Context: an optimization exercise on an open-source flow, tuned for small area and a short achievable clock period. The choices shown serve that exercise and are no tape-out recipe.
Only simulation tests tie the RTL to the original design; equivalence was not proved.
The series may have gaps, and a smaller design here may also do less where the tests do not look.
Power and IR drop assume default switching activity.

**flow/design.v**
```verilog
module dp_ram #(
    DATA_WIDTH = 32,
    ADDR_WIDTH = 32) (
    input  logic clkIn,
    input  logic wrEnIn,
    input  logic [ADDR_WIDTH-1:0] wrAddrIn,
    input  logic [DATA_WIDTH-1:0] wrDataIn,
    input  logic [ADDR_WIDTH-1:0] rdAddrIn,
    output logic [DATA_WIDTH-1:0] rdDataOut);
    localparam DEPTH = 1 << ADDR_WIDTH;
    logic [DEPTH-1:0][DATA_WIDTH-1:0] dataR;
    logic [DATA_WIDTH-1:0] rdDataR;
    always @(posedge clkIn) begin
        if (wrEnIn) begin
            dataR[wrAddrIn] = wrDataIn;  
        end
        rdDataR             <= dataR[rdAddrIn];
    end
    assign rdDataOut = rdDataR;
endmodule
module fifo #(
    DATA_WIDTH = 32,
    DEPTH      = 32,
    SKID       = 0) (
    input  logic clkIn,
    input  logic rstIn,
    input  logic wrValidIn,
    output logic wrConsentOut,
    input  logic [DATA_WIDTH-1:0] wrDataIn,
    output logic rdValidOut,
    input  logic rdConsentIn,
    output logic [DATA_WIDTH-1:0] rdDataOut);
    localparam ADDR_WIDTH = $clog2(DEPTH);
    logic [ADDR_WIDTH-1:0] rdAddrR;
    logic [ADDR_WIDTH-1:0] wrAddrR;
    logic [ADDR_WIDTH:0] countR;
    logic rdValidR;
    logic wrConsentR;
    logic rstR;
    logic wrValid;
    logic rdValid;
    logic [ADDR_WIDTH-1:0] rdAddrNext;
    assign wrValid = wrValidIn & wrConsentR;
    assign rdValid = rdValidR & rdConsentIn;
    assign rdAddrNext = rdValid ? rdAddrR + 1 : rdAddrR;
    always @(posedge clkIn) begin
        rstR                    <= rstIn;
        if (rstIn) begin
            wrAddrR             <= 0;
            rdAddrR             <= 0;
            countR              <= 0;
            rdValidR            <= 0;
            wrConsentR          <= 0;
        end else begin
            if (rstR) begin
                wrConsentR      <= 1;
            end
            if (wrValid) begin
                wrAddrR         <= wrAddrR + 1;
            end
            if (rdValid) begin
                rdAddrR         <= rdAddrR + 1;
            end
            if (wrValid && !rdValid) begin
                countR          <= countR + 1;
                rdValidR        <= 1;
                if (countR == (DEPTH - SKID - 1)) begin
                    wrConsentR  <= 0;
                end
            end else if (!wrValid && rdValid) begin
                countR          <= countR - 1;
                wrConsentR      <= 1;
                if (countR == 1) begin
                    rdValidR    <= 0;
                end
            end
        end
    end
    assign rdValidOut = rdValidR;
    assign wrConsentOut = wrConsentR;
    dp_ram #(
        .ADDR_WIDTH(ADDR_WIDTH),
        .DATA_WIDTH(DATA_WIDTH))
        ram (
        .clkIn(clkIn),
        .wrEnIn(wrValid),
        .wrAddrIn(wrAddrR),
        .wrDataIn(wrDataIn),
        .rdAddrIn(rdAddrNext),
        .rdDataOut(rdDataOut));
endmodule
```
**flow/run.sh**
```bash
#!/bin/bash
# synth_recipe.tcl (not shown) runs the flow's synth.tcl, then flattens the netlist and writes it again
# the make line also repeats each setting of config.mk as NAME=value (left out here)
make -C /OpenROAD-flow-scripts/flow DESIGN_CONFIG=/design/flow/config.mk WORK_HOME=/design/flow/orfs CLKGATE_MAP_FILE= SYNTH_SCRIPT=/design/flow/synth_recipe.tcl finish
```
**flow/config.mk**
```make
export PLATFORM = sky130hd
export DESIGN_NAME = fifo
export DESIGN_NICKNAME = fifo
export VERILOG_FILES = /design/flow/design.v
export SDC_FILE = /design/flow/constraint.sdc
export NUM_CORES = 4
export LEC_CHECK = 0
export CAP_MARGIN = 20
export CORE_MARGIN = 2
export CORE_UTILIZATION = 40
export SLEW_MARGIN = 20
```
**flow/constraint.sdc**
```tcl
create_clock -name core_clock -period 4.5 [get_ports {clkIn}]
set_input_delay 0.9000 -clock core_clock [delete_from_list [all_inputs] [get_ports {clkIn}]]
set_output_delay 0.9000 -clock core_clock [all_outputs]
set_load 0.01 [all_outputs]
```
==> flow_results.org, run 1 <==
** Synth
- Cell area after synthesis :: 47500 µm²
- Seq cells post-synth :: roughly 1100
- Mux share of post-synthesis cell area :: around 10%
- Top area cells in the synthesized netlist :: dfxtp_1, nand2_1, mux2_2
- Portion of the post-synthesis area used by sequential elements :: 45.3%
- Top_reg_cell synth :: dfxtp_1
- Of the total synthesized cell area, the portion taken by AND, OR, NAND and NOR gates is a little over a fifth.
- During synthesis, Yosys emitted a total of 2 warnings.
- Mean Syn Cell Area :: ~8.4 µm²
- Post-synthesis xor/xnor area fraction :: less than 1%
- Number of nets in the synthesized netlist :: 5702
- Summed over its instances, the top area cell type makes up 45.3% of the synthesized netlist area.
- Dominant cell type by area after synthesis :: dfxtp_1
- Async set-or-reset flop fraction in the synthesized netlist :: 0%
- By count the netlist is led by nand2_1, dfxtp_1, clkbuf_1.
- The netlist uses 96 different library cells.
- By area, the combinational part of the netlist is dominated by simple AND/OR/NAND/NOR gates.
- The synthesized netlist devotes 17.7% of its cell area to compound gates.
- Count leader, synth :: nand2_1
- Synth Instances :: 5657
- Yosys mapped a number of flops with a built-in enable equal to 0.
- Synth Area in Adders :: 0.237%

** Place
- Total instance count after detailed placement :: 6980
- Detailed placement finished with a half-perimeter wire length of 109 mm.
- Placed standard-cell area :: 50500 µm²
- Buffers placed on the I/O ports in this run total 69.
- Routability-driven placement congestion ratio :: slightly below 1
- OpenSTA, run right after detailed placement, puts the worst setup slack at 0.0376 ns.

** Pwr
- Overall power consumption after layout is estimated at 21.4 mW.
- Internal power :: ~16 mW
- For this design the ratio of total power to cell area is 395 nW/µm².
- The analysis attributes to cell leakage a power of 22.9 nW.
- Power share of the clock group :: 45.0%
- Total net switching power :: 5.34 mW
- Ranked by power, first place goes to registers.
- Switching part of the total power :: 24.9%
- Power attributed to sequential cells :: about 10 mW
- Maximum vdd drop :: 292 µV
- For the combinational group, total power comes out at 1.70 mW.
- Registers are responsible for 47.1% of the overall power.
- The clock network consumes a total of 9.65 mW.
- Part of the power in combinational logic :: 7.9%

** Floorplan
- Tapcells :: between 1500 and 2000
- The floorplan step defined a die boundary enclosing ~120000 µm².
- Die height :: 348 µm
- Ports placed on the boundary :: 70
- Die outline width :: 348 µm

** CTS
- The number of hold buffers added after CTS was 0.
- Clock-pin slew was measured on the worst setup and hold paths at 0.06 ns.
- Post-CTS Resized :: 0
- Once the clock tree was built, the setup fixing pass inserted 0 buffers.
- The clock net in this run drives a total of approximately 1100 sinks.
- Clock tree root buffer cell :: clkbuf_16
- Clock buffer count from CTS :: around 110
- The clock passes through at most 3 buffers.
- CTS tree :: done
- For the worst-skew pair, the clock arrives at the later sink with an insertion delay of slightly above 0.7 ns.
- The H-tree generated during clock tree synthesis spans 3 levels.

** Setup path
- Traced cell by cell, the critical path runs through inv_1 > ha_1 > or3_2 > buf_4 > or3_2 > mux2_2 > a221oi_1 > o21ai_0 > o211ai_1 > a22oi_1.
- Crit path launch type :: register
- The worst register-to-register path begins at wrAddrR[4].
- STA puts the critical path data required time at 5.05 ns.
- The critical path runs through a total of 10 cells.
- Setup slack of the worst register-to-register path :: 0.27 ns
- The cell family contributing the most delay on the critical path is simple AND/OR/NAND/NOR gates.
- Capturing point of the worst reg2reg path :: ram.rdDataR[3]
- In this run the worst path has a maximum fanout of 16.
- Critical path endpoint category :: register
- Measured in cells, the most critical reg-to-reg path has a length of 10.
- Crit. Startpoint :: wrAddrR[4]
- The critical path ends at ram.rdDataR[3].
- Most frequent cell on the critical path :: or3_2
- CP max-delay cell :: or3_2
- Crit path kind :: register to register
- On the worst path, the slowest cell contributes a delay of 0.77 ns.
- Buffers and inverters on the worst path :: 2
- Signal arrival time at the worst endpoint :: 4.78 ns

** STA
- Final-report setup violation count :: 0
- At the pin with the least slew margin, the transition time is 1.02 ns.
- Static timing analysis puts the maximum clock frequency at 236 MHz.
- Normalized max-slew margin :: 31.6%
- Shortest clock period the worst path allows after layout :: ~4.2 ns
- Final hold violations :: 0
- The number of max-slew violations in the final report came to 0.
- Final critical-path share of the clock period :: 94.0%
- Setup repair after global routing left no endpoint under its margin.
- After layout, the worst setup slack is around 0.27 ns.
- Setup total negative slack on the finished layout was measured at 0 ns.
- Fin Clk Skew :: 0.0273 ns
- Hold Slack :: 0.435 ns

** Finish
- Leaving out the clock tree, the finished layout contains a buffer count of 344.
- Counting the clock-network buffers in the layout gives 177.
- In the finished design the tool counted flip-flops and latches totalling 1075.
- Fin nets :: 5604
- Largest cell class :: multi-input combinational cells
- Total of fill cells in the finished design :: 11300
- The library cell used most frequently in the layout, excluding fill and tap cells, is nand2_1.
- Antenna cells :: 1
- Inverters, non-clock :: 15
- The post-route netlist has 17.9% of its cells at a drive strength greater than 1.
- Multi-Input Combinational :: 4010
- The multi-input combinational cells in the finished layout cover a total of 24000 µm².
- FF/Latch Area :: 21500 µm²
- Of all the cell area in the finished design, the clock network holds between 7 and 8%.
- The area growth from synthesis to layout is 14.4%.
- In the final layout, multi-input gates take up roughly 44% of the cell area.
- Non-Clock Buffer Area Fraction :: approximately 5.5%
- Final std cells w/o fill :: 7191
- In the layout the commonest cells are nand2_1, dfxtp_1, mux2_2.
- The register with the most flip-flops in the layout has approximately 1000 of them.

** Drt
- For this block, the via count after detailed routing is 42000.
- The first routing iteration left 4267 violations.
- Routed length per instance :: 22.7 µm
- Detailed-route wire length :: approximately 160 mm
- In the routed design, unresolved DRC markers number 0.
- Met2 WL post-DR :: 72.2 mm
- The highest metal layer carrying signal wires in the routed design is met5.
- Total length of routed met3 wires :: 12.4 mm
- In this run the remaining antenna-violating nets after routing total 0.
- 1st-pass router iterations :: 6
- Dividing the detail-routed via count by the number of cells gives just under 6.
- For this block, wires on met1 add up to 74.8 mm.

** Global route
- The global routing stage identified its most utilized layer as met2.
- Number of global-route vias before repair :: between 30000 and 40000
- Global routing used 26.1% of the available tracks.
- The total overflow left after global routing is 0.
- Met1 layer usage reported by global route :: 37.5%
- Met2 GRT Util :: 40.7%
- First-pass GRT wire length :: roughly 250 mm
- GR Util met3 :: 3.90%
- The number of antenna violations at the first check in global routing came to 8.
- Entering global routing, the biggest net connects between 80 and 90 pins.

** Worst hold path
- The startpoint identified for the worst hold timing path is ram.dataR[967].
- In this run the worst hold path is classified as register to register.
- For hold timing, the worst endpoint is ram.dataR[967].
- Cell depth of the worst min-delay path :: 2

** Run status
- Run status :: complete, no violations

** Run
- Max-capacitance violation count :: 0
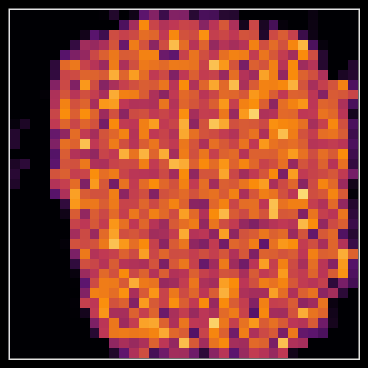
*Cell area per tile, run 1*
(1 px per µm) 35 x 35 tiles, from black (low) to pale yellow (high), 0 to 100% covered.
The fullest tile reaches 92%. The mean over all tiles is 43%. 7.0% of the tiles are over 75% full. 21% of the tiles are nearly empty. The emptiest ninth of the die: bottom left.
area of the core region: 118000 µm²
initial cell density of the core: 40.2%

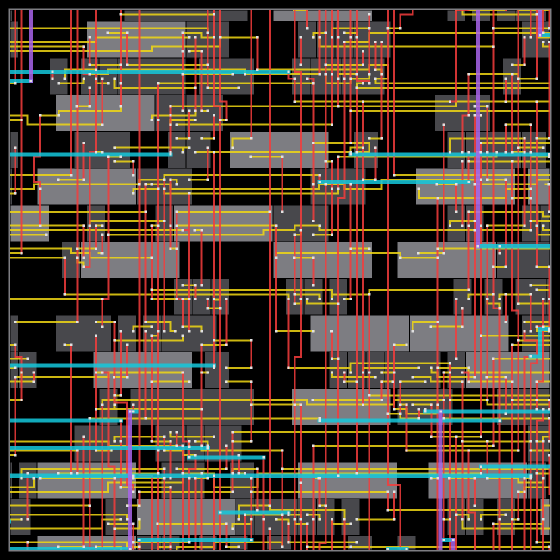
*A small window of the routed layout, run 1*
Region (67, 241) to (107, 281) µm. Cells in gray, sequential cells in the stronger gray; small squares are vias.
Key: metal 2 = red; metal 3 = cyan; metal 4 = purple; metal 1 = yellow
Sequential cells in the window: 18. Netlist names of flops here include `ram.dataR` (18). 97 logic cells have their middle in the window. Most frequent: nand2_1 (43), dfxtp_1 (18), mux2_2 (8).

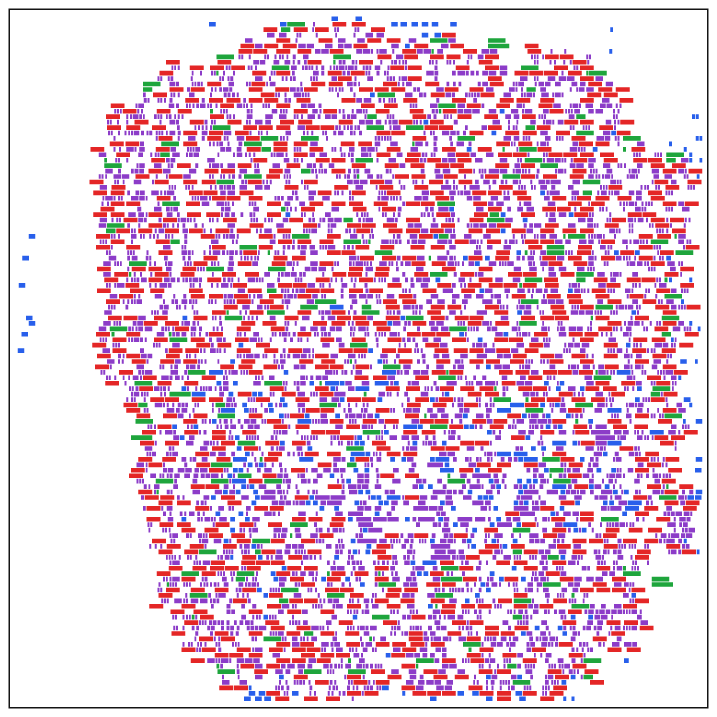
*Cells colored by class, run 1*
(2 px per µm)
Key: combinational and other logic = purple [cells 4025, share of their area 46%]; clock drivers and dummy loads = green [cells 210, share of their area 7.3%]; sequential cells = red [cells 1075, share of their area 41%]; remaining buffers and delay cells = blue [cells 344, share of their area 5.7%]
core utilization of the finished layout: 46.0%
register fraction of the total cell area: 39.6%
total number of placement rows: 126
Design Area, Final: 54300 µm²

==> run 2: changes to the inputs <==
==> flow/design.v (replaced) <==
module dp_ram #(
    DATA_WIDTH = 32,
    ADDR_WIDTH = 32) (
    input  logic clkIn,
    input  logic wrEnIn,
    input  logic [ADDR_WIDTH-1:0] wrAddrIn,
    input  logic [DATA_WIDTH-1:0] wrDataIn,
    input  logic [ADDR_WIDTH-1:0] rdAddrIn,
    output logic [DATA_WIDTH-1:0] rdDataOut);
    localparam DEPTH = 1 << ADDR_WIDTH;
    logic [DEPTH-1:0][DATA_WIDTH-1:0] dataR;
    logic [DATA_WIDTH-1:0] rdDataR;
    always @(posedge clkIn) begin
        if (wrEnIn) begin
            dataR[wrAddrIn] <= wrDataIn;
        end
        rdDataR <= dataR[rdAddrIn];
    end
    assign rdDataOut = rdDataR;
endmodule
module fifo #(
    DATA_WIDTH = 32,
    DEPTH      = 32,
    SKID       = 0) (
    input  logic clkIn,
    input  logic rstIn,
    input  logic wrValidIn,
    output logic wrConsentOut,
    input  logic [DATA_WIDTH-1:0] wrDataIn,
    output logic rdValidOut,
    input  logic rdConsentIn,
    output logic [DATA_WIDTH-1:0] rdDataOut);
    localparam MDEPTH = DEPTH - 1;
    localparam PW = $clog2(MDEPTH);
    localparam CW = $clog2(DEPTH + 1);
    logic [DATA_WIDTH-1:0] headR;
    logic [DATA_WIDTH-1:0] memR [0:MDEPTH-1];
    logic [PW-1:0] wrPtrR, rdPtrR;
    logic [CW-1:0] countR;
    logic rdValidR, wrConsentR, oneR;
    logic wr, rd, wrMem, rdMem;
    logic [CW-1:0] countNext;
    logic [DATA_WIDTH-1:0] memOut;
    assign wr = wrValidIn & wrConsentR;
    assign rd = rdConsentIn & rdValidR;
    assign wrMem = wr & rdValidR & ~(rdConsentIn & oneR);
    assign rdMem = rd & ~oneR;
    assign countNext = countR + {{(CW-1){1'b0}}, wr} - {{(CW-1){1'b0}}, rd};
    always_comb begin
        memOut = '0;
        for (int i = 0; i < MDEPTH; i++)
            memOut = memOut | (memR[i] & {DATA_WIDTH{rdPtrR == PW'(i)}});
    end
    always_ff @(posedge clkIn) begin
        if (rstIn) begin
            wrPtrR     <= '0;
            rdPtrR     <= '0;
            countR     <= '0;
            rdValidR   <= 1'b0;
            wrConsentR <= 1'b0;
            oneR       <= 1'b0;
        end else begin
            if (wrMem) wrPtrR <= (wrPtrR == PW'(MDEPTH - 1)) ? '0 : wrPtrR + 1'b1;
            if (rdMem) rdPtrR <= (rdPtrR == PW'(MDEPTH - 1)) ? '0 : rdPtrR + 1'b1;
            countR     <= countNext;
            rdValidR   <= countNext != 0;
            wrConsentR <= countNext != CW'(DEPTH);
            oneR       <= countNext == 1;
        end
    end
    always_ff @(posedge clkIn) begin
        if (~rdValidR | (rdConsentIn & oneR))
            headR <= wrDataIn;
        else if (rdConsentIn)
            headR <= memOut;
    end
    for (genvar i = 0; i < MDEPTH; i++) begin : g_mem
        always_ff @(posedge clkIn) begin
            if (wrConsentR && wrPtrR == PW'(i))
                memR[i] <= wrDataIn;
        end
    end
    assign rdValidOut = rdValidR;
    assign wrConsentOut = wrConsentR;
    assign rdDataOut = headR;
endmodule
==> flow_results.org, run 2 <==
** Worst hold path
- Cell depth of the worst min-delay path :: 2 (unchanged)
- Worst min-delay path endpoint :: wrPtrR[1] (was ram.dataR[967])
- Worst hold path type :: register to register (unchanged)
- Hold_sp :: wrPtrR[1] (was ram.dataR[967])

** CTS
- Count of H-tree levels built during CTS :: 3 (unchanged)
- Post-CTS Resized :: 0 (unchanged)
- Clock tree root buffer cell :: clkbuf_16 (unchanged)
- CTS tree :: done (unchanged)
- Sinks on the clock net :: 1043 (was 1075)
- The buffer count from post-CTS setup fixing was 0 (unchanged).
- Hold buffer count at cts :: 0 (unchanged)
- Clock buffer count from CTS :: 102 (was 113)
- The clock-pin slew on the worst setup and hold paths is 0.06 ns (about the same).
- The clock latency of the later-clocked register in the worst-skew pair came to 0.69 ns (was 0.71 ns).
- Number of buffers on the longest clock path :: 3 (unchanged)

** Drt
- Total length of routed met3 wires :: 18.0 mm (was 12.4 mm)
- The via count is 25200 (was 42000).
- DRC violation total after the first TritonRoute iteration :: 4530 (was 4267)
- The final routed wirelength across all metal layers came to 148 mm (was 163 mm).
- The detail-routed net length per standard cell is 39.2 µm (was 22.7 µm).
- 1st-pass router iterations :: 6 (unchanged)
- Met2 WL post-DR :: 67.9 mm (was 72.2 mm)
- The average via count per standard cell was 6.67 (was 5.84).
- Count of unresolved DRC violations after routing :: 0 (unchanged)
- The detailed-routing wirelength on met1 was 53.3 mm (was 74.8 mm).
- Antenna Violating Nets Remaining :: 0 (unchanged)
- Highest Signal Layer :: met5 (unchanged)

** Finish
- Layout cell share with drive strength beyond 1 :: 14.7% (was 17.9%)
- Clock network area share :: 6.66% (was 7.05%)
- The buffer share of cell area was 3.22% (was 5.54%).
- Growth of design area from synthesis to finish :: 14.6% (was 14.4%)
- Inverters, non-clock :: 18 (was 15)
- Largest cell class :: registers (was multi-input combinational cells)
- Final sequential cell count :: 1043 (was 1075)
- Most used cells in the layout excluding fill and tap cells: edfxtp_1, a22oi_1, clkbuf_16 (was nand2_1, dfxtp_1, mux2_2).
- Antenna cells :: 7 (was 1)
- The number of nets in the layout is 2464 (was 5604).
- Leading cell type in the layout, fill and taps excluded :: edfxtp_1 (was nand2_1)
- Flip-flop count of the largest register, all copies and words added :: 992 (was 1024)
- The fraction of area in registers is 68.6% (was 39.6%).
- The number of filler instances in the final layout was 8238 (was 11300).
- FF/Latch Area :: 31100 µm² (was 21500 µm²)
- Buffer count excluding the clock tree in the final layout :: 171 (was 344)
- The layout multi-input combinational cell count was 1075 (was 4010).
- The area occupied by multi-input gates was 8090 µm² (was 24000 µm²).
- The number of clock-tree buffers in the layout was 129 (was 177).
- Multi-input combinational area share :: 17.8% (was 44.1%)
- The final core area utilization was 46.2% (was 46.0%).

** Pwr
- The reported net switching power was 4.85 mW (was 5.34 mW).
- Top power consumer group :: registers (unchanged)
- The proportion of total power due to net switching was 23.4% (was 24.9%).
- Post-layout power :: 20.7 mW (was 21.4 mW)
- The power in sequential cells is 11.0 mW (was 10.1 mW).
- The maximum vdd drop came to 285 µV (was 292 µV).
- The clock network fraction of design power was 38.8% (was 45.0%).
- Power attributed to combinational cells :: 1.63 mW (was 1.70 mW)
- The power per cell area came to 456 nW/µm² (was 395 nW/µm²).
- Part of the power in combinational logic :: 7.9% (about the same)
- The part of the total power dissipated in sequential elements is 53.3% (was 47.1%).
- The leakage power came to 14.0 nW (was 22.9 nW).
- Internal power :: 15.8 mW (was 16.1 mW)
- The clock-net power came to 8.03 mW (was 9.65 mW).

** Run status
- Run status :: complete, no violations (unchanged)

** Setup path
- Crit. Startpoint :: rdPtrR[0] (was wrAddrR[4])
- Signal arrival time at the worst endpoint :: 4.19 ns (was 4.78 ns)
- The critical-path maximum fanout was 23 (was 16).
- The startpoint of the most critical register-to-register path is rdPtrR[0] (was wrAddrR[4]).
- Buffers and inverters on the worst path :: 1 (was 2)
- The worst flop-to-flop path endpoint is headR[0] (was ram.rdDataR[3]).
- Critical Path Sink :: headR[0] (was ram.rdDataR[3])
- CP max-delay cell :: a2111oi_0 (was or3_2)
- Critical path depth in cells :: 7 (was 10)
- The startpoint type of the worst setup path is a register (unchanged).
- The element type at the critical path end is a register (unchanged).
- The required time at the endpoint of the critical path came to 4.88 ns (was 5.05 ns).
- The critical setup path kind was register to register (unchanged).
- Cell count of the worst reg-to-reg path :: 7 (was 10)
- The delay of the slowest cell on the worst path was 0.76 ns (was 0.77 ns).
- Ordered list of cells on the worst path :: ha_1 > and3_1 > ha_2 > buf_4 > a221o_1 > a2111oi_0 > a31oi_1 (was inv_1 > ha_1 > or3_2 > buf_4 > or3_2 > mux2_2 > a221oi_1 > o21ai_0 > o211ai_1 > a22oi_1)
- The register-to-register setup slack is 0.69 ns (was 0.27 ns).
- Top Family by Delay on Critical Path :: compound AO/OA/AOI/OAI gates (was simple AND/OR/NAND/NOR gates)

** Synth
- The mean cell area of the mapped netlist is 17.5 µm² (was 8.39 µm²).
- Post-synth EDFFs :: 1024 (was 0)
- The sequential cell area fraction in the yosys report is 78.5% (was 45.3%).
- The dominant cell type by area after synthesis was edfxtp_1 (was dfxtp_1).
- Mux share of post-synthesis cell area :: 3.18% (was 10.1%)
- The post-synthesis async set-or-reset flop share came to 0% (unchanged).
- Synth Instances :: 2269 (was 5657)
- Top_reg_cell synth :: edfxtp_1 (was dfxtp_1)
- Distinct cells, synth :: 75 (was 96)
- Number of warnings issued by yosys :: 2 (unchanged)
- Number of nets in the synthesized netlist :: 2322 (was 5702)
- The register bit total from synthesis was 1043 (was 1075).
- Most used standard cells in the synthesized netlist: edfxtp_1, a22oi_1, nand2_1 (was nand2_1, dfxtp_1, clkbuf_1).
- The complex-gate fraction of the synthesized area came to 10.9% (was 17.7%).
- The share of the synthesized area in the top cell type came to 77.6% (was 45.3%).
- The dominant combinational cell family by area after synthesis is compound AO/OA/AOI/OAI gates (was simple AND/OR/NAND/NOR gates).
- Cell area after synthesis :: 39600 µm² (was 47500 µm²)
- The adder and majority cell fraction of the synthesized area was 0.556% (was 0.237%).
- The share of the synthesized netlist area taken by xor and xnor gates is 0.0663% (was 0.403%).
- Basic-gate share of the synthesized area counting and, or, nand and nor cells :: 5.00% (was 21.2%)
- Count leader, synth :: edfxtp_1 (was nand2_1)
- Top area cells in the synthesized netlist: edfxtp_1, a22oi_1, mux2i_1 (was dfxtp_1, nand2_1, mux2_2).

** STA
- The worst slew margin relative to its limit came to 21.1% (was 31.6%).
- Shortest clock period the worst path allows after layout :: 3.81 ns (was 4.23 ns)
- Max Freq :: 262 MHz (was 236 MHz)
- Final critical-path share of the clock period :: 84.7% (was 94.0%)
- The number of failing hold endpoints at the final stage came to 0 (unchanged).
- Unrepaired setup endpoints after global routing :: no (unchanged)
- The final hold slack was 0.574 ns (was 0.435 ns).
- The worst clock skew came to 0.0339 ns (was 0.0273 ns).
- Measured slew at the worst slew-check pin :: 1.18 ns (was 1.02 ns)
- Final WS setup :: 0.688 ns (was 0.268 ns)
- Sum of negative setup slack :: 0 ns (unchanged)
- Max-slew violation count :: 0 (unchanged)
- The total of endpoints with negative setup slack in the final report came to 0 (unchanged).

** Global route
- Final global-route overflow total :: 0 (unchanged)
- Number of global-route vias before repair :: 24300 (was 39000)
- The total track usage came to 28.6% (was 26.1%).
- Met1 layer usage reported by global route :: 36.9% (was 37.5%)
- The met2 layer usage reported by global route was 44.5% (was 40.7%).
- GR Util met3 :: 6.75% (was 3.90%)
- The global routing's busiest layer was met2 (unchanged).
- First-pass GRT wire length :: 200 mm (was 248 mm)
- The number of antenna violations at the first check in global routing came to 5 (was 8).
- Pin count of the biggest net entering global routing :: 75 (was 82)

** Run
- The total of max-cap violations was 0 (unchanged).

** Place
- Routability-driven placement congestion ratio :: 0.863 (was 0.974)
- Placed standard-cell area :: 42400 µm² (was 50500 µm²)
- The count of port buffers added during placement came to 69 (unchanged).
- Pre-CTS setup slack :: 0.673 ns (was 0.0376 ns)
- Total instance count after detailed placement :: 3593 (was 6980)
- Estimated wirelength of the detail-placed design :: 83.3 mm (was 109 mm)

** Floorplan
- Total number of placement rows :: 115 (was 126)
- Area of the core region :: 98300 µm² (was 118000 µm²)
- The effective utilization at floorplan came to 40.3% (was 40.2%).
- Die Area :: 102000 µm² (was 121000 µm²)
- The number of well taps is 1287 (was 1536).
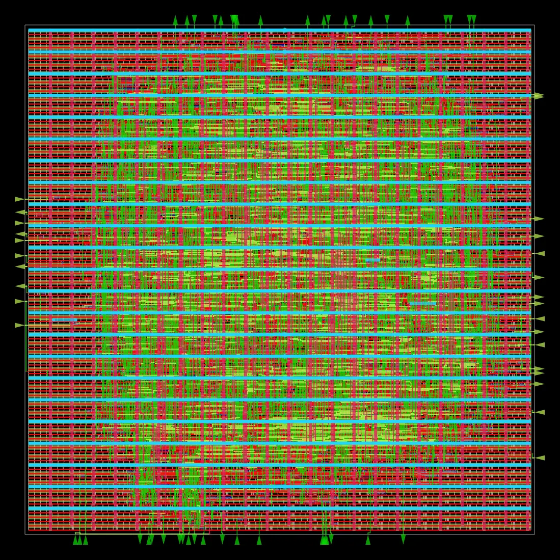
*Final layout, run 2*
die height: 319 µm
ports placed on the boundary: 70
Design Area, Final: 45400 µm²
final std cells w/o fill: 3779
die outline width: 319 µm

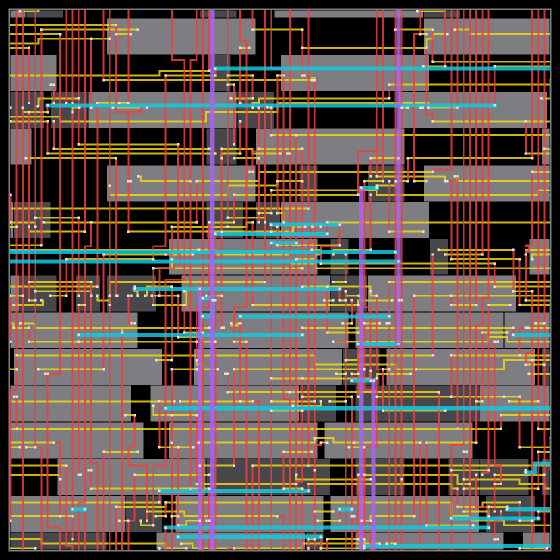
*A small window of the routed layout, run 2*
Region (60, 219) to (100, 259) µm. Cells in gray, sequential cells in the stronger gray; small squares are vias.
Key: metal 4 = purple; metal 2 = red; metal 1 = yellow; metal 3 = cyan
52 logic cells have their middle in the window. Most frequent: edfxtp_1 (27), a22oi_1 (10). Sequential cells in the window: 27. Netlist names of flops here include `memR` (26), `headR` (1).

==> run 3: changes to the inputs <==
--- a/flow/design.v
+++ b/flow/design.v
@@ -36,24 +36,34 @@
     logic [DATA_WIDTH-1:0] headR;
     logic [DATA_WIDTH-1:0] memR [0:MDEPTH-1];
-    logic [PW-1:0] wrPtrR, rdPtrR;
+    logic [PW-1:0] wrPtrR;
+    logic [MDEPTH-1:0] rdSelR;
     logic [CW-1:0] countR;
     logic rdValidR, wrConsentR, oneR;
-    logic wr, rd, wrMem, rdMem;
-    logic [CW-1:0] countNext;
+    logic wr, rd, inc, dec, wrMem, rdMem;
+    logic is2, is31, is32;
+    logic [PW-1:0] wrPtrInc;
+    logic [CW-1:0] countInc, countDec;
     logic [DATA_WIDTH-1:0] memOut;
-    assign wr = wrValidIn & wrConsentR;
-    assign rd = rdConsentIn & rdValidR;
+    assign wr  = wrValidIn & wrConsentR;
+    assign rd  = rdConsentIn & rdValidR;
+    assign inc = wr & ~rd;
+    assign dec = rd & ~wr;
     assign wrMem = wr & rdValidR & ~(rdConsentIn & oneR);
     assign rdMem = rd & ~oneR;
-    assign countNext = countR + {{(CW-1){1'b0}}, wr} - {{(CW-1){1'b0}}, rd};
+    assign is2  = countR == CW'(2);
+    assign is31 = countR == CW'(DEPTH - 1);
+    assign is32 = countR == CW'(DEPTH);
+    assign countInc = countR + 1'b1;
+    assign countDec = countR - 1'b1;
+    assign wrPtrInc = (wrPtrR == PW'(MDEPTH - 1)) ? '0 : wrPtrR + 1'b1;
     always_comb begin
         memOut = '0;
         for (int i = 0; i < MDEPTH; i++)
-            memOut = memOut | (memR[i] & {DATA_WIDTH{rdPtrR == PW'(i)}});
+            memOut = memOut | (memR[i] & {DATA_WIDTH{rdSelR[i]}});
     end
     always_ff @(posedge clkIn) begin
         if (rstIn) begin
             wrPtrR     <= '0;
-            rdPtrR     <= '0;
+            rdSelR     <= MDEPTH'(1);
             countR     <= '0;
             rdValidR   <= 1'b0;
@@ -61,10 +71,19 @@
             oneR       <= 1'b0;
         end else begin
-            if (wrMem) wrPtrR <= (wrPtrR == PW'(MDEPTH - 1)) ? '0 : wrPtrR + 1'b1;
-            if (rdMem) rdPtrR <= (rdPtrR == PW'(MDEPTH - 1)) ? '0 : rdPtrR + 1'b1;
-            countR     <= countNext;
-            rdValidR   <= countNext != 0;
-            wrConsentR <= countNext != CW'(DEPTH);
-            oneR       <= countNext == 1;
+            if (wrMem) wrPtrR <= wrPtrInc;
+            if (rdMem) rdSelR <= {rdSelR[MDEPTH-2:0], rdSelR[MDEPTH-1]};
+            if (inc) begin
+                countR     <= countInc;
+                rdValidR   <= 1'b1;
+                oneR       <= ~rdValidR;
+                wrConsentR <= ~is31;
+            end else if (dec) begin
+                countR     <= countDec;
+                rdValidR   <= ~oneR;
+                oneR       <= is2;
+                wrConsentR <= 1'b1;
+            end else begin
+                wrConsentR <= ~is32;
+            end
         end
     end
--- a/flow/config.mk
+++ b/flow/config.mk
@@ -9,3 +9,4 @@
 export CORE_MARGIN = 2
 export CORE_UTILIZATION = 40
+export SETUP_SLACK_MARGIN = 2.3
 export SLEW_MARGIN = 20
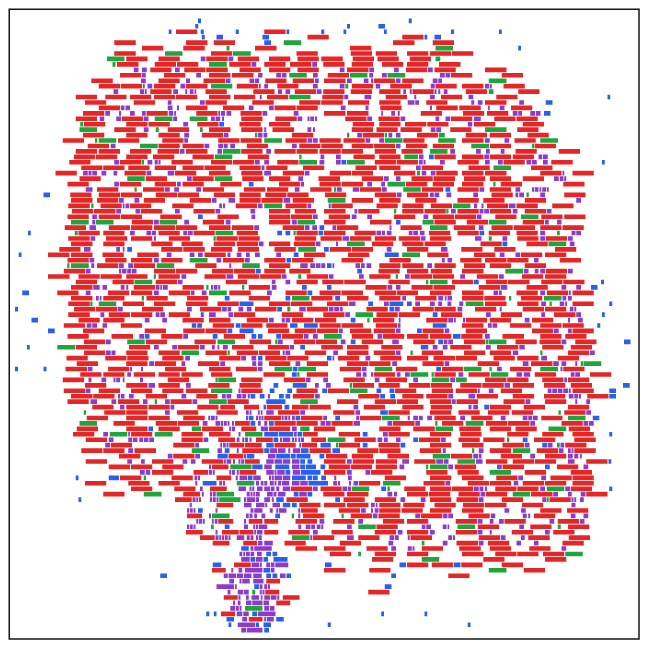
*Cells colored by class, run 3*
(2 px per µm)
Key: remaining buffers and delay cells = blue [cells 215, share of their area 4.4%]; clock drivers and dummy loads = green [cells 191, share of their area 7.5%]; sequential cells = red [cells 1069, share of their area 73%]; combinational and other logic = purple [cells 970, share of their area 15%]
register fraction of the total cell area: 70.3%
total number of placement rows: 113
area of the core region: 95200 µm²
Design Area, Final: 45100 µm²
core utilization of the finished layout: 47.4%

==> flow_results.org, run 3 <==
** Finish
- Multi-Input Combinational :: 963 (was 1075)
- The sequential cell area in the final layout was 31700 µm² (was 31100 µm²).
- The cell type taking the most area is registers (unchanged).
- The clock buffer and inverter area fraction after layout is 7.26% (was 6.66%).
- Most used cells in the layout excluding fill and tap cells :: edfxtp_1, a22oi_1, buf_4 (was edfxtp_1, a22oi_1, clkbuf_16)
- Multi-input combinational area share :: 14.6% (was 17.8%)
- The fraction of final layout cells sized beyond drive strength 1 is 17.2% (was 14.7%).
- The count of inverters not on the clock network in the layout was 7 (was 18).
- Non-Clock Buffer Area Fraction :: 4.23% (was 3.22%)
- Multi-input combinational cell area :: 6570 µm² (was 8090 µm²)
- The flip-flop count of the largest register after layout was 992 (unchanged).
- The number of clock-tree buffers in the layout was 132 (was 129).
- Fin nets :: 2409 (was 2464)
- Leading cell type in the layout, fill and taps excluded :: edfxtp_1 (unchanged)
- Antenna cells :: 0 (was 7)
- Total of fill cells in the finished design :: 7835 (was 8238)
- Growth of design area from synthesis to finish :: 17.2% (was 14.6%)
- The number of non-filler instances in the completed layout was 3710 (was 3779).

** Pwr
- Maximum vdd drop :: 280 µV (was 285 µV)
- The combinational group power came to 870 µW (was 1.63 mW).
- Power in the clock group :: 8.39 mW (was 8.03 mW)
- Power share of the clock group :: 41.1% (was 38.8%)
- Flop pwr share :: 54.6% (was 53.3%)
- Top power consumer group :: registers (unchanged)
- Power attributed to sequential cells :: 11.2 mW (was 11.0 mW)
- Switching part of the total power :: 21.5% (was 23.4%)
- The total power came to 20.4 mW (was 20.7 mW).
- The reported net switching power is 4.38 mW (was 4.85 mW).
- The portion of total power attributed to combinational logic was 4.3% (was 7.9%).

** Setup path
- Reg2Reg Launch Point :: rdSelR[13] (was rdPtrR[0])
- Cell count of the worst reg-to-reg path :: 5 (was 7)
- The delay of the slowest cell on the worst path was 1.02 ns (was 0.76 ns).
- The top cell family by delay on the critical path is flip-flops (was compound AO/OA/AOI/OAI gates).
- Signal arrival time at the worst endpoint :: 2.76 ns (was 4.19 ns)
- Crit path launch type :: register (unchanged)
- Crit path kind :: register to register (unchanged)
- Critical path endpoint category :: register (unchanged)
- Ordered list of cells on the worst path: buf_4 > a22oi_1 > nand4_1 > nor2_1 > a31oi_1 (was ha_1 > and3_1 > ha_2 > buf_4 > a221o_1 > a2111oi_0 > a31oi_1).
- The number of stages on the worst setup path is 5 (was 7).
- The critical-path maximum fanout was 24 (was 23).
- The startpoint of the worst setup timing path is rdSelR[13] (was rdPtrR[0]).
- Critical Path Sink :: headR[25] (was headR[0])
- The cell with the largest stage delay on the worst path is dfxtp_2 (was a2111oi_0).
- The worst flop-to-flop path endpoint was headR[25] (was headR[0]).
- The required time at the endpoint of the critical path was 5.00 ns (was 4.88 ns).
- The register-to-register setup slack is 2.23 ns (was 0.69 ns).

** Run status
- Run status: complete, no violations (unchanged).

** STA
- Final-report setup violation count :: 0 (unchanged)
- Shortest clock period the worst path allows after layout :: 2.27 ns (was 3.81 ns)
- Sum of negative setup slack :: 0 ns (unchanged)
- The number of failing hold endpoints at the final stage was 0 (unchanged).
- The number of max-slew violations in the final report is 0 (unchanged).
- Hold Slack :: 0.520 ns (was 0.574 ns)
- The worst slew margin relative to its limit is 21.6% (was 21.1%).
- Fin Clk Skew :: 0.0414 ns (was 0.0339 ns)
- The worst setup slack after layout came to 2.23 ns (was 0.688 ns).
- Unrepaired setup endpoints after global routing :: yes (was no)
- Measured slew at the worst slew-check pin :: 1.17 ns (was 1.18 ns)

** Global route
- Met1 layer usage reported by global route :: 33.9% (was 36.9%)
- First-pass GRT wire length :: 176 mm (was 200 mm)
- Number of global-route vias before repair :: 22800 (was 24300)
- Final global-route overflow total :: 0 (unchanged)
- The pin count of the biggest net entering global routing was 67 (was 75).
- The number of antenna violations at the first check in global routing came to 0 (was 5).
- The met3 track utilization from global routing is 4.16% (was 6.75%).
- Top Usage Layer GRT :: met2 (unchanged)
- Met2 GRT Util :: 42.0% (was 44.5%)

** Drt
- The detailed-routing wirelength on met1 came to 46.9 mm (was 53.3 mm).
- The average via count per standard cell came to 6.35 (was 6.67).
- Detailed-route wire length :: 127 mm (was 148 mm)
- Total length of routed met3 wires :: 13.6 mm (was 18.0 mm)
- The total length of routed met2 wires was 61.1 mm (was 67.9 mm).
- The topmost layer with routed signal wires is met4 (was met5).
- The remaining routing DRC violations is 0 (unchanged).
- 1st-pass router iterations :: 7 (was 6)
- The DRC marker count from the first detailed-route iteration came to 3707 (was 4530).

** Synth
- The post-synthesis async set-or-reset flop share is 0% (unchanged).
- Share of Yosys cell area claimed by the top area cell type :: 79.9% (was 77.6%)
- Number of nets in the synthesized netlist :: 2237 (was 2322)
- Top area cells in the synthesized netlist: edfxtp_1, a22oi_1, dfxtp_1 (was edfxtp_1, a22oi_1, mux2i_1).
- The share of the synthesized netlist area taken by xor and xnor gates is 0.0683% (was 0.0663%).
- Dominant cell type by area after synthesis :: edfxtp_1 (unchanged)
- The cell area after technology mapping was 38500 µm² (was 39600 µm²).
- Top_reg_cell synth :: edfxtp_1 (unchanged)
- Most used standard cells in the synthesized netlist: edfxtp_1, a22oi_1, clkbuf_1 (was edfxtp_1, a22oi_1, nand2_1).
- The adder and majority cell fraction of the synthesized area is 0.410% (was 0.556%).
- Synth Instances :: 2189 (was 2269)
- The dominant cell by count in the synthesized netlist is edfxtp_1 (unchanged).
- Area fraction in compound gates after synthesis :: 11.0% (was 10.9%)
- Mean Syn Cell Area :: 17.6 µm² (was 17.5 µm²)
- Main combinational cell family by area after synthesis :: compound AO/OA/AOI/OAI gates (unchanged)
- Portion of the post-synthesis area used by sequential elements :: 82.3% (was 78.5%)
- Distinct cells, synth :: 48 (was 75)
- The number of flops mapped to enable cells by yosys came to 1024 (unchanged).

** Place
- The cell count after placement is 3460 (was 3593).
- Pre-CTS setup slack :: 1.19 ns (was 0.673 ns)
- Routability-driven placement congestion ratio :: 0.799 (was 0.863)
- Placed standard-cell area :: 41300 µm² (was 42400 µm²)
- The count of port buffers added during placement is 69 (unchanged).

** Worst hold path
- The hold path depth is 1 (was 2).
- The worst min-delay path class was register to register (unchanged).
- The end point of the most critical hold path is wrConsentR (was wrPtrR[1]).
- The startpoint of the lowest-slack hold path is countR[5] (was wrPtrR[1]).

** CTS
- Sinks on the clock net :: 1069 (was 1043)
- Post-CTS Setup Inserts :: 39 (was 0)
- Clock input transition at the sequential cells of the worst setup and hold paths :: 0.06 ns (about the same)
- Clock buffer count from CTS :: 105 (was 102)
- Clock latency reported for the late side of the worst-skew pair :: 0.69 ns (about the same)
- Number of buffers on the longest clock path :: 3 (unchanged)
- The count of H-tree levels built during CTS is 3 (unchanged).
- CTS tree :: done (unchanged)

** Floorplan
- Ports placed on the boundary :: 70 (unchanged)
- The width of the chip came to 314 µm (was 319 µm).
- The effective utilization at floorplan was 40.4% (was 40.3%).
- The die area is 98700 µm² (was 102000 µm²).
- The number of well taps is 1265 (was 1287).
- The height of the chip was 314 µm (was 319 µm).
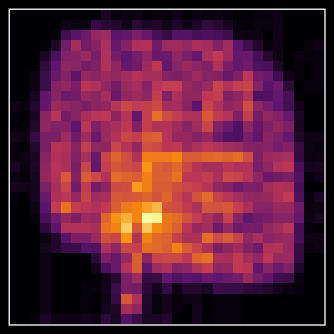
*Wire density map, run 3*
(1 px per µm) 31 x 31 tiles, from black (low) to pale yellow (high), scaled to the fullest tile. Values are wire area over tile area, all layers added.
The fullest tile reaches 0.79. 22% of the tiles are nearly empty. The emptiest ninth of the die: bottom left. The mean over all tiles is 0.22. The densest ninth of the die: middle.
overall global routing resource usage: 25.5%
vias after detailed routing: 23600
routed length per instance: 34.3 µm

==> run 4: changes to the inputs <==
--- a/flow/config.mk
+++ b/flow/config.mk
@@ -8,5 +8,5 @@
 export CAP_MARGIN = 20
 export CORE_MARGIN = 2
-export CORE_UTILIZATION = 40
+export CORE_UTILIZATION = 65
 export SETUP_SLACK_MARGIN = 2.3
 export SLEW_MARGIN = 20
==> flow_results.org, run 4 <==
** Run status
- Run status :: complete, no violations (unchanged)

** STA
- Sum of negative setup slack :: 0 ns (unchanged)
- Final-report setup violation count :: 0 (unchanged)
- Final WS setup :: 2.22 ns (was 2.23 ns)
- The worst clock skew is 0.0196 ns (was 0.0414 ns).
- Unrepaired setup endpoints after global routing :: yes (unchanged)
- The post-layout minimum cycle time was 2.28 ns (was 2.27 ns).
- Final critical-path share of the clock period :: 50.7% (was 50.3%)
- The number of max-slew violations in the final report is 0 (unchanged).
- Max Freq :: 438 MHz (was 441 MHz)
- The final hold slack was 0.544 ns (was 0.520 ns).
- Measured slew at the worst slew-check pin :: 1.21 ns (was 1.17 ns)
- The number of failing hold endpoints at the final stage is 0 (unchanged).
- The worst slew margin relative to its limit is 19.2% (was 21.6%).

** Drt
- Vias after detailed routing :: 23800 (was 23600)
- The remaining routing DRC violations is 0 (unchanged).
- Vias per cell :: 7.40 (was 6.35)
- The total length of routed met2 wires came to 56.5 mm (was 61.1 mm).
- Met1 Wirelength :: 42.0 mm (was 46.9 mm)
- Routed length per instance :: 38.1 µm (was 34.3 µm)
- Highest Signal Layer :: met5 (was met4)
- DRC violation total after the first TritonRoute iteration :: 3968 (was 3707)
- 1st-pass router iterations :: 6 (was 7)
- Total length of routed met3 wires :: 18.1 mm (was 13.6 mm)
- The remaining antenna violation count is 0 (unchanged).

** Global route
- Met1 layer usage reported by global route :: 56.0% (was 33.9%)
- First-pass GRT wire length :: 170 mm (was 176 mm)
- The met3 track utilization from global routing was 10.6% (was 4.16%).
- The global routing's busiest layer is met2 (unchanged).
- The met2 layer usage reported by global route is 62.9% (was 42.0%).
- The total track usage came to 40.8% (was 25.5%).
- The total congestion overflow after global routing is 0 (unchanged).
- Number of global-route vias before repair :: 22900 (was 22800)
- The pin count of the biggest net entering global routing was 48 (was 67).
- Antenna violations before repair :: 6 (was 0)

** Setup path
- The number of stages on the worst setup path is 5 (unchanged).
- The critical path buffer and inverter count is 1 (unchanged).
- The cell with the largest stage delay on the worst path is dfxtp_2 (unchanged).
- Crit path launch type :: register (unchanged)
- Highest cell delay on the worst timing path :: 1.07 ns (was 1.02 ns)
- Critical Path Fanout Max :: 23 (was 24)
- The end of the critical path is headR[1] (was headR[25]).
- The critical setup path kind is register to register (unchanged).
- Crit. Startpoint :: rdSelR[8] (was rdSelR[13])
- Worst EP required :: 4.96 ns (was 5.00 ns)
- The top cell family by delay on the critical path is flip-flops (unchanged).
- The depth of the worst register-to-register path was 5 (unchanged).
- The startpoint of the most critical register-to-register path was rdSelR[8] (was rdSelR[13]).
- Critical path endpoint category :: register (unchanged)
- Ordered list of cells on the worst path :: buf_4 > a22oi_1 > nand4_1 > nor2_1 > a31oi_1 (unchanged)
- Capturing point of the worst reg2reg path :: headR[1] (was headR[25])
- Signal arrival time at the worst endpoint :: 2.74 ns (was 2.76 ns)
- The register-to-register setup slack is 2.22 ns (was 2.23 ns).

** Finish
- The fraction of final layout cells sized beyond drive strength 1 was 16.1% (was 17.2%).
- The number of non-filler instances in the completed layout was 3214 (was 3710).
- The cell type taking the most area is registers (unchanged).
- Most used cells in the layout excluding fill and tap cells: edfxtp_1, a22oi_1, buf_4 (unchanged).
- The synthesis-to-finish area growth was 15.6% (was 17.2%).
- Antenna cells :: 6 (was 0)
- The buffer share of cell area was 4.29% (was 4.23%).
- The flip-flop count of the largest register after layout came to 992 (unchanged).
- Final sequential cell count :: 1069 (unchanged)
- Multi-input combinational cell area :: 6590 µm² (was 6570 µm²)
- The number of clock-tree buffers in the layout was 124 (was 132).
- Inverters, non-clock :: 7 (unchanged)
- The number of buffers outside the clock class in the layout is 215 (unchanged).
- The clock buffer and inverter area fraction after layout is 7.28% (was 7.26%).
- The layout multi-input combinational cell count was 964 (was 963).
- Multi-input combinational area share :: 14.8% (was 14.6%)
- The fraction of area in registers was 71.3% (was 70.3%).
- Fin nets :: 2405 (was 2409)
- Total of fill cells in the finished design :: 3396 (was 7835)
- Design Area, Final :: 44500 µm² (was 45100 µm²)
- The sequential cell area in the final layout was 31700 µm² (about the same).
- The most frequent standard cell in the layout excluding fill and tap cells is edfxtp_1 (unchanged).

** Synth
- The post-synthesis async set-or-reset flop share was 0% (unchanged).
- The adder and majority cell fraction of the synthesized area came to 0.410% (unchanged).
- The post-synthesis share of cell area spent on and, or, nand and nor gates came to 4.67% (unchanged).
- The complex-gate fraction of the synthesized area was 11.0% (unchanged).
- Main combinational cell family by area after synthesis :: compound AO/OA/AOI/OAI gates (unchanged)
- Most used standard cells in the synthesized netlist :: edfxtp_1, a22oi_1, clkbuf_1 (unchanged)
- Dominant cell type by area after synthesis :: edfxtp_1 (unchanged)
- Post-synthesis xor/xnor area fraction :: 0.0683% (unchanged)
- Top area cells in the synthesized netlist: edfxtp_1, a22oi_1, dfxtp_1 (unchanged).
- The cell area after technology mapping came to 38500 µm² (unchanged).
- The net count of the mapped netlist is 2237 (unchanged).
- Number of warnings issued by yosys :: 2 (unchanged)
- The dominant cell by count in the synthesized netlist is edfxtp_1 (unchanged).
- Top_reg_cell synth :: edfxtp_1 (unchanged)
- Portion of the post-synthesis area used by sequential elements :: 82.3% (unchanged)
- The number of instances in the synthesized netlist is 2189 (unchanged).
- Mux share of post-synthesis cell area :: 0.0553% (unchanged)
- Post-synth EDFFs :: 1024 (unchanged)
- Distinct cells, synth :: 48 (unchanged)
- Seq cells post-synth :: 1069 (unchanged)
- Share of Yosys cell area claimed by the top area cell type :: 79.9% (unchanged)
- The mean cell area of the mapped netlist is 17.6 µm² (unchanged).

** CTS
- The number of instances resized during post-cts repair is 130 (was 162).
- The buffer count from post-CTS setup fixing was 45 (was 39).
- Count of H-tree levels built during CTS :: 3 (unchanged)
- Clock input transition at the sequential cells of the worst setup and hold paths :: 0.06 ns (about the same)
- The number of buffers inserted during clock tree synthesis was 100 (was 105).
- The quantity of hold-fixing buffers added after cts is 0 (unchanged).
- The total number of clock tree sinks is 1069 (unchanged).
- Clock tree root buffer cell :: clkbuf_16 (unchanged)
- CTS tree :: done (unchanged)
- Number of buffers on the longest clock path :: 3 (unchanged)
- The clock latency of the later-clocked register in the worst-skew pair is 0.65 ns (was 0.69 ns).

** Pwr
- Switching part of the total power :: 20.4% (was 21.5%)
- Power share of the clock group :: 41.2% (was 41.1%)
- The part of the total power dissipated in sequential elements was 54.6% (about the same).
- The combinational group power came to 855 µW (was 870 µW).
- The internal power consumption was 16.2 mW (was 16.0 mW).
- Maximum vdd drop :: 354 µV (was 280 µV)
- Top power consumer group :: registers (unchanged)
- Power attributed to sequential cells :: 11.2 mW (about the same)
- The leakage power was 14.0 nW (about the same).
- The portion of total power attributed to combinational logic came to 4.2% (was 4.3%).
- The clock-net power was 8.41 mW (was 8.39 mW).
- The power per cell area came to 459 nW/µm² (was 453 nW/µm²).
- The total power was 20.4 mW (about the same).
- Total net switching power :: 4.17 mW (was 4.38 mW)

** Worst hold path
- Cell depth of the worst min-delay path :: 2 (was 1)
- Worst hold path type :: register to register (unchanged)
- Worst min-delay path endpoint :: countR[2] (was wrConsentR)
- The startpoint of the lowest-slack hold path is countR[2] (was countR[5]).

** Run
- Max-capacitance violation count :: 0 (unchanged)

** Place
- Placed standard-cell area :: 40600 µm² (was 41300 µm²)
- The worst slack at placement was 1.22 ns (was 1.19 ns).
- Total instance count after detailed placement :: 2964 (was 3460)
- The routability-driven placement congestion ratio was 0.853 (was 0.799).
- I/O Buffers :: 69 (unchanged)
- The sum of net half-perimeters after detailed placement came to 63.2 mm (was 66.6 mm).

** Floorplan
- The width of the chip is 247 µm (was 314 µm).
- Ports placed on the boundary :: 70 (unchanged)
- Die Area :: 61200 µm² (was 98700 µm²)
- Total number of placement rows :: 89 (was 113)
- Tapcells :: 773 (was 1265)
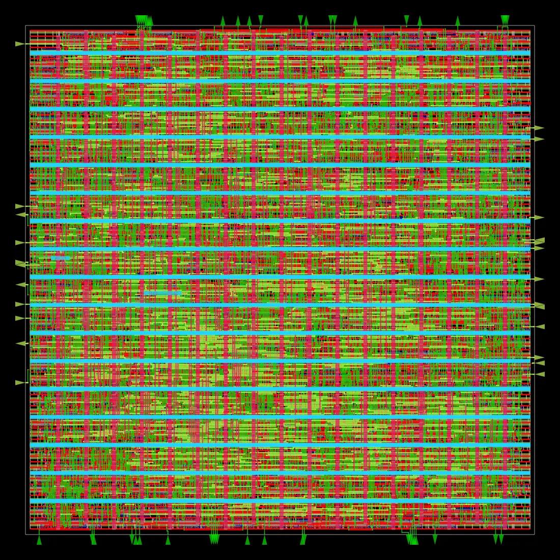
*Final layout, run 4*
detailed-route wire length: 122 mm
core utilization of the finished layout: 75.7%
die height: 247 µm

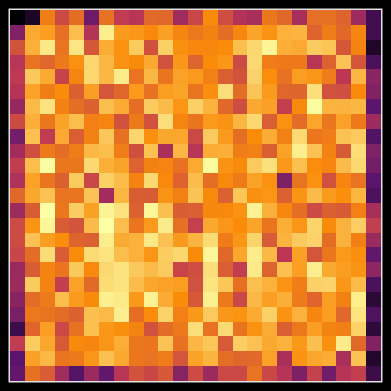
*Cell area per tile, run 4*
(1.5 px per µm) 25 x 25 tiles, from black (low) to pale yellow (high), 0 to 100% covered.
0.20% of the tiles are nearly empty. The fullest tile reaches 100%. 48% of the tiles are over 75% full.
initial cell density of the core: 65.4%
area of the core region: 58800 µm²

### A small window of the routed layout, run 4

Region (42, 165) to (82, 205) µm. Cells in gray, sequential cells in the stronger gray; small squares are vias.
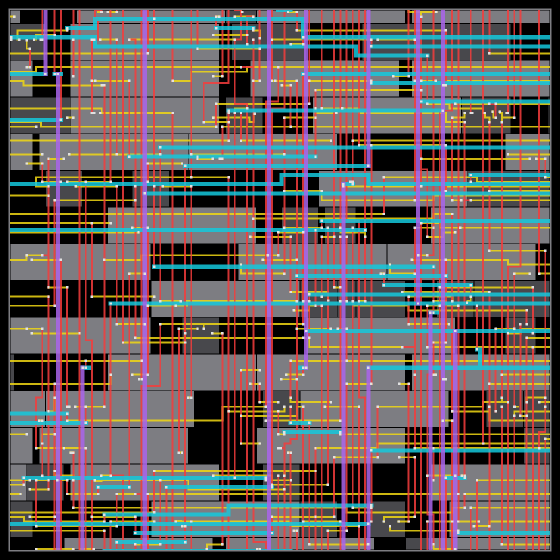

==> run 5: changes to the inputs <==
--- a/flow/design.v
+++ b/flow/design.v
@@ -31,16 +31,19 @@
     input  logic rdConsentIn,
     output logic [DATA_WIDTH-1:0] rdDataOut);
-    localparam MDEPTH = DEPTH - 1;
-    localparam PW = $clog2(MDEPTH);
+    localparam MDEPTH = DEPTH - 1;               
+    localparam NLO = 4;                          
+    localparam NHI = (MDEPTH + NLO - 1) / NLO;   
+    localparam LASTLO = (MDEPTH - 1) % NLO;
+    localparam LASTHI = (MDEPTH - 1) / NLO;
     localparam CW = $clog2(DEPTH + 1);
     logic [DATA_WIDTH-1:0] headR;
     logic [DATA_WIDTH-1:0] memR [0:MDEPTH-1];
-    logic [PW-1:0] wrPtrR;
+    logic [NLO-1:0] wrLoR;
+    logic [NHI-1:0] wrHiR;
     logic [MDEPTH-1:0] rdSelR;
     logic [CW-1:0] countR;
     logic rdValidR, wrConsentR, oneR;
-    logic wr, rd, inc, dec, wrMem, rdMem;
+    logic wr, rd, inc, dec, wrMem, rdMem, wrWrap, headLoad;
     logic is2, is31, is32;
-    logic [PW-1:0] wrPtrInc;
     logic [CW-1:0] countInc, countDec;
     logic [DATA_WIDTH-1:0] memOut;
@@ -51,4 +54,5 @@
     assign wrMem = wr & rdValidR & ~(rdConsentIn & oneR);
     assign rdMem = rd & ~oneR;
+    assign wrWrap = wrLoR[LASTLO] & wrHiR[LASTHI];
     assign is2  = countR == CW'(2);
     assign is31 = countR == CW'(DEPTH - 1);
@@ -56,5 +60,4 @@
     assign countInc = countR + 1'b1;
     assign countDec = countR - 1'b1;
-    assign wrPtrInc = (wrPtrR == PW'(MDEPTH - 1)) ? '0 : wrPtrR + 1'b1;
     always_comb begin
         memOut = '0;
@@ -64,5 +67,6 @@
     always_ff @(posedge clkIn) begin
         if (rstIn) begin
-            wrPtrR     <= '0;
+            wrLoR      <= NLO'(1);
+            wrHiR      <= NHI'(1);
             rdSelR     <= MDEPTH'(1);
             countR     <= '0;
@@ -71,5 +75,14 @@
             oneR       <= 1'b0;
         end else begin
-            if (wrMem) wrPtrR <= wrPtrInc;
+            if (wrMem) begin
+                if (wrWrap) begin
+                    wrLoR <= NLO'(1);
+                    wrHiR <= NHI'(1);
+                end else begin
+                    wrLoR <= {wrLoR[NLO-2:0], wrLoR[NLO-1]};
+                    if (wrLoR[NLO-1])
+                        wrHiR <= {wrHiR[NHI-2:0], wrHiR[NHI-1]};
+                end
+            end
             if (rdMem) rdSelR <= {rdSelR[MDEPTH-2:0], rdSelR[MDEPTH-1]};
             if (inc) begin
@@ -88,6 +101,7 @@
         end
     end
+    assign headLoad = ~rdValidR | (rdConsentIn & oneR);
     always_ff @(posedge clkIn) begin
-        if (~rdValidR | (rdConsentIn & oneR))
+        if (headLoad)
             headR <= wrDataIn;
         else if (rdConsentIn)
@@ -96,5 +110,5 @@
     for (genvar i = 0; i < MDEPTH; i++) begin : g_mem
         always_ff @(posedge clkIn) begin
-            if (wrConsentR && wrPtrR == PW'(i))
+            if (wrConsentR && wrLoR[i % NLO] && wrHiR[i / NLO])
                 memR[i] <= wrDataIn;
         end
--- a/flow/config.mk
+++ b/flow/config.mk
@@ -9,4 +9,6 @@
 export CORE_MARGIN = 2
 export CORE_UTILIZATION = 65
-export SETUP_SLACK_MARGIN = 2.3
+export CTS_CLUSTER_DIAMETER = 100
+export CTS_CLUSTER_SIZE = 30
+export SETUP_SLACK_MARGIN = 2.4
 export SLEW_MARGIN = 20
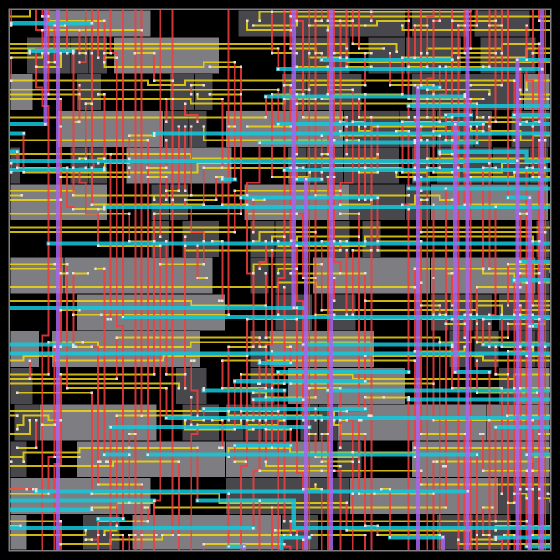
*A small window of the routed layout, run 5*
Region (42, 166) to (82, 206) µm. Cells in gray, sequential cells in the stronger gray; small squares are vias.
Key: metal 2 = red; metal 4 = purple; metal 1 = yellow; metal 3 = cyan
Netlist names of flops here include `rdSelR` (16), `memR` (9). Most frequent: nand2_1 (32), and3_4 (16), a21oi_1 (15). Sequential cells in the window: 25. 107 logic cells have their middle in the window.

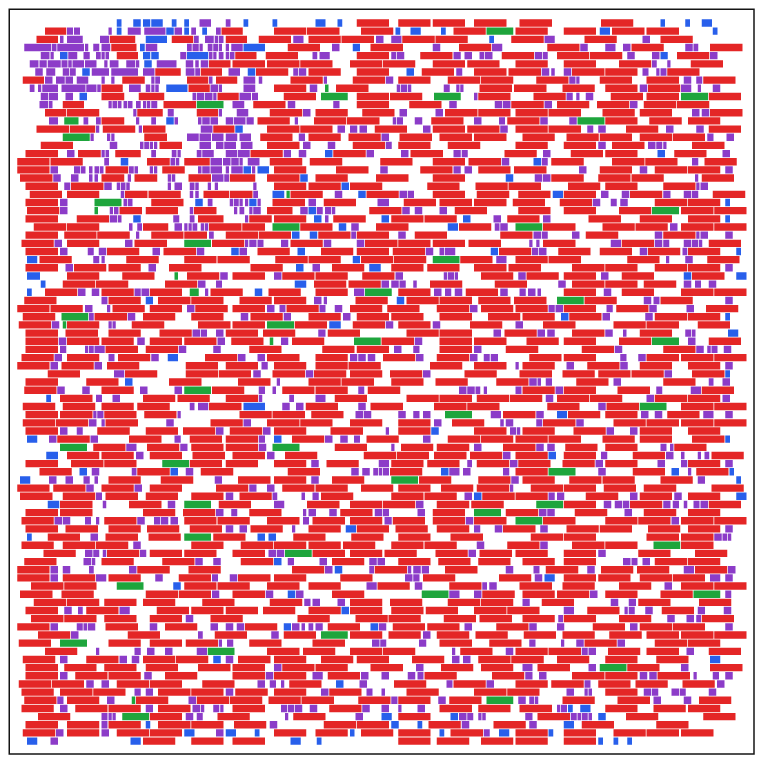
*Cells colored by class, run 5*
(3 px per µm)
Key: combinational and other logic = purple [cells 960, share of their area 16%]; clock drivers and dummy loads = green [cells 52, share of their area 2.8%]; sequential cells = red [cells 1076, share of their area 78%]; remaining buffers and delay cells = blue [cells 146, share of their area 2.9%]
register fraction of the total cell area: 76.6%
Design Area, Final: 41600 µm²
total number of placement rows: 89
area of the core region: 58900 µm²
core utilization of the finished layout: 70.6%

==> flow_results.org, run 5 <==
** Pwr
- The part of the total power dissipated in sequential elements was 66.9% (was 54.6%).
- Power in the clock group :: 4.64 mW (was 8.41 mW)
- Power attributed to combinational cells :: 897 µW (was 855 µW)
- Top power consumer group :: registers (unchanged)
- The power in sequential cells is 11.2 mW (about the same).
- Power share of the clock group :: 27.7% (was 41.2%)
- The maximum vdd drop is 382 µV (was 354 µV).
- Total net switching power :: 3.54 mW (was 4.17 mW)
- The total power is 16.7 mW (was 20.4 mW).
- Part of the power in combinational logic :: 5.4% (was 4.2%)
- The internal power consumption is 13.2 mW (was 16.2 mW).
- Switching part of the total power :: 21.2% (was 20.4%)
- Static Leakage :: 12.6 nW (was 14.0 nW)

** Setup path
- The number of stages on the worst setup path came to 1 (was 5).
- CP max-delay cell :: edfxtp_1 (was dfxtp_2)
- Critical Path Fanout Max :: 1 (was 23)
- Top Family by Delay on Critical Path :: flip-flops (unchanged)
- Ordered list of cells on the worst path: buf_2 (was buf_4 > a22oi_1 > nand4_1 > nor2_1 > a31oi_1).
- Capturing point of the worst reg2reg path :: headR[12] (was headR[1])
- The depth of the worst register-to-register path came to 5 (unchanged).
- Crit path launch type :: register (unchanged)
- The data arrival time of the worst path came to 1.27 ns (was 2.74 ns).
- Reg2Reg Launch Point :: rdSelR[13] (was rdSelR[8])
- Buffers and inverters on the worst path :: 1 (unchanged)
- Highest cell delay on the worst timing path :: 0.47 ns (was 1.07 ns)
- Worst EP required :: 3.60 ns (was 4.96 ns)
- Critical path endpoint category :: primary output (was register)
- The end of the critical path was rdDataOut[16] (was headR[1]).
- Setup slack of the worst register-to-register path :: 2.38 ns (was 2.22 ns)

** Synth
- The sequential cell area fraction in the yosys report came to 82.3% (about the same).
- Number of warnings issued by yosys :: 2 (unchanged)
- The post-synthesis share of cell area spent on and, or, nand and nor gates is 4.66% (was 4.67%).
- Share of Yosys cell area claimed by the top area cell type :: 79.6% (was 79.9%)
- Async set-or-reset flop fraction in the synthesized netlist :: 0% (unchanged)
- The leading register cell type out of synthesis was edfxtp_1 (unchanged).
- The number of flops mapped to enable cells by yosys is 1024 (unchanged).
- Seq cells post-synth :: 1076 (was 1069)
- Main combinational cell family by area after synthesis :: compound AO/OA/AOI/OAI gates (unchanged)
- Synth Area in Adders :: 0.246% (was 0.410%)
- The dominant cell type by area after synthesis was edfxtp_1 (unchanged).
- The mean cell area of the mapped netlist came to 17.7 µm² (was 17.6 µm²).
- Distinct cells, synth :: 43 (was 48)
- The net count of the mapped netlist is 2229 (was 2237).
- The dominant cell by count in the synthesized netlist is edfxtp_1 (unchanged).
- The cell area after technology mapping came to 38600 µm² (was 38500 µm²).
- The share of the synthesized netlist area taken by xor and xnor gates is 0.0680% (was 0.0683%).
- The multiplexer share of the synthesized area was 0.0551% (was 0.0553%).
- Synth Instances :: 2186 (was 2189)
- Top area cells in the synthesized netlist :: edfxtp_1, a22oi_1, dfxtp_1 (unchanged)

** Drt
- Met2 WL post-DR :: 56.1 mm (was 56.5 mm)
- The detailed-routing wirelength on met1 was 41.4 mm (was 42.0 mm).
- 1st-pass router iterations :: 8 (was 6)
- The topmost layer with routed signal wires is met4 (was met5).
- DRC violation total after the first TritonRoute iteration :: 4012 (was 3968)
- Total length of routed met3 wires :: 16.4 mm (was 18.1 mm)
- The via count is 22800 (was 23800).
- The remaining antenna violation count is 0 (unchanged).
- The remaining routing DRC violations is 0 (unchanged).

** CTS
- The total number of clock tree sinks was 1076 (was 1069).
- The number of buffers inserted during clock tree synthesis came to 41 (was 100).
- The TritonCTS clock tree is done (unchanged).
- The clock tree root driver cell is clkbuf_16 (unchanged).
- Clock input transition at the sequential cells of the worst setup and hold paths :: 0.11 ns (was 0.06 ns)
- The buffer count from post-CTS setup fixing is 8 (was 45).
- The deepest clock path buffer count came to 3 (unchanged).
- Clock latency reported for the late side of the worst-skew pair :: 0.64 ns (was 0.65 ns)
- Count of H-tree levels built during CTS :: 2 (was 3)

** Worst hold path
- Worst min-delay path endpoint :: rdSelR[11] (was countR[2])
- Hold_sp :: rdSelR[10] (was countR[2])
- Worst hold path type :: register to register (unchanged)

** STA
- Unrepaired setup endpoints after global routing: yes (unchanged).
- Max-slew violation count :: 0 (unchanged)
- Final critical-path share of the clock period :: 48.2% (was 50.7%)
- Shortest clock period the worst path allows after layout :: 2.17 ns (was 2.28 ns)
- The worst slew margin relative to its limit came to 28.7% (was 19.2%).
- Measured slew at the worst slew-check pin :: 1.07 ns (was 1.21 ns)
- The peak clock frequency supported by timing is 461 MHz (was 438 MHz).
- Sum of negative setup slack :: 0 ns (unchanged)
- Hold Slack :: 0.487 ns (was 0.544 ns)
- Final WS setup :: 2.33 ns (was 2.22 ns)
- The number of failing hold endpoints at the final stage came to 0 (unchanged).

** Finish
- The layout multi-input combinational cell count is 954 (was 964).
- The synthesis-to-finish area growth was 7.74% (was 15.6%).
- Final sequential cell count :: 1076 (was 1069)
- The flip-flop count of the largest register after layout came to 992 (unchanged).
- The number of buffers outside the clock class in the layout came to 146 (was 215).
- The number of non-filler instances in the completed layout is 3009 (was 3214).
- Inverters, non-clock :: 6 (was 7)
- Most used cells in the layout excluding fill and tap cells: edfxtp_1, a22oi_1, nor2_1 (was edfxtp_1, a22oi_1, buf_4).
- The clock buffer and inverter area fraction after layout came to 2.70% (was 7.28%).
- The antenna cell count was 2 (was 6).
- Non-Clock Buffer Area Fraction :: 2.79% (was 4.29%)
- The number of nets in the layout came to 2268 (was 2405).
- The fraction of final layout cells sized beyond drive strength 1 came to 11.2% (was 16.1%).
- Clock buffers :: 50 (was 124)
- Largest cell class :: registers (unchanged)
- The multi-input gate share of total cell area was 15.5% (was 14.8%).
- Multi-input combinational cell area :: 6460 µm² (was 6590 µm²)
- Total of fill cells in the finished design :: 3760 (was 3396)

** Global route
- The pin count of the biggest net entering global routing was 55 (was 48).
- The met2 layer usage reported by global route is 61.9% (was 62.9%).
- Top Usage Layer GRT :: met2 (unchanged)
- GR Util met3 :: 7.43% (was 10.6%)
- First-pass GRT wire length :: 163 mm (was 170 mm)
- Final global-route overflow total :: 0 (unchanged)
- The met1 track utilization from global routing is 55.6% (was 56.0%).
- Overall global routing resource usage :: 39.3% (was 40.8%)
- Antenna violations before repair :: 2 (was 6)
- The via count of the first global-routing pass is 21600 (was 22900).

** Place
- Estimated wirelength of the detail-placed design :: 60.3 mm (was 63.2 mm)
- Total instance count after detailed placement :: 2939 (was 2964)
- The worst slack at placement is 1.26 ns (was 1.22 ns).
- Routability-driven placement congestion ratio :: 0.839 (was 0.853)
- I/O Buffers :: 69 (unchanged)
- Placed standard-cell area :: 40400 µm² (was 40600 µm²)

** Floorplan
- Die height :: 248 µm (was 247 µm)
- The number of primary I/O pins came to 70 (unchanged).
- Tapcells :: 773 (unchanged)
- The effective utilization at floorplan was 65.6% (was 65.4%).

** Run status
- Run status: complete, no violations (unchanged).
### Wire density map, run 5

(1.5 px per µm) 25 x 25 tiles, from black (low) to pale yellow (high), scaled to the fullest tile. Values are wire area over tile area, all layers added.
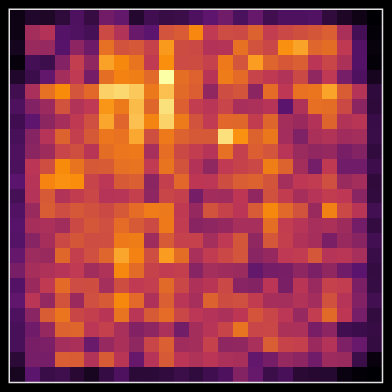

==> run 6: changes to the inputs <==
--- a/flow/config.mk
+++ b/flow/config.mk
@@ -11,4 +11,4 @@
 export CTS_CLUSTER_DIAMETER = 100
 export CTS_CLUSTER_SIZE = 30
-export SETUP_SLACK_MARGIN = 2.4
+export SETUP_SLACK_MARGIN = 2.6
 export SLEW_MARGIN = 20
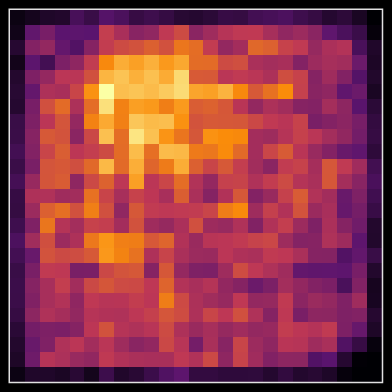
*Wire density map, run 6*
(1.5 px per µm) 25 x 25 tiles, from black (low) to pale yellow (high), scaled to the fullest tile. Values are wire area over tile area, all layers added.
The mean over all tiles is 0.39. 36% of the tiles are over half the peak. The emptiest ninth of the die: bottom right. 1.1% of the tiles are nearly empty. The fullest tile reaches 0.88.
vias after detailed routing: 24200
routed length per instance: 42.2 µm

==> flow_results.org, run 6 <==
** Setup path
- The critical-path maximum fanout was 1 (unchanged).
- Capturing point of the worst reg2reg path :: countR[5] (was headR[12])
- The number of stages on the worst setup path came to 1 (unchanged).
- Ordered list of cells on the worst path :: buf_2 (unchanged)
- Cell count of the worst reg-to-reg path :: 10 (was 5)
- Highest cell delay on the worst timing path :: 0.49 ns (was 0.47 ns)
- The element type at the critical path end is a primary output (unchanged).
- Signal arrival time at the worst endpoint :: 1.31 ns (was 1.27 ns)
- The cell with the largest stage delay on the worst path was edfxtp_1 (unchanged).
- Reg2Reg Launch Point :: wrConsentR (was rdSelR[13])
- Top Family by Delay on Critical Path :: flip-flops (unchanged)
- Buffers and inverters on the worst path :: 1 (unchanged)
- Crit path launch type :: register (unchanged)
- The startpoint of the worst setup timing path is headR[16] (unchanged).
- The register-to-register setup slack was 2.41 ns (was 2.38 ns).
- Worst EP required :: 3.60 ns (about the same)
- Crit path kind :: register to primary output (unchanged)
- The end of the critical path is rdDataOut[16] (unchanged).

** Pwr
- The portion of total power attributed to combinational logic is 5.7% (was 5.4%).
- The combinational group power came to 962 µW (was 897 µW).
- Flop pwr share :: 66.5% (was 66.9%)
- The reported net switching power came to 3.59 mW (was 3.54 mW).
- The total power came to 16.8 mW (was 16.7 mW).
- The leakage power was 13.5 nW (was 12.6 nW).
- The group with the largest share of power was registers (unchanged).
- Internal power :: 13.3 mW (was 13.2 mW)
- Power attributed to sequential cells :: 11.2 mW (about the same)
- The clock network fraction of design power is 27.8% (was 27.7%).
- The maximum vdd drop came to 344 µV (was 382 µV).
- Switching part of the total power :: 21.3% (was 21.2%)
- Power in the clock group :: 4.69 mW (was 4.64 mW)
- The power per cell area was 393 nW/µm² (was 402 nW/µm²).

** Finish
- The fraction of final layout cells sized beyond drive strength 1 is 14.9% (was 11.2%).
- The layout multi-input combinational cell count came to 970 (was 954).
- Total of fill cells in the finished design :: 3621 (was 3760)
- Inverters, non-clock :: 6 (unchanged)
- The sequential cell area in the final layout was 31900 µm² (about the same).
- The antenna cell count came to 7 (was 2).
- Buffer count excluding the clock tree in the final layout :: 223 (was 146)
- Multi-input combinational cell area :: 6630 µm² (was 6460 µm²)
- Most used cells in the layout excluding fill and tap cells :: edfxtp_1, a22oi_1, nor2_1, buf_4, nand4_1 (was edfxtp_1, a22oi_1, nor2_1)
- The multi-input gate share of total cell area came to 15.5% (about the same).
- The count of sequential standard cells was 1076 (unchanged).
- Largest cell class :: registers (unchanged)
- The buffer share of cell area was 4.93% (was 2.79%).
- Flip-flop count of the largest register, all copies and words added :: 992 (unchanged)
- The number of nets in the layout came to 2361 (was 2268).
- The number of clock-tree buffers in the layout came to 50 (unchanged).
- Final std cells w/o fill :: 3107 (was 3009)
- The most frequent standard cell in the layout excluding fill and tap cells is edfxtp_1 (unchanged).
- Clock network area share :: 2.67% (was 2.70%)
- Growth of design area from synthesis to finish :: 10.8% (was 7.74%)

** Synth
- The cell area after technology mapping came to 38600 µm² (unchanged).
- The complex-gate fraction of the synthesized area was 11.0% (unchanged).
- The number of instances in the synthesized netlist was 2186 (unchanged).
- The sequential cell area fraction in the yosys report came to 82.3% (unchanged).
- The dominant cell type by area after synthesis is edfxtp_1 (unchanged).
- Mux share of post-synthesis cell area :: 0.0551% (unchanged)
- Number of warnings issued by yosys :: 2 (unchanged)
- Post-synth EDFFs :: 1024 (unchanged)
- Number of nets in the synthesized netlist :: 2229 (unchanged)
- The share of the synthesized area in the top cell type is 79.6% (unchanged).
- Seq cells post-synth :: 1076 (unchanged)
- Async set-or-reset flop fraction in the synthesized netlist :: 0% (unchanged)
- Mean Syn Cell Area :: 17.7 µm² (unchanged)
- The share of the synthesized netlist area taken by xor and xnor gates is 0.0680% (unchanged).
- Count leader, synth :: edfxtp_1 (unchanged)
- Top_reg_cell synth :: edfxtp_1 (unchanged)
- Basic-gate share of the synthesized area counting and, or, nand and nor cells :: 4.66% (unchanged)
- Distinct cells, synth :: 43 (unchanged)
- Most used standard cells in the synthesized netlist :: edfxtp_1, a22oi_1, clkbuf_1 (unchanged)
- Top area cells in the synthesized netlist :: edfxtp_1, a22oi_1, dfxtp_1 (unchanged)
- The adder and majority cell fraction of the synthesized area is 0.246% (unchanged).
- The dominant combinational cell family by area after synthesis is compound AO/OA/AOI/OAI gates (unchanged).

** Floorplan
- Initial cell density of the core :: 65.6% (unchanged)
- Die Area :: 61400 µm² (unchanged)
- The number of standard-cell rows in the floorplan came to 89 (unchanged).
- The width of the chip came to 248 µm (unchanged).
- The core footprint is 58900 µm² (unchanged).
- The number of well taps was 773 (unchanged).
- The height of the chip was 248 µm (unchanged).
- Ports placed on the boundary :: 70 (unchanged)

** Run
- The total of max-cap violations is 0 (unchanged).

** CTS
- The buffer count from post-CTS setup fixing is 33 (was 8).
- Post-CTS Resized :: 234 (was 183)
- The count of H-tree levels built during CTS is 2 (unchanged).
- The number of buffers inserted during clock tree synthesis is 41 (unchanged).
- The clock-pin slew on the worst setup and hold paths is 0.11 ns (about the same).
- Sinks on the clock net :: 1076 (unchanged)
- Clock tree root buffer cell :: clkbuf_16 (unchanged)
- Hold buffer count at cts :: 0 (unchanged)
- CTS tree :: done (unchanged)
- Clock latency reported for the late side of the worst-skew pair :: 0.64 ns (about the same)
- The deepest clock path buffer count is 3 (unchanged).

** Global route
- The met3 track utilization from global routing was 10.7% (was 7.43%).
- Top Usage Layer GRT :: met2 (unchanged)
- The global-route wire length before repair came to 172 mm (was 163 mm).
- The number of antenna violations at the first check in global routing is 8 (was 2).
- The total congestion overflow after global routing came to 0 (unchanged).
- The met2 layer usage reported by global route was 63.4% (was 61.9%).
- Number of global-route vias before repair :: 22200 (was 21600)
- Met1 layer usage reported by global route :: 58.5% (was 55.6%)
- The total track usage came to 41.7% (was 39.3%).
- Pin count of the biggest net entering global routing :: 55 (unchanged)

** Place
- I/O Buffers :: 69 (unchanged)
- The worst slack at placement was 1.27 ns (was 1.26 ns).
- The area of placed instances is 40400 µm² (about the same).
- The routability-driven placement congestion ratio came to 0.847 (was 0.839).
- Estimated wirelength of the detail-placed design :: 61.2 mm (was 60.3 mm)

** Worst hold path
- The worst min-delay path class is register to register (unchanged).
- The startpoint of the lowest-slack hold path is countR[5] (was rdSelR[10]).
- Cell depth of the worst min-delay path :: 1 (was 2)
- The end point of the most critical hold path is wrConsentR (was rdSelR[11]).

** STA
- The worst clock skew was 0.0247 ns (was 0.0284 ns).
- The pin slew with the least headroom to its limit is 1.12 ns (was 1.07 ns).
- Normalized max-slew margin :: 25.3% (was 28.7%)
- Shortest clock period the worst path allows after layout :: 2.21 ns (was 2.17 ns)
- The peak clock frequency supported by timing came to 453 MHz (was 461 MHz).
- Sum of negative setup slack :: 0 ns (unchanged)
- Final critical-path share of the clock period :: 49.0% (was 48.2%)
- Unrepaired setup endpoints after global routing: yes (unchanged).
- Final hold violations :: 0 (unchanged)
- The total of endpoints with negative setup slack in the final report was 0 (unchanged).
- The number of max-slew violations in the final report came to 0 (unchanged).
- Hold Slack :: 0.528 ns (was 0.487 ns)
- The worst setup slack after layout is 2.29 ns (was 2.33 ns).

** Drt
- The detailed-routing iteration count for the pre-antenna-repair pass is 7 (was 8).
- The total length of routed met2 wires was 58.8 mm (was 56.1 mm).
- The final routed wirelength across all metal layers was 131 mm (was 119 mm).
- The DRC marker count from the first detailed-route iteration came to 4586 (was 4012).
- Antenna Violating Nets Remaining :: 0 (unchanged)
- Total length of routed met3 wires :: 21.8 mm (was 16.4 mm)
- The average via count per standard cell is 7.78 (was 7.57).
- The detailed-routing wirelength on met1 was 43.0 mm (was 41.4 mm).
- Highest Signal Layer :: met5 (was met4)
- The remaining routing DRC violations came to 0 (unchanged).

** Run status
- Run status :: complete, no violations (unchanged)
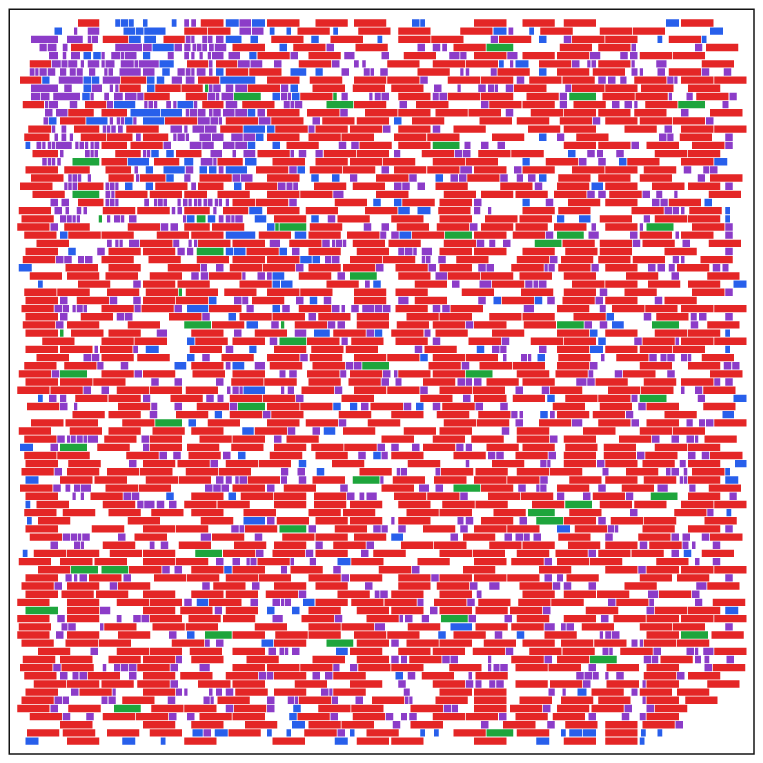
*Cells colored by class, run 6*
(3 px per µm)
Key: sequential cells = red [cells 1076, share of their area 76%]; clock drivers and dummy loads = green [cells 52, share of their area 2.7%]; combinational and other logic = purple [cells 976, share of their area 16%]; remaining buffers and delay cells = blue [cells 223, share of their area 5.0%]
core utilization of the finished layout: 72.7%
Design Area, Final: 42800 µm²
register fraction of the total cell area: 74.5%

==> run 7: changes to the inputs <==
--- a/flow/config.mk
+++ b/flow/config.mk
@@ -11,4 +11,4 @@
 export CTS_CLUSTER_DIAMETER = 100
 export CTS_CLUSTER_SIZE = 30
-export SETUP_SLACK_MARGIN = 2.6
+export SETUP_SLACK_MARGIN = 2.2
 export SLEW_MARGIN = 20
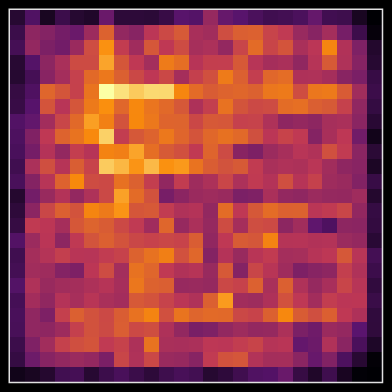
*Wire density map, run 7*
(1.5 px per µm) 25 x 25 tiles, from black (low) to pale yellow (high), scaled to the fullest tile. Values are wire area over tile area, all layers added.
The mean over all tiles is 0.34. The fullest tile reaches 0.74. 43% of the tiles are over half the peak.
routed length per instance: 39.6 µm
vias after detailed routing: 22800
overall global routing resource usage: 39.3%

==> flow_results.org, run 7 <==
** CTS
- Post-CTS Setup Inserts :: 6 (was 33)
- The clock latency of the later-clocked register in the worst-skew pair came to 0.62 ns (was 0.64 ns).
- Number of buffers on the longest clock path :: 3 (unchanged)
- The TritonCTS clock tree is done (unchanged).
- The number of instances resized during post-cts repair is 59 (was 234).
- Count of H-tree levels built during CTS :: 2 (unchanged)
- Sinks on the clock net :: 1076 (unchanged)
- Clock input transition at the sequential cells of the worst setup and hold paths :: 0.11 ns (about the same)
- Hold buffer count at cts :: 0 (unchanged)
- Clock tree root buffer cell :: clkbuf_16 (unchanged)

** Place
- The area of placed instances came to 40300 µm² (was 40400 µm²).
- The count of port buffers added during placement was 69 (unchanged).
- The routability-driven placement congestion ratio was 0.822 (was 0.847).
- Estimated wirelength of the detail-placed design :: 60.7 mm (was 61.2 mm)
- Total instance count after detailed placement :: 2937 (was 2943)
- Pre-CTS setup slack :: 1.32 ns (was 1.27 ns)

** Synth
- Basic-gate share of the synthesized area counting and, or, nand and nor cells :: 4.66% (unchanged)
- The adder and majority cell fraction of the synthesized area was 0.246% (unchanged).
- Top area cells in the synthesized netlist: edfxtp_1, a22oi_1, dfxtp_1 (unchanged).
- The multiplexer share of the synthesized area is 0.0551% (unchanged).
- Number of nets in the synthesized netlist :: 2229 (unchanged)
- Portion of the post-synthesis area used by sequential elements :: 82.3% (unchanged)
- Seq cells post-synth :: 1076 (unchanged)
- The number of warning messages in the yosys log was 2 (unchanged).
- Dominant cell type by area after synthesis :: edfxtp_1 (unchanged)
- The cell area after technology mapping was 38600 µm² (unchanged).
- The number of flops mapped to enable cells by yosys is 1024 (unchanged).
- Area fraction in compound gates after synthesis :: 11.0% (unchanged)
- The number of instances in the synthesized netlist came to 2186 (unchanged).
- Main combinational cell family by area after synthesis :: compound AO/OA/AOI/OAI gates (unchanged)
- Post-synthesis xor/xnor area fraction :: 0.0680% (unchanged)
- Share of Yosys cell area claimed by the top area cell type :: 79.6% (unchanged)
- Most used standard cells in the synthesized netlist: edfxtp_1, a22oi_1, clkbuf_1 (unchanged).

** Finish
- The flip-flop count of the largest register after layout was 992 (unchanged).
- The number of nets in the layout is 2256 (was 2361).
- The layout multi-input combinational cell count came to 953 (was 970).
- The number of clock-tree buffers in the layout was 49 (was 50).
- The most frequent standard cell in the layout excluding fill and tap cells is edfxtp_1 (unchanged).
- Most used cells in the layout excluding fill and tap cells :: edfxtp_1, a22oi_1, nor2_1 (was edfxtp_1, a22oi_1, nor2_1, buf_4, nand4_1)
- The multi-input gate share of total cell area came to 15.4% (was 15.5%).
- Total of fill cells in the finished design :: 3732 (was 3621)
- Layout cell share with drive strength beyond 1 :: 8.69% (was 14.9%)
- The area occupied by multi-input gates came to 6390 µm² (was 6630 µm²).
- Growth of design area from synthesis to finish :: 7.39% (was 10.8%)
- The antenna cell count is 1 (was 7).
- Non-Clock Buffer Area Fraction :: 2.82% (was 4.93%)
- The number of buffers outside the clock class in the layout came to 135 (was 223).
- FF/Latch Area :: 31800 µm² (was 31900 µm²)
- The cell type taking the most area is registers (unchanged).
- The count of sequential standard cells was 1076 (unchanged).
- Final std cells w/o fill :: 2994 (was 3107)

** Global route
- The pin count of the biggest net entering global routing came to 55 (unchanged).
- The met1 track utilization from global routing is 57.4% (was 58.5%).
- First-pass GRT wire length :: 163 mm (was 172 mm)
- Met2 GRT Util :: 61.0% (was 63.4%)
- Number of global-route vias before repair :: 21500 (was 22200)
- Top Usage Layer GRT :: met2 (unchanged)
- The number of antenna violations at the first check in global routing is 2 (was 8).

** Pwr
- Power attributed to sequential cells :: 11.2 mW (about the same)
- The power per cell area came to 400 nW/µm² (was 393 nW/µm²).
- The maximum vdd drop came to 398 µV (was 344 µV).
- The combinational group power is 847 µW (was 962 µW).
- The clock-net power is 4.54 mW (was 4.69 mW).
- Static Leakage :: 12.6 nW (was 13.5 nW)
- Flop pwr share :: 67.6% (was 66.5%)
- Total net switching power :: 3.45 mW (was 3.59 mW)
- Post-layout power :: 16.6 mW (was 16.8 mW)
- Top power consumer group :: registers (unchanged)
- The portion of total power attributed to combinational logic came to 5.1% (was 5.7%).

** STA
- The worst slew margin relative to its limit is 17.5% (was 25.3%).
- The peak clock frequency supported by timing is 420 MHz (was 453 MHz).
- The worst setup slack after layout is 2.12 ns (was 2.29 ns).
- The final worst-path cycle share was 52.9% (was 49.0%).
- Measured slew at the worst slew-check pin :: 1.24 ns (was 1.12 ns)
- Max-slew violation count :: 0 (unchanged)
- Fin Clk Skew :: 0.0265 ns (was 0.0247 ns)
- Final-report setup violation count :: 0 (unchanged)
- Final hold violations :: 0 (unchanged)
- The final hold slack is 0.530 ns (was 0.528 ns).

** Setup path
- The cell with the largest stage delay on the worst path was and3_2 (was edfxtp_1).
- Top Family by Delay on Critical Path :: simple AND/OR/NAND/NOR gates (was flip-flops)
- Reg2Reg Launch Point :: wrLoR[2] (was wrConsentR)
- Critical Path Fanout Max :: 19 (was 1)
- Critical path depth in cells :: 2 (was 1)
- The critical path buffer and inverter count was 1 (unchanged).
- The end of the critical path is memR[6][0] (was rdDataOut[16]).
- The delay of the slowest cell on the worst path is 0.84 ns (was 0.49 ns).
- Capturing point of the worst reg2reg path :: memR[6][0] (was countR[5])
- Setup slack of the worst register-to-register path :: 2.12 ns (was 2.41 ns)
- Signal arrival time at the worst endpoint :: 2.64 ns (was 1.31 ns)
- Ordered list of cells on the worst path: and3_2 > buf_4 (was buf_2).
- Cell count of the worst reg-to-reg path :: 2 (was 10)
- The element type at the critical path end is a register (was primary output).
- Crit. Startpoint :: wrLoR[2] (was headR[16])
- Crit path kind :: register to register (was register to primary output)
- The required time at the endpoint of the critical path was 4.76 ns (was 3.60 ns).
- Crit path launch type :: register (unchanged)

** Floorplan
- Initial cell density of the core :: 65.6% (unchanged)
- Die Area :: 61400 µm² (unchanged)
- The width of the chip came to 248 µm (unchanged).
- The number of standard-cell rows in the floorplan was 89 (unchanged).
- The height of the chip came to 248 µm (unchanged).
- Area of the core region :: 58900 µm² (unchanged)
- The number of well taps is 773 (unchanged).

** Drt
- Detailed-route wire length :: 119 mm (was 131 mm)
- Met2 WL post-DR :: 54.7 mm (was 58.8 mm)
- The met3 wire length is 16.4 mm (was 21.8 mm).
- The detailed-routing iteration count for the pre-antenna-repair pass was 6 (was 7).
- The average via count per standard cell is 7.62 (was 7.78).
- The remaining antenna violation count was 0 (unchanged).
- DRC violation total after the first TritonRoute iteration :: 4020 (was 4586)
- Met1 Wirelength :: 42.5 mm (was 43.0 mm)

** Worst hold path
- Worst min-delay path endpoint :: countR[2] (was wrConsentR)
- Worst hold path type :: register to register (unchanged)
- The startpoint of the lowest-slack hold path was countR[2] (was countR[5]).
- The hold path depth came to 2 (was 1).

** Run status
- Run status :: complete, no violations (unchanged)
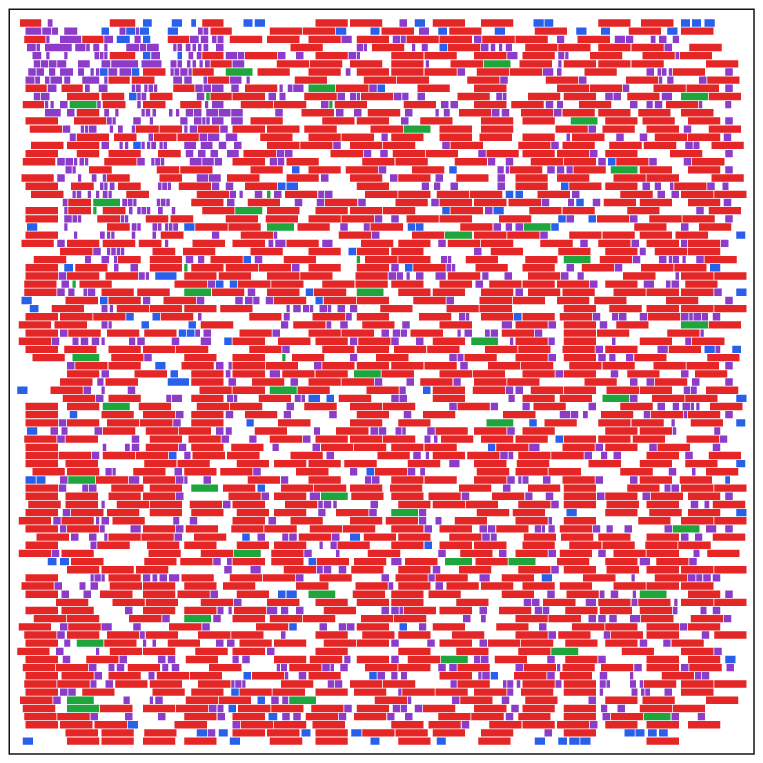
*Cells colored by class, run 7*
(3 px per µm)
Key: remaining buffers and delay cells = blue [cells 135, share of their area 2.9%]; clock drivers and dummy loads = green [cells 50, share of their area 2.7%]; combinational and other logic = purple [cells 959, share of their area 16%]; sequential cells = red [cells 1076, share of their area 79%]
register fraction of the total cell area: 76.8%
Design Area, Final: 41500 µm²
core utilization of the finished layout: 70.4%

### A small window of the routed layout, run 7

Region (42, 166) to (82, 206) µm. Cells in gray, sequential cells in the stronger gray; small squares are vias.
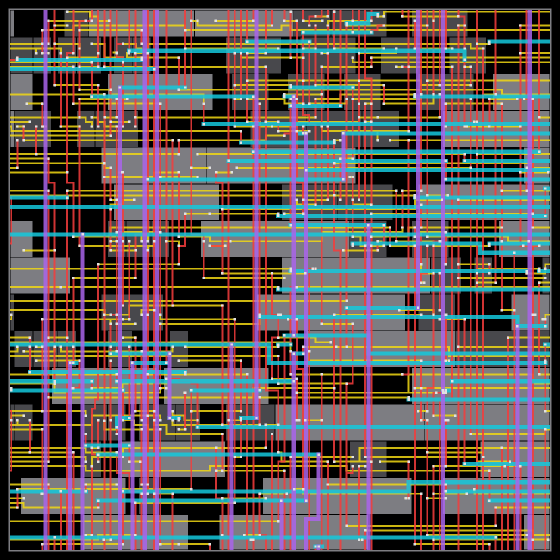

==> run 8: changes to the inputs <==
--- a/flow/design.v
+++ b/flow/design.v
@@ -103,5 +103,7 @@
     assign headLoad = ~rdValidR | (rdConsentIn & oneR);
     always_ff @(posedge clkIn) begin
-        if (headLoad)
+        if (rstIn)
+            headR <= '0;
+        else if (headLoad)
             headR <= wrDataIn;
         else if (rdConsentIn)
--- a/flow/config.mk
+++ b/flow/config.mk
@@ -11,4 +11,4 @@
 export CTS_CLUSTER_DIAMETER = 100
 export CTS_CLUSTER_SIZE = 30
-export SETUP_SLACK_MARGIN = 2.2
+export SETUP_SLACK_MARGIN = 2.4
 export SLEW_MARGIN = 20
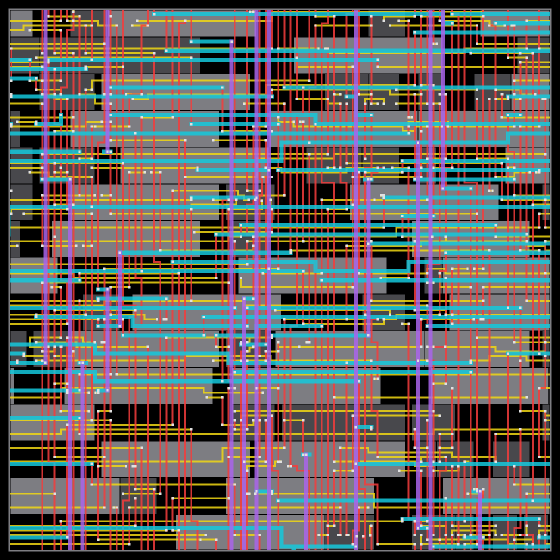
*A small window of the routed layout, run 8*
Region (42, 166) to (82, 206) µm. Cells in gray, sequential cells in the stronger gray; small squares are vias.
Key: metal 1 = yellow; metal 4 = purple; metal 3 = cyan; metal 2 = red
62 logic cells have their middle in the window. Netlist names of flops here include `memR` (25), `rdSelR` (2). Most frequent: edfxtp_1 (25), buf_4 (6), a22oi_1 (5). Sequential cells in the window: 28.

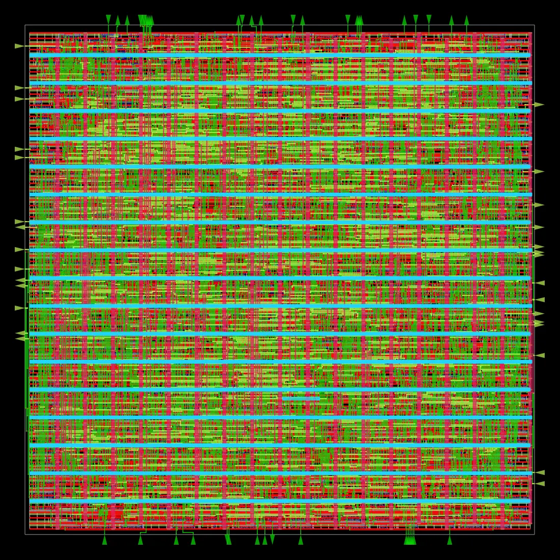
*Final layout, run 8*
die outline width: 249 µm
detailed-route wire length: 126 mm
Die Area: 61800 µm²

==> flow_results.org, run 8 <==
** Run status
- Run status :: complete, no violations (unchanged)

** Synth
- Basic-gate share of the synthesized area counting and, or, nand and nor cells :: 5.51% (was 4.66%)
- Area fraction in compound gates after synthesis :: 11.5% (was 11.0%)
- The dominant cell by count in the synthesized netlist is edfxtp_1 (unchanged).
- Top_reg_cell synth :: edfxtp_1 (unchanged)
- The number of warning messages in the yosys log was 2 (unchanged).
- The net count of the mapped netlist is 2275 (was 2229).
- The number of flops mapped to enable cells by yosys came to 992 (was 1024).
- The multiplexer share of the synthesized area is 0.0547% (was 0.0551%).
- Most used standard cells in the synthesized netlist: edfxtp_1, a22oi_1, nand2_1 (was edfxtp_1, a22oi_1, clkbuf_1).
- The dominant combinational cell family by area after synthesis is compound AO/OA/AOI/OAI gates (unchanged).
- The share of the synthesized netlist area taken by xor and xnor gates was 0.0675% (was 0.0680%).
- Distinct cells, synth :: 44 (was 43)
- The cell area after technology mapping came to 38900 µm² (was 38600 µm²).
- Share of Yosys cell area claimed by the top area cell type :: 76.6% (was 79.6%)
- Async set-or-reset flop fraction in the synthesized netlist :: 0% (unchanged)
- Dominant cell type by area after synthesis :: edfxtp_1 (unchanged)
- Portion of the post-synthesis area used by sequential elements :: 80.9% (was 82.3%)

** Finish
- The fraction of final layout cells sized beyond drive strength 1 came to 12.1% (was 8.69%).
- The synthesis-to-finish area growth came to 8.05% (was 7.39%).
- The layout multi-input combinational cell count was 993 (was 953).
- The cell type taking the most area is registers (unchanged).
- The most frequent standard cell in the layout excluding fill and tap cells is edfxtp_1 (unchanged).
- Antenna cells :: 6 (was 1)
- Buffer count excluding the clock tree in the final layout :: 153 (was 135)
- Non-Clock Buffer Area Fraction :: 2.85% (was 2.82%)
- Inverters, non-clock :: 7 (was 6)
- The flip-flop count of the largest register after layout came to 992 (unchanged).
- The multi-input gate share of total cell area came to 16.7% (was 15.4%).
- Most used cells in the layout excluding fill and tap cells: edfxtp_1, a22oi_1, nand2_1 (was edfxtp_1, a22oi_1, nor2_1).
- Multi-input combinational cell area :: 7010 µm² (was 6390 µm²)
- The post-route cell area came to 42000 µm² (was 41500 µm²).
- The number of non-filler instances in the completed layout is 3076 (was 2994).
- The number of nets in the layout was 2315 (was 2256).
- Core utilization of the finished layout :: 71.1% (was 70.4%)
- The clock buffer and inverter area fraction after layout is 2.80% (was 2.62%).
- The sequential cell area in the final layout came to 31600 µm² (was 31800 µm²).
- Clock buffers :: 66 (was 49)

** STA
- The total of endpoints with negative setup slack in the final report came to 0 (unchanged).
- The final worst-path cycle share is 48.1% (was 52.9%).
- Max-slew violation count :: 0 (unchanged)
- Unrepaired setup endpoints after global routing :: yes (unchanged)
- Measured slew at the worst slew-check pin :: 1.19 ns (was 1.24 ns)
- The final hold slack was 0.509 ns (was 0.530 ns).
- Sum of negative setup slack :: 0 ns (unchanged)
- The number of failing hold endpoints at the final stage is 0 (unchanged).
- Shortest clock period the worst path allows after layout :: 2.17 ns (was 2.38 ns)
- Normalized max-slew margin :: 20.8% (was 17.5%)
- The peak clock frequency supported by timing came to 462 MHz (was 420 MHz).

** Global route
- The number of antenna violations at the first check in global routing is 2 (unchanged).
- The pin count of the biggest net entering global routing came to 56 (was 55).
- The global-route wire length before repair came to 173 mm (was 163 mm).
- The met2 layer usage reported by global route is 64.7% (was 61.0%).
- Met1 layer usage reported by global route :: 56.9% (was 57.4%)
- Final global-route overflow total :: 0 (unchanged)
- The total track usage was 40.7% (was 39.3%).
- Top Usage Layer GRT :: met2 (unchanged)
- The via count of the first global-routing pass came to 22400 (was 21500).

** Pwr
- Power in the clock group :: 4.68 mW (was 4.54 mW)
- Power share of the clock group :: 27.9% (was 27.3%)
- The power per cell area was 399 nW/µm² (was 400 nW/µm²).
- Switching part of the total power :: 21.4% (was 20.8%)
- Power attributed to combinational cells :: 945 µW (was 847 µW)
- The portion of total power attributed to combinational logic is 5.6% (was 5.1%).
- The total power is 16.8 mW (was 16.6 mW).
- The reported net switching power is 3.59 mW (was 3.45 mW).
- The maximum vdd drop was 492 µV (was 398 µV).
- Static Leakage :: 12.8 nW (was 12.6 nW)
- The power in sequential cells is 11.2 mW (about the same).

** Drt
- The DRC marker count from the first detailed-route iteration came to 4174 (was 4020).
- Routed length per instance :: 40.9 µm (was 39.6 µm)
- Vias after detailed routing :: 23700 (was 22800)
- Met1 Wirelength :: 42.8 mm (was 42.5 mm)
- The total length of routed met2 wires is 59.1 mm (was 54.7 mm).
- Count of unresolved DRC violations after routing :: 0 (unchanged)
- Highest Signal Layer :: met5 (unchanged)
- The met3 wire length came to 18.0 mm (was 16.4 mm).

** Floorplan
- Total number of placement rows :: 89 (unchanged)
- The number of primary I/O pins was 70 (unchanged).
- The core footprint was 59100 µm² (was 58900 µm²).
- Initial cell density of the core :: 65.8% (was 65.6%)
- The number of well taps came to 773 (unchanged).

** Worst hold path
- The worst min-delay path class is register to register (unchanged).
- The hold path depth was 2 (unchanged).
- The end point of the most critical hold path is headR[2] (was countR[2]).

** Setup path
- Highest cell delay on the worst timing path :: 0.87 ns (was 0.84 ns)
- The end of the critical path was memR[28][8] (was memR[6][0]).
- The element type at the critical path end is a register (unchanged).
- The startpoint type of the worst setup path is a register (unchanged).
- Worst EP required :: 4.76 ns (about the same)
- Cell count of the worst reg-to-reg path :: 3 (was 2)
- CP max-delay cell :: and3_4 (was and3_2)
- Reg2Reg Launch Point :: wrConsentR (was wrLoR[2])
- The startpoint of the worst setup timing path was wrConsentR (was wrLoR[2]).
- The critical setup path kind is register to register (unchanged).
- The register-to-register setup slack was 2.33 ns (was 2.12 ns).
- Buffers and inverters on the worst path :: 2 (was 1)
- Critical Path Fanout Max :: 32 (was 19)
- Ordered list of cells on the worst path :: bufbuf_16 > buf_4 > and3_4 (was and3_2 > buf_4)
- The worst flop-to-flop path endpoint is memR[28][8] (was memR[6][0]).
- The number of stages on the worst setup path was 3 (was 2).

** Place
- Pre-CTS setup slack :: 1.20 ns (was 1.32 ns)
- The routability-driven placement congestion ratio is 0.825 (was 0.822).
- Placed standard-cell area :: 40600 µm² (was 40300 µm²)
- The sum of net half-perimeters after detailed placement is 62.1 mm (was 60.7 mm).
- I/O Buffers :: 69 (unchanged)
- Total instance count after detailed placement :: 2983 (was 2937)

** CTS
- CTS tree :: done (unchanged)
- The count of H-tree levels built during CTS is 2 (unchanged).
- The clock latency of the later-clocked register in the worst-skew pair came to 0.62 ns (about the same).
- The clock tree root driver cell is clkbuf_16 (unchanged).
- The deepest clock path buffer count was 3 (unchanged).
- The quantity of hold-fixing buffers added after cts was 0 (unchanged).
- The clock-pin slew on the worst setup and hold paths came to 0.11 ns (about the same).
- Post-CTS Resized :: 203 (was 59)
- Clock buffer count from CTS :: 41 (unchanged)
- The total number of clock tree sinks came to 1076 (unchanged).

** Run
- Max-capacitance violation count :: 0 (unchanged)
==> run 9: changes to the inputs <==
--- a/flow/config.mk
+++ b/flow/config.mk
@@ -9,6 +9,6 @@
 export CORE_MARGIN = 2
 export CORE_UTILIZATION = 65
-export CTS_CLUSTER_DIAMETER = 100
-export CTS_CLUSTER_SIZE = 30
+export CTS_CLUSTER_DIAMETER = 90
+export CTS_CLUSTER_SIZE = 28
 export SETUP_SLACK_MARGIN = 2.4
-export SLEW_MARGIN = 20
+export SLEW_MARGIN = 70
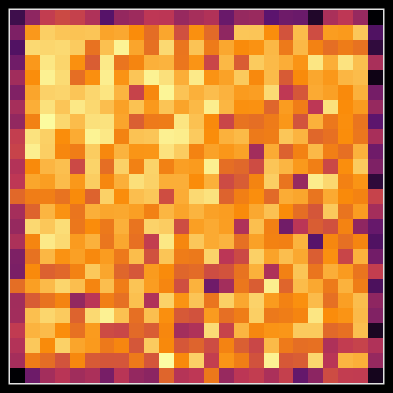
*Cell area per tile, run 9*
(1.5 px per µm) 25 x 25 tiles, from black (low) to pale yellow (high), 0 to 100% covered.
0.30% of the tiles are nearly empty. The fullest tile reaches 100%. 48% of the tiles are over 75% full.
area of the core region: 59100 µm²
initial cell density of the core: 65.8%
core utilization of the finished layout: 75.2%

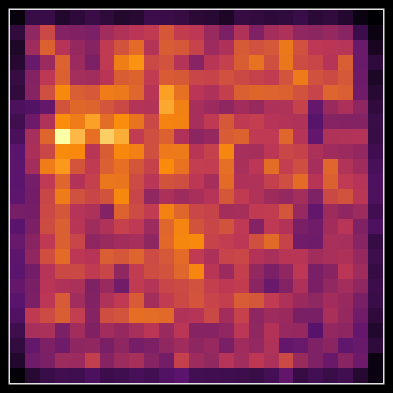
*Wire density map, run 9*
(1.5 px per µm) 25 x 25 tiles, from black (low) to pale yellow (high), scaled to the fullest tile. Values are wire area over tile area, all layers added.
The fullest tile reaches 0.83. 39% of the tiles are over half the peak. The emptiest ninth of the die: bottom right. The mean over all tiles is 0.37. 0.30% of the tiles are nearly empty.
overall global routing resource usage: 41.3%
detailed-route wire length: 127 mm
routed length per instance: 40.1 µm

==> flow_results.org, run 9 <==
** Setup path
- The element type at the critical path end is a primary output (was register).
- Crit path launch type :: register (unchanged)
- The startpoint of the most critical register-to-register path was wrConsentR (unchanged).
- Buffers and inverters on the worst path :: 1 (was 2)
- The end of the critical path is wrConsentOut (was memR[28][8]).
- The register-to-register setup slack was 2.37 ns (was 2.33 ns).
- Ordered list of cells on the worst path: clkdlybuf4s15_1 (was bufbuf_16 > buf_4 > and3_4).
- The depth of the worst register-to-register path came to 10 (was 3).
- Highest cell delay on the worst timing path :: 0.37 ns (was 0.87 ns)
- The startpoint of the worst setup timing path is wrConsentR (unchanged).
- Top Family by Delay on Critical Path :: flip-flops (was simple AND/OR/NAND/NOR gates)
- CP max-delay cell :: dfxtp_4 (was and3_4)

** Finish
- Fin nets :: 2417 (was 2315)
- The layout multi-input combinational cell count came to 993 (unchanged).
- The number of filler instances in the final layout came to 3347 (was 3699).
- Layout cell share with drive strength beyond 1 :: 17.0% (was 12.1%)
- Multi-input combinational area share :: 15.8% (was 16.7%)
- Buffer count excluding the clock tree in the final layout :: 252 (was 153)
- The antenna cell count is 0 (was 6).
- Growth of design area from synthesis to finish :: 14.3% (was 8.05%)
- The count of sequential standard cells is 1076 (unchanged).
- Flip-flop count of the largest register, all copies and words added :: 992 (unchanged)
- Most used cells in the layout excluding fill and tap cells: edfxtp_1, a22oi_1, nand2_1 (unchanged).

** CTS
- The number of buffers inserted during clock tree synthesis is 44 (was 41).
- The clock latency of the later-clocked register in the worst-skew pair is 0.64 ns (was 0.62 ns).
- The clock-pin slew on the worst setup and hold paths is 0.11 ns (about the same).
- The number of instances resized during post-cts repair came to 180 (was 203).
- Count of H-tree levels built during CTS :: 2 (unchanged)
- The deepest clock path buffer count was 3 (unchanged).
- Hold buffer count at cts :: 0 (unchanged)

** Synth
- Async set-or-reset flop fraction in the synthesized netlist :: 0% (unchanged)
- The sequential cell area fraction in the yosys report was 80.9% (unchanged).
- Share of Yosys cell area claimed by the top area cell type :: 76.6% (unchanged)
- Count leader, synth :: edfxtp_1 (unchanged)
- Top area cells in the synthesized netlist: edfxtp_1, a22oi_1, dfxtp_1 (unchanged).
- Main combinational cell family by area after synthesis :: compound AO/OA/AOI/OAI gates (unchanged)
- The number of instances in the synthesized netlist is 2232 (unchanged).
- The mean cell area of the mapped netlist is 17.4 µm² (unchanged).
- Post-synthesis xor/xnor area fraction :: 0.0675% (unchanged)
- The number of distinct library cells after synthesis came to 44 (unchanged).
- Synth Area in Adders :: 0.244% (unchanged)
- The net count of the mapped netlist was 2275 (unchanged).
- Cell area after synthesis :: 38900 µm² (unchanged)

** Floorplan
- Die Area :: 61800 µm² (unchanged)
- The number of standard-cell rows in the floorplan came to 89 (unchanged).
- Tapcells :: 773 (unchanged)
- Ports placed on the boundary :: 70 (unchanged)
- The height of the chip came to 249 µm (unchanged).

** Global route
- The met3 track utilization from global routing came to 9.26% (was 8.05%).
- Top Usage Layer GRT :: met2 (unchanged)
- The global-route wire length before repair is 176 mm (was 173 mm).
- The met2 layer usage reported by global route came to 65.2% (was 64.7%).

** STA
- The final-layout setup total negative slack came to 0 ns (unchanged).
- Unrepaired setup endpoints after global routing :: yes (unchanged)
- The number of failing hold endpoints at the final stage came to 0 (unchanged).
- Normalized max-slew margin :: 67.2% (was 20.8%)
- Max Freq :: 468 MHz (was 462 MHz)
- Hold Slack :: 0.502 ns (was 0.509 ns)
- Final critical-path share of the clock period :: 47.5% (was 48.1%)

** Drt
- 1st-pass router iterations :: 26 (was 23)
- The remaining antenna violation count came to 0 (unchanged).
- Total length of routed met3 wires :: 18.4 mm (was 18.0 mm)
- The topmost layer with routed signal wires was met4 (was met5).
- Met1 Wirelength :: 42.7 mm (was 42.8 mm)

** Pwr
- Power in the clock group :: 4.84 mW (was 4.68 mW)
- The power per cell area is 382 nW/µm² (was 399 nW/µm²).
- Top power consumer group :: registers (unchanged)
- Power share of the clock group :: 28.5% (was 27.9%)
- The total power came to 17.0 mW (was 16.8 mW).
- The part of the total power dissipated in sequential elements was 65.4% (was 66.5%).
- Power attributed to sequential cells :: 11.1 mW (was 11.2 mW)
- The combinational group power came to 1.05 mW (was 945 µW).
- The portion of total power attributed to combinational logic came to 6.2% (was 5.6%).
- The reported net switching power is 3.67 mW (was 3.59 mW).
- Internal power :: 13.3 mW (was 13.2 mW)
- The proportion of total power due to net switching is 21.6% (was 21.4%).

** Run status
- Run status :: complete, no violations (unchanged)

** Worst hold path
- Cell depth of the worst min-delay path :: 2 (unchanged)
- Worst hold path type :: register to register (unchanged)

** Run
- The total of max-cap violations is 0 (unchanged).

** Place
- The cell count after placement came to 3080 (was 2983).
- Placed standard-cell area :: 43000 µm² (was 40600 µm²)
==> run 10: changes to the inputs <==
--- a/flow/config.mk
+++ b/flow/config.mk
@@ -12,3 +12,3 @@
 export CTS_CLUSTER_SIZE = 28
 export SETUP_SLACK_MARGIN = 2.4
-export SLEW_MARGIN = 70
+export SLEW_MARGIN = 85
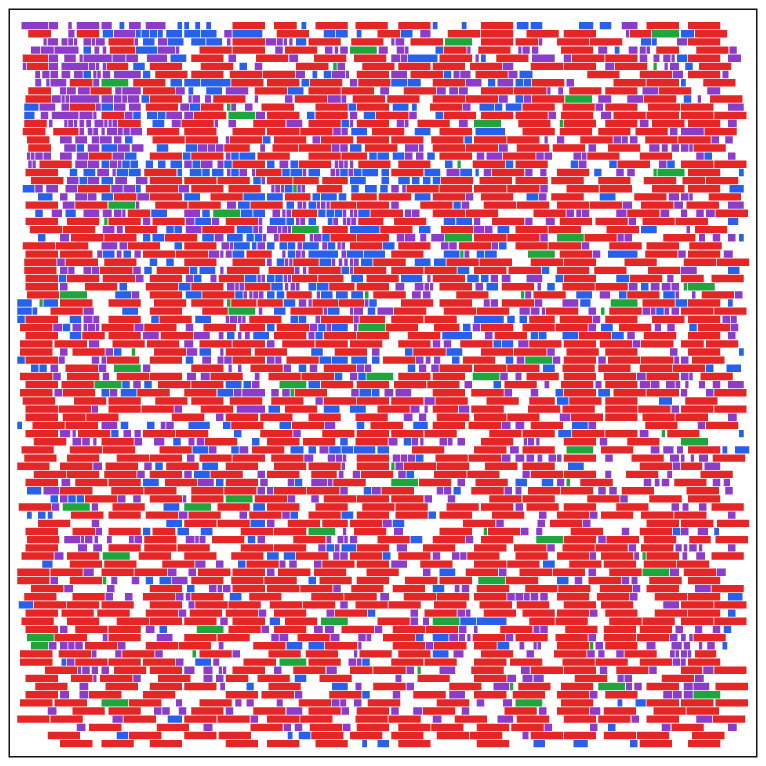
*Cells colored by class, run 10*
(3 px per µm)
Key: sequential cells = red [cells 1076, share of their area 70%]; clock drivers and dummy loads = green [cells 73, share of their area 2.7%]; combinational and other logic = purple [cells 1000, share of their area 17%]; remaining buffers and delay cells = blue [cells 465, share of their area 11%]
register fraction of the total cell area: 68.5%
core utilization of the finished layout: 78.2%
Design Area, Final: 46200 µm²

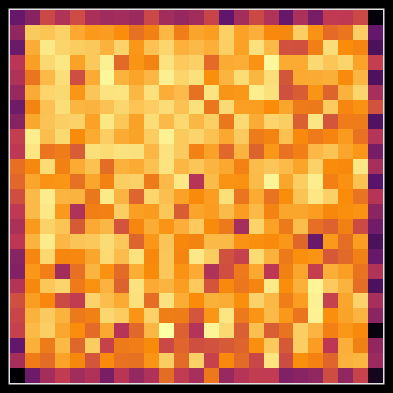
*Cell area per tile, run 10*
(1.5 px per µm) 25 x 25 tiles, from black (low) to pale yellow (high), 0 to 100% covered.
57% of the tiles are over 75% full. 0.30% of the tiles are nearly empty. The mean over all tiles is 73%. The fullest tile reaches 100%.

==> flow_results.org, run 10 <==
** Place
- The count of port buffers added during placement is 69 (unchanged).
- Pre-CTS setup slack :: 1.02 ns (was 1.23 ns)
- The cell count after placement was 3276 (was 3080).
- Routability-driven placement congestion ratio :: 0.825 (unchanged)
- The sum of net half-perimeters after detailed placement came to 91.5 mm (was 78.4 mm).
- The area of placed instances came to 44200 µm² (was 43000 µm²).

** Finish
- Layout cell share with drive strength beyond 1 :: 26.5% (was 17.0%)
- Antenna cells :: 0 (unchanged)
- Total of fill cells in the finished design :: 3173 (was 3347)
- Final sequential cell count :: 1076 (unchanged)
- Leading cell type in the layout, fill and taps excluded :: edfxtp_1 (unchanged)
- Multi-input combinational area share :: 16.3% (was 15.8%)
- Final std cells w/o fill :: 3387 (was 3180)
- Buffer count excluding the clock tree in the final layout :: 465 (was 252)
- The area occupied by multi-input gates is 7540 µm² (was 7030 µm²).
- Flip-flop count of the largest register, all copies and words added :: 992 (unchanged)
- Inverters, non-clock :: 7 (unchanged)
- Most used cells in the layout excluding fill and tap cells :: edfxtp_1, a22oi_1, buf_4 (was edfxtp_1, a22oi_1, nand2_1)
- Growth of design area from synthesis to finish :: 18.9% (was 14.3%)
- The layout multi-input combinational cell count is 993 (unchanged).
- Clock buffers :: 72 (was 78)
- Clock network area share :: 2.69% (was 2.85%)

** Floorplan
- Die height :: 249 µm (unchanged)
- The core footprint came to 59100 µm² (unchanged).
- The number of well taps is 773 (unchanged).
- Die Area :: 61800 µm² (unchanged)
- The number of primary I/O pins was 70 (unchanged).
- The effective utilization at floorplan is 65.8% (unchanged).
- The number of standard-cell rows in the floorplan came to 89 (unchanged).
- The width of the chip came to 249 µm (unchanged).

** Drt
- The met3 wire length is 18.9 mm (was 18.4 mm).
- The detailed-routing wirelength on met1 came to 42.9 mm (was 42.7 mm).
- The average via count per standard cell was 7.55 (was 7.64).
- Count of unresolved DRC violations after routing :: 0 (unchanged)
- The topmost layer with routed signal wires was met4 (unchanged).
- The detail-routed net length per standard cell came to 38.6 µm (was 40.1 µm).
- The final routed wirelength across all metal layers came to 131 mm (was 127 mm).
- The remaining antenna violation count was 0 (unchanged).
- The via count is 25600 (was 24300).
- The DRC marker count from the first detailed-route iteration is 4489 (was 4368).
- 1st-pass router iterations :: 22 (was 26)
- The total length of routed met2 wires is 61.0 mm (was 59.6 mm).

** Pwr
- The power per cell area came to 371 nW/µm² (was 382 nW/µm²).
- Power in the clock group :: 4.82 mW (was 4.84 mW)
- Maximum vdd drop :: 412 µV (was 448 µV)
- The power in sequential cells is 11.1 mW (about the same).
- Flop pwr share :: 64.9% (was 65.4%)
- Top power consumer group :: registers (unchanged)
- Static Leakage :: 15.0 nW (was 13.9 nW)
- The portion of total power attributed to combinational logic came to 7.0% (was 6.2%).
- The total power was 17.1 mW (was 17.0 mW).
- The clock network fraction of design power is 28.2% (was 28.5%).
- Switching part of the total power :: 21.8% (was 21.6%)
- The reported net switching power came to 3.73 mW (was 3.67 mW).
- Power attributed to combinational cells :: 1.19 mW (was 1.05 mW)

** Setup path
- The required time at the endpoint of the critical path was 5.02 ns (was 3.60 ns).
- Capturing point of the worst reg2reg path :: headR[4] (was countR[5])
- Critical Path Sink :: headR[4] (was wrConsentOut)
- The critical path buffer and inverter count was 5 (was 1).
- The critical setup path kind is register to register (was register to primary output).
- Top Family by Delay on Critical Path :: buffers and inverters (was flip-flops)
- The data arrival time of the worst path is 2.77 ns (was 1.24 ns).
- CP max-delay cell :: clkdlybuf4s50_1 (was dfxtp_4)
- The depth of the worst register-to-register path is 9 (was 10).
- Critical path endpoint category :: register (was primary output)
- Setup slack of the worst register-to-register path :: 2.25 ns (was 2.37 ns)
- Crit. Startpoint :: rdSelR[19] (was wrConsentR)
- Ordered list of cells on the worst path: buf_4 > buf_8 > buf_8 > a22oi_1 > nand2_1 > nor4_4 > buf_2 > clkdlybuf4s50_1 > a22oi_1 (was clkdlybuf4s15_1).
- The number of stages on the worst setup path came to 9 (was 1).

** STA
- The worst clock skew came to 0.0396 ns (was 0.0476 ns).
- The pin slew with the least headroom to its limit came to 0.314 ns (was 0.492 ns).
- The final hold slack is 0.479 ns (was 0.502 ns).
- The worst slew margin relative to its limit is 79.1% (was 67.2%).
- Sum of negative setup slack :: 0 ns (unchanged)
- The number of max-slew violations in the final report is 0 (unchanged).
- Final hold violations :: 0 (unchanged)
- The post-layout minimum cycle time was 2.25 ns (was 2.14 ns).
- The worst setup slack after layout is 2.25 ns (was 2.36 ns).
- The total of endpoints with negative setup slack in the final report came to 0 (unchanged).
- Unrepaired setup endpoints after global routing: yes (unchanged).
- Max Freq :: 445 MHz (was 468 MHz)

** CTS
- The number of instances resized during post-cts repair was 207 (was 180).
- Count of H-tree levels built during CTS :: 2 (unchanged)
- The quantity of hold-fixing buffers added after cts came to 0 (unchanged).
- Sinks on the clock net :: 1076 (unchanged)
- The clock latency of the later-clocked register in the worst-skew pair came to 0.64 ns (about the same).
- Clock buffer count from CTS :: 44 (unchanged)
- The buffer count from post-CTS setup fixing came to 26 (was 8).
- The clock-pin slew on the worst setup and hold paths came to 0.11 ns (about the same).
- CTS tree :: done (unchanged)
- The deepest clock path buffer count is 3 (unchanged).
- The clock tree root driver cell is clkbuf_16 (unchanged).

** Synth
- Main combinational cell family by area after synthesis :: compound AO/OA/AOI/OAI gates (unchanged)
- The number of warning messages in the yosys log was 2 (unchanged).
- The number of flops mapped to enable cells by yosys came to 992 (unchanged).
- The complex-gate fraction of the synthesized area came to 11.5% (unchanged).
- Share of Yosys cell area claimed by the top area cell type :: 76.6% (unchanged)
- The multiplexer share of the synthesized area was 0.0547% (unchanged).
- Portion of the post-synthesis area used by sequential elements :: 80.9% (unchanged)
- The register bit total from synthesis came to 1076 (unchanged).
- The dominant cell type by area after synthesis was edfxtp_1 (unchanged).
- The mean cell area of the mapped netlist came to 17.4 µm² (unchanged).
- Count leader, synth :: edfxtp_1 (unchanged)
- The number of instances in the synthesized netlist was 2232 (unchanged).
- The share of the synthesized netlist area taken by xor and xnor gates was 0.0675% (unchanged).
- The post-synthesis async set-or-reset flop share is 0% (unchanged).
- Basic-gate share of the synthesized area counting and, or, nand and nor cells :: 5.51% (unchanged)
- Synth Area in Adders :: 0.244% (unchanged)
- Most used standard cells in the synthesized netlist: edfxtp_1, a22oi_1, nand2_1 (unchanged).
- Cell area after synthesis :: 38900 µm² (unchanged)
- The leading register cell type out of synthesis is edfxtp_1 (unchanged).
- Top area cells in the synthesized netlist :: edfxtp_1, a22oi_1, dfxtp_1 (unchanged)

** Run status
- Run status: complete, no violations (unchanged).

** Worst hold path
- Hold_sp :: wrDataIn[0] (was headR[7])
- Cell depth of the worst min-delay path :: 1 (was 2)
- Worst min-delay path endpoint :: memR[12][0] (was headR[7])
- The worst min-delay path class was input port to register (was register to register).

** Global route
- The via count of the first global-routing pass is 23800 (was 23100).
- The met2 layer usage reported by global route came to 66.6% (was 65.2%).
- Overall global routing resource usage :: 42.0% (was 41.3%)
- The number of antenna violations at the first check in global routing is 1 (was 0).
- The global routing's busiest layer was met2 (unchanged).
- GR Util met3 :: 8.43% (was 9.26%)

** Run
- The total of max-cap violations is 0 (unchanged).
==> run 11: changes to the inputs <==
--- a/flow/config.mk
+++ b/flow/config.mk
@@ -8,7 +8,7 @@
 export CAP_MARGIN = 20
 export CORE_MARGIN = 2
-export CORE_UTILIZATION = 65
+export CORE_UTILIZATION = 75
 export CTS_CLUSTER_DIAMETER = 90
 export CTS_CLUSTER_SIZE = 28
 export SETUP_SLACK_MARGIN = 2.4
-export SLEW_MARGIN = 85
+export SLEW_MARGIN = 20
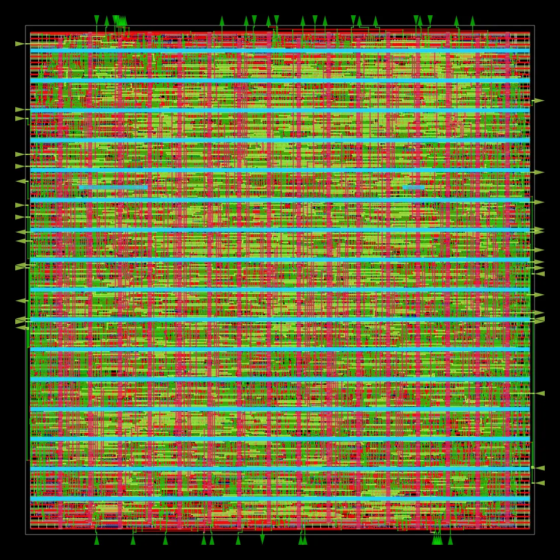
*Final layout, run 11*
Design Area, Final: 42100 µm²
die height: 232 µm
die outline width: 232 µm

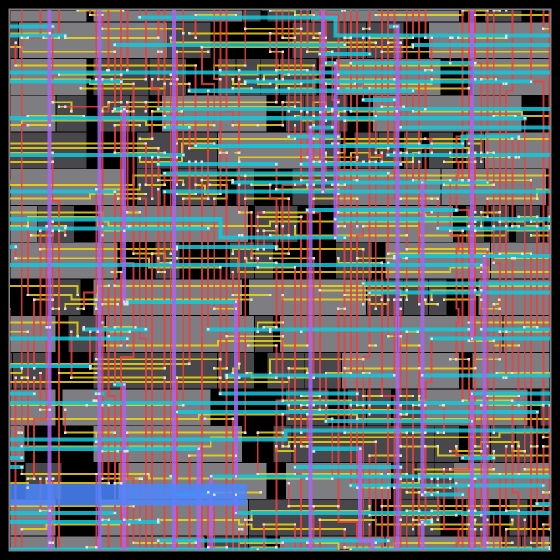
*A small window of the routed layout, run 11*
Region (38, 154) to (78, 194) µm. Cells in gray, sequential cells in the stronger gray; small squares are vias.
Key: metal 2 = red; metal 3 = cyan; metal 1 = yellow; metal 4 = purple; metal 5 = blue
Most frequent: nand2_1 (31), a21oi_1 (16), edfxtp_1 (15). 103 logic cells have their middle in the window. Sequential cells in the window: 30. Netlist names of flops here include `memR` (15), `rdSelR` (14).

==> flow_results.org, run 11 <==
** Run status
- Run status :: complete, no violations (unchanged)

** Floorplan
- Initial cell density of the core :: 75.8% (was 65.8%)
- The number of standard-cell rows in the floorplan was 83 (was 89).
- Ports placed on the boundary :: 70 (unchanged)
- The core footprint is 51300 µm² (was 59100 µm²).
- The number of well taps came to 680 (was 773).
- Die Area :: 53700 µm² (was 61800 µm²)

** Setup path
- Capturing point of the worst reg2reg path :: headR[5] (was headR[4])
- Buffers and inverters on the worst path :: 1 (was 5)
- The startpoint type of the worst setup path was a register (unchanged).
- Crit path kind :: register to register (unchanged)
- Cell count of the worst reg-to-reg path :: 5 (was 9)
- Critical Path Sink :: headR[5] (was headR[4])
- Critical Path Fanout Max :: 27 (was 7)
- Critical path depth in cells :: 5 (was 9)
- Ordered list of cells on the worst path: buf_4 > a22o_1 > a221oi_1 > and4_1 > a22oi_1 (was buf_4 > buf_8 > buf_8 > a22oi_1 > nand2_1 > nor4_4 > buf_2 > clkdlybuf4s50_1 > a22oi_1).
- Critical path endpoint category :: register (unchanged)
- Setup slack of the worst register-to-register path :: 2.25 ns (about the same)
- Crit. Startpoint :: rdSelR[1] (was rdSelR[19])
- Worst EP required :: 5.03 ns (was 5.02 ns)
- Reg2Reg Launch Point :: rdSelR[1] (was rdSelR[19])
- CP max-delay cell :: dfxtp_2 (was clkdlybuf4s50_1)
- The top cell family by delay on the critical path was flip-flops (was buffers and inverters).
- The delay of the slowest cell on the worst path came to 1.15 ns (was 0.48 ns).
- Signal arrival time at the worst endpoint :: 2.78 ns (was 2.77 ns)

** Pwr
- Post-layout power :: 17.0 mW (was 17.1 mW)
- Internal power :: 13.3 mW (was 13.4 mW)
- The clock-net power is 4.84 mW (was 4.82 mW).
- The reported net switching power is 3.61 mW (was 3.73 mW).
- Top power consumer group :: registers (unchanged)
- The leakage power was 12.9 nW (was 15.0 nW).
- The combinational group power is 966 µW (was 1.19 mW).
- The power in sequential cells is 11.1 mW (about the same).
- The part of the total power dissipated in sequential elements came to 65.8% (was 64.9%).
- The maximum vdd drop is 498 µV (was 412 µV).
- Part of the power in combinational logic :: 5.7% (was 7.0%)
- The power per cell area came to 403 nW/µm² (was 371 nW/µm²).
- The proportion of total power due to net switching came to 21.3% (was 21.8%).
- The clock network fraction of design power is 28.6% (was 28.2%).

** Synth
- The sequential cell area fraction in the yosys report is 80.9% (unchanged).
- Area fraction in compound gates after synthesis :: 11.5% (unchanged)
- Share of Yosys cell area claimed by the top area cell type :: 76.6% (unchanged)
- The mean cell area of the mapped netlist came to 17.4 µm² (unchanged).
- The number of instances in the synthesized netlist came to 2232 (unchanged).
- Most used standard cells in the synthesized netlist :: edfxtp_1, a22oi_1, nand2_1 (unchanged)
- Seq cells post-synth :: 1076 (unchanged)
- The adder and majority cell fraction of the synthesized area came to 0.244% (unchanged).
- The number of flops mapped to enable cells by yosys came to 992 (unchanged).
- Async set-or-reset flop fraction in the synthesized netlist :: 0% (unchanged)
- Basic-gate share of the synthesized area counting and, or, nand and nor cells :: 5.51% (unchanged)
- Count leader, synth :: edfxtp_1 (unchanged)
- The cell area after technology mapping came to 38900 µm² (unchanged).
- Distinct cells, synth :: 44 (unchanged)
- Top_reg_cell synth :: edfxtp_1 (unchanged)
- The dominant combinational cell family by area after synthesis was compound AO/OA/AOI/OAI gates (unchanged).
- The dominant cell type by area after synthesis was edfxtp_1 (unchanged).
- Top area cells in the synthesized netlist: edfxtp_1, a22oi_1, dfxtp_1 (unchanged).
- The share of the synthesized netlist area taken by xor and xnor gates is 0.0675% (unchanged).
- The multiplexer share of the synthesized area was 0.0547% (unchanged).
- The net count of the mapped netlist was 2275 (unchanged).

** Place
- I/O Buffers :: 69 (unchanged)
- The worst slack at placement was 1.17 ns (was 1.02 ns).
- The routability-driven placement congestion ratio is 0.872 (was 0.825).
- Estimated wirelength of the detail-placed design :: 64.3 mm (was 91.5 mm)
- Placed standard-cell area :: 40500 µm² (was 44200 µm²)
- Total instance count after detailed placement :: 2898 (was 3276)

** STA
- Shortest clock period the worst path allows after layout :: 2.25 ns (about the same)
- The worst clock skew came to 0.0189 ns (was 0.0396 ns).
- The number of failing hold endpoints at the final stage came to 0 (unchanged).
- Hold Slack :: 0.509 ns (was 0.479 ns)
- Measured slew at the worst slew-check pin :: 1.21 ns (was 0.314 ns)
- Final critical-path share of the clock period :: 50.1% (was 49.9%)
- Normalized max-slew margin :: 19.2% (was 79.1%)
- Unrepaired setup endpoints after global routing: yes (unchanged).
- The final-layout setup total negative slack is 0 ns (unchanged).
- The peak clock frequency supported by timing came to 444 MHz (was 445 MHz).
- The total of endpoints with negative setup slack in the final report was 0 (unchanged).
- Final WS setup :: 2.25 ns (about the same)
- Max-slew violation count :: 0 (unchanged)

** Finish
- The area occupied by multi-input gates was 7030 µm² (was 7540 µm²).
- The synthesis-to-finish area growth came to 8.18% (was 18.9%).
- Most used cells in the layout excluding fill and tap cells :: edfxtp_1, a22oi_1, nand2_1 (was edfxtp_1, a22oi_1, buf_4)
- Inverters, non-clock :: 7 (unchanged)
- The cell type taking the most area is registers (unchanged).
- The number of buffers outside the clock class in the layout came to 162 (was 465).
- The fraction of area in registers is 75.1% (was 68.5%).
- The fraction of final layout cells sized beyond drive strength 1 came to 12.5% (was 26.5%).
- The antenna cell count came to 3 (was 0).
- The flip-flop count of the largest register after layout came to 992 (unchanged).
- The final core area utilization is 82.0% (was 78.2%).
- The number of nets in the layout is 2327 (was 2630).
- The number of clock-tree buffers in the layout is 76 (was 72).
- Clock network area share :: 3.06% (was 2.69%)
- The number of filler instances in the final layout is 2492 (was 3173).
- FF/Latch Area :: 31600 µm² (was 31700 µm²)
- The most frequent standard cell in the layout excluding fill and tap cells was edfxtp_1 (unchanged).
- Final std cells w/o fill :: 2999 (was 3387)
- Multi-input combinational area share :: 16.7% (was 16.3%)
- The layout multi-input combinational cell count is 993 (unchanged).
- Final sequential cell count :: 1076 (unchanged)
- The buffer share of cell area came to 3.02% (was 10.3%).

** CTS
- The number of instances resized during post-cts repair is 227 (was 207).
- Hold buffer count at cts :: 0 (unchanged)
- Clock buffer count from CTS :: 44 (unchanged)
- The buffer count from post-CTS setup fixing is 14 (was 26).
- Clock input transition at the sequential cells of the worst setup and hold paths :: 0.10 ns (was 0.11 ns)
- Number of buffers on the longest clock path :: 3 (unchanged)
- Count of H-tree levels built during CTS :: 2 (unchanged)
- CTS tree :: done (unchanged)
- Clock latency reported for the late side of the worst-skew pair :: 0.63 ns (was 0.64 ns)
- Clock tree root buffer cell :: clkbuf_16 (unchanged)
- The total number of clock tree sinks was 1076 (unchanged).

** Global route
- The total congestion overflow after global routing is 0 (unchanged).
- The met3 track utilization from global routing is 10.8% (was 8.43%).
- The global-route wire length before repair came to 169 mm (was 180 mm).
- Overall global routing resource usage :: 46.4% (was 42.0%)
- Pin count of the biggest net entering global routing :: 57 (was 33)
- The number of antenna violations at the first check in global routing is 5 (was 1).
- Top Usage Layer GRT :: met2 (unchanged)
- Number of global-route vias before repair :: 23100 (was 23800)
- The met2 layer usage reported by global route came to 70.6% (was 66.6%).
- Met1 layer usage reported by global route :: 63.5% (was 57.0%)

** Drt
- Highest Signal Layer :: met5 (was met4)
- The detail-routed net length per standard cell came to 40.8 µm (was 38.6 µm).
- Met2 WL post-DR :: 56.0 mm (was 61.0 mm)
- Total length of routed met3 wires :: 20.8 mm (was 18.9 mm)
- The remaining routing DRC violations was 0 (unchanged).
- The detailed-routing iteration count for the pre-antenna-repair pass is 6 (was 22).
- The DRC marker count from the first detailed-route iteration was 5133 (was 4489).
- Vias per cell :: 8.11 (was 7.55)
- Detailed-route wire length :: 122 mm (was 131 mm)
- Vias after detailed routing :: 24300 (was 25600)
- The remaining antenna violation count was 0 (unchanged).
- Met1 Wirelength :: 37.4 mm (was 42.9 mm)

** Worst hold path
- The hold path depth came to 2 (was 1).
- Worst hold path type :: register to register (was input port to register)
- The startpoint of the lowest-slack hold path was headR[1] (was wrDataIn[0]).
- The end point of the most critical hold path is headR[1] (was memR[12][0]).

** Run
- Max-capacitance violation count :: 0 (unchanged)

[re-timing with driven ports]
The flow's constraints put no driver on any port. The routed layouts listed below were extracted and timed again, unchanged, in two steps.
Step 1: set_driving_cell puts a clkbuf_16 on clkIn and a buf_2 on each other input, an assumption about the parent block.
Step 2, shift: input delay + t, output delay - t, t = (earliest + latest rising clock arrival at the registers) / 2. This alone moves slack from input paths to output paths.
Three values: no drivers, after step 1, after step 2; two values: the first two.
| run | t (ns) | slack for setup (ns) | hold WS [ns] | worst register clock-pin slew, ns |
|---|---|---|---|---|
| run 1 | 0.778 | 0.268 / 0.268 / -0.051 | 0.435 / 0.435 / 0.435 | 0.07 / 0.07 |
| run 2 | 0.740 | 0.688 / 0.688 / 0.607 | 0.574 / 0.574 / 0.574 | 0.07 / 0.07 |
| run 3 | 0.734 | 2.235 / 2.217 / 1.624 | 0.520 / 0.520 / 0.520 | 0.07 / 0.07 |
| run 4 | 0.708 | 2.217 / 2.164 / 1.740 | 0.544 / 0.544 / 0.544 | 0.06 / 0.06 |
| run 5 | 0.688 | 2.329 / 2.267 / 1.774 | 0.487 / 0.487 / 0.487 | 0.12 / 0.12 |
| run 6 | 0.691 | 2.294 / 2.231 / 1.830 | 0.528 / 0.528 / 0.528 | 0.12 / 0.12 |
| run 7 | 0.676 | 2.119 / 2.119 / 1.645 | 0.530 / 0.530 / 0.530 | 0.12 / 0.12 |
| run 8 | 0.684 | 2.333 / 2.333 / 1.782 | 0.509 / 0.509 / 0.509 | 0.12 / 0.12 |
| run 9 | 0.689 | 2.361 / 2.292 / 1.775 | 0.502 / 0.502 / 0.502 | 0.11 / 0.11 |
| run 10 | 0.695 | 2.254 / 2.254 / 1.628 | 0.479 / 0.453 / 0.496 | 0.11 / 0.11 |
| run 11 | 0.686 | 2.247 / 2.247 / 1.754 | 0.509 / 0.509 / 0.509 | 0.11 / 0.11 |
With both steps, setup timing fails in run 1, where it was met with ideal ports. For run 10, which loses most, drivers alone change the setup slack by 0.000 ns; drivers and shift together by -0.626 ns.
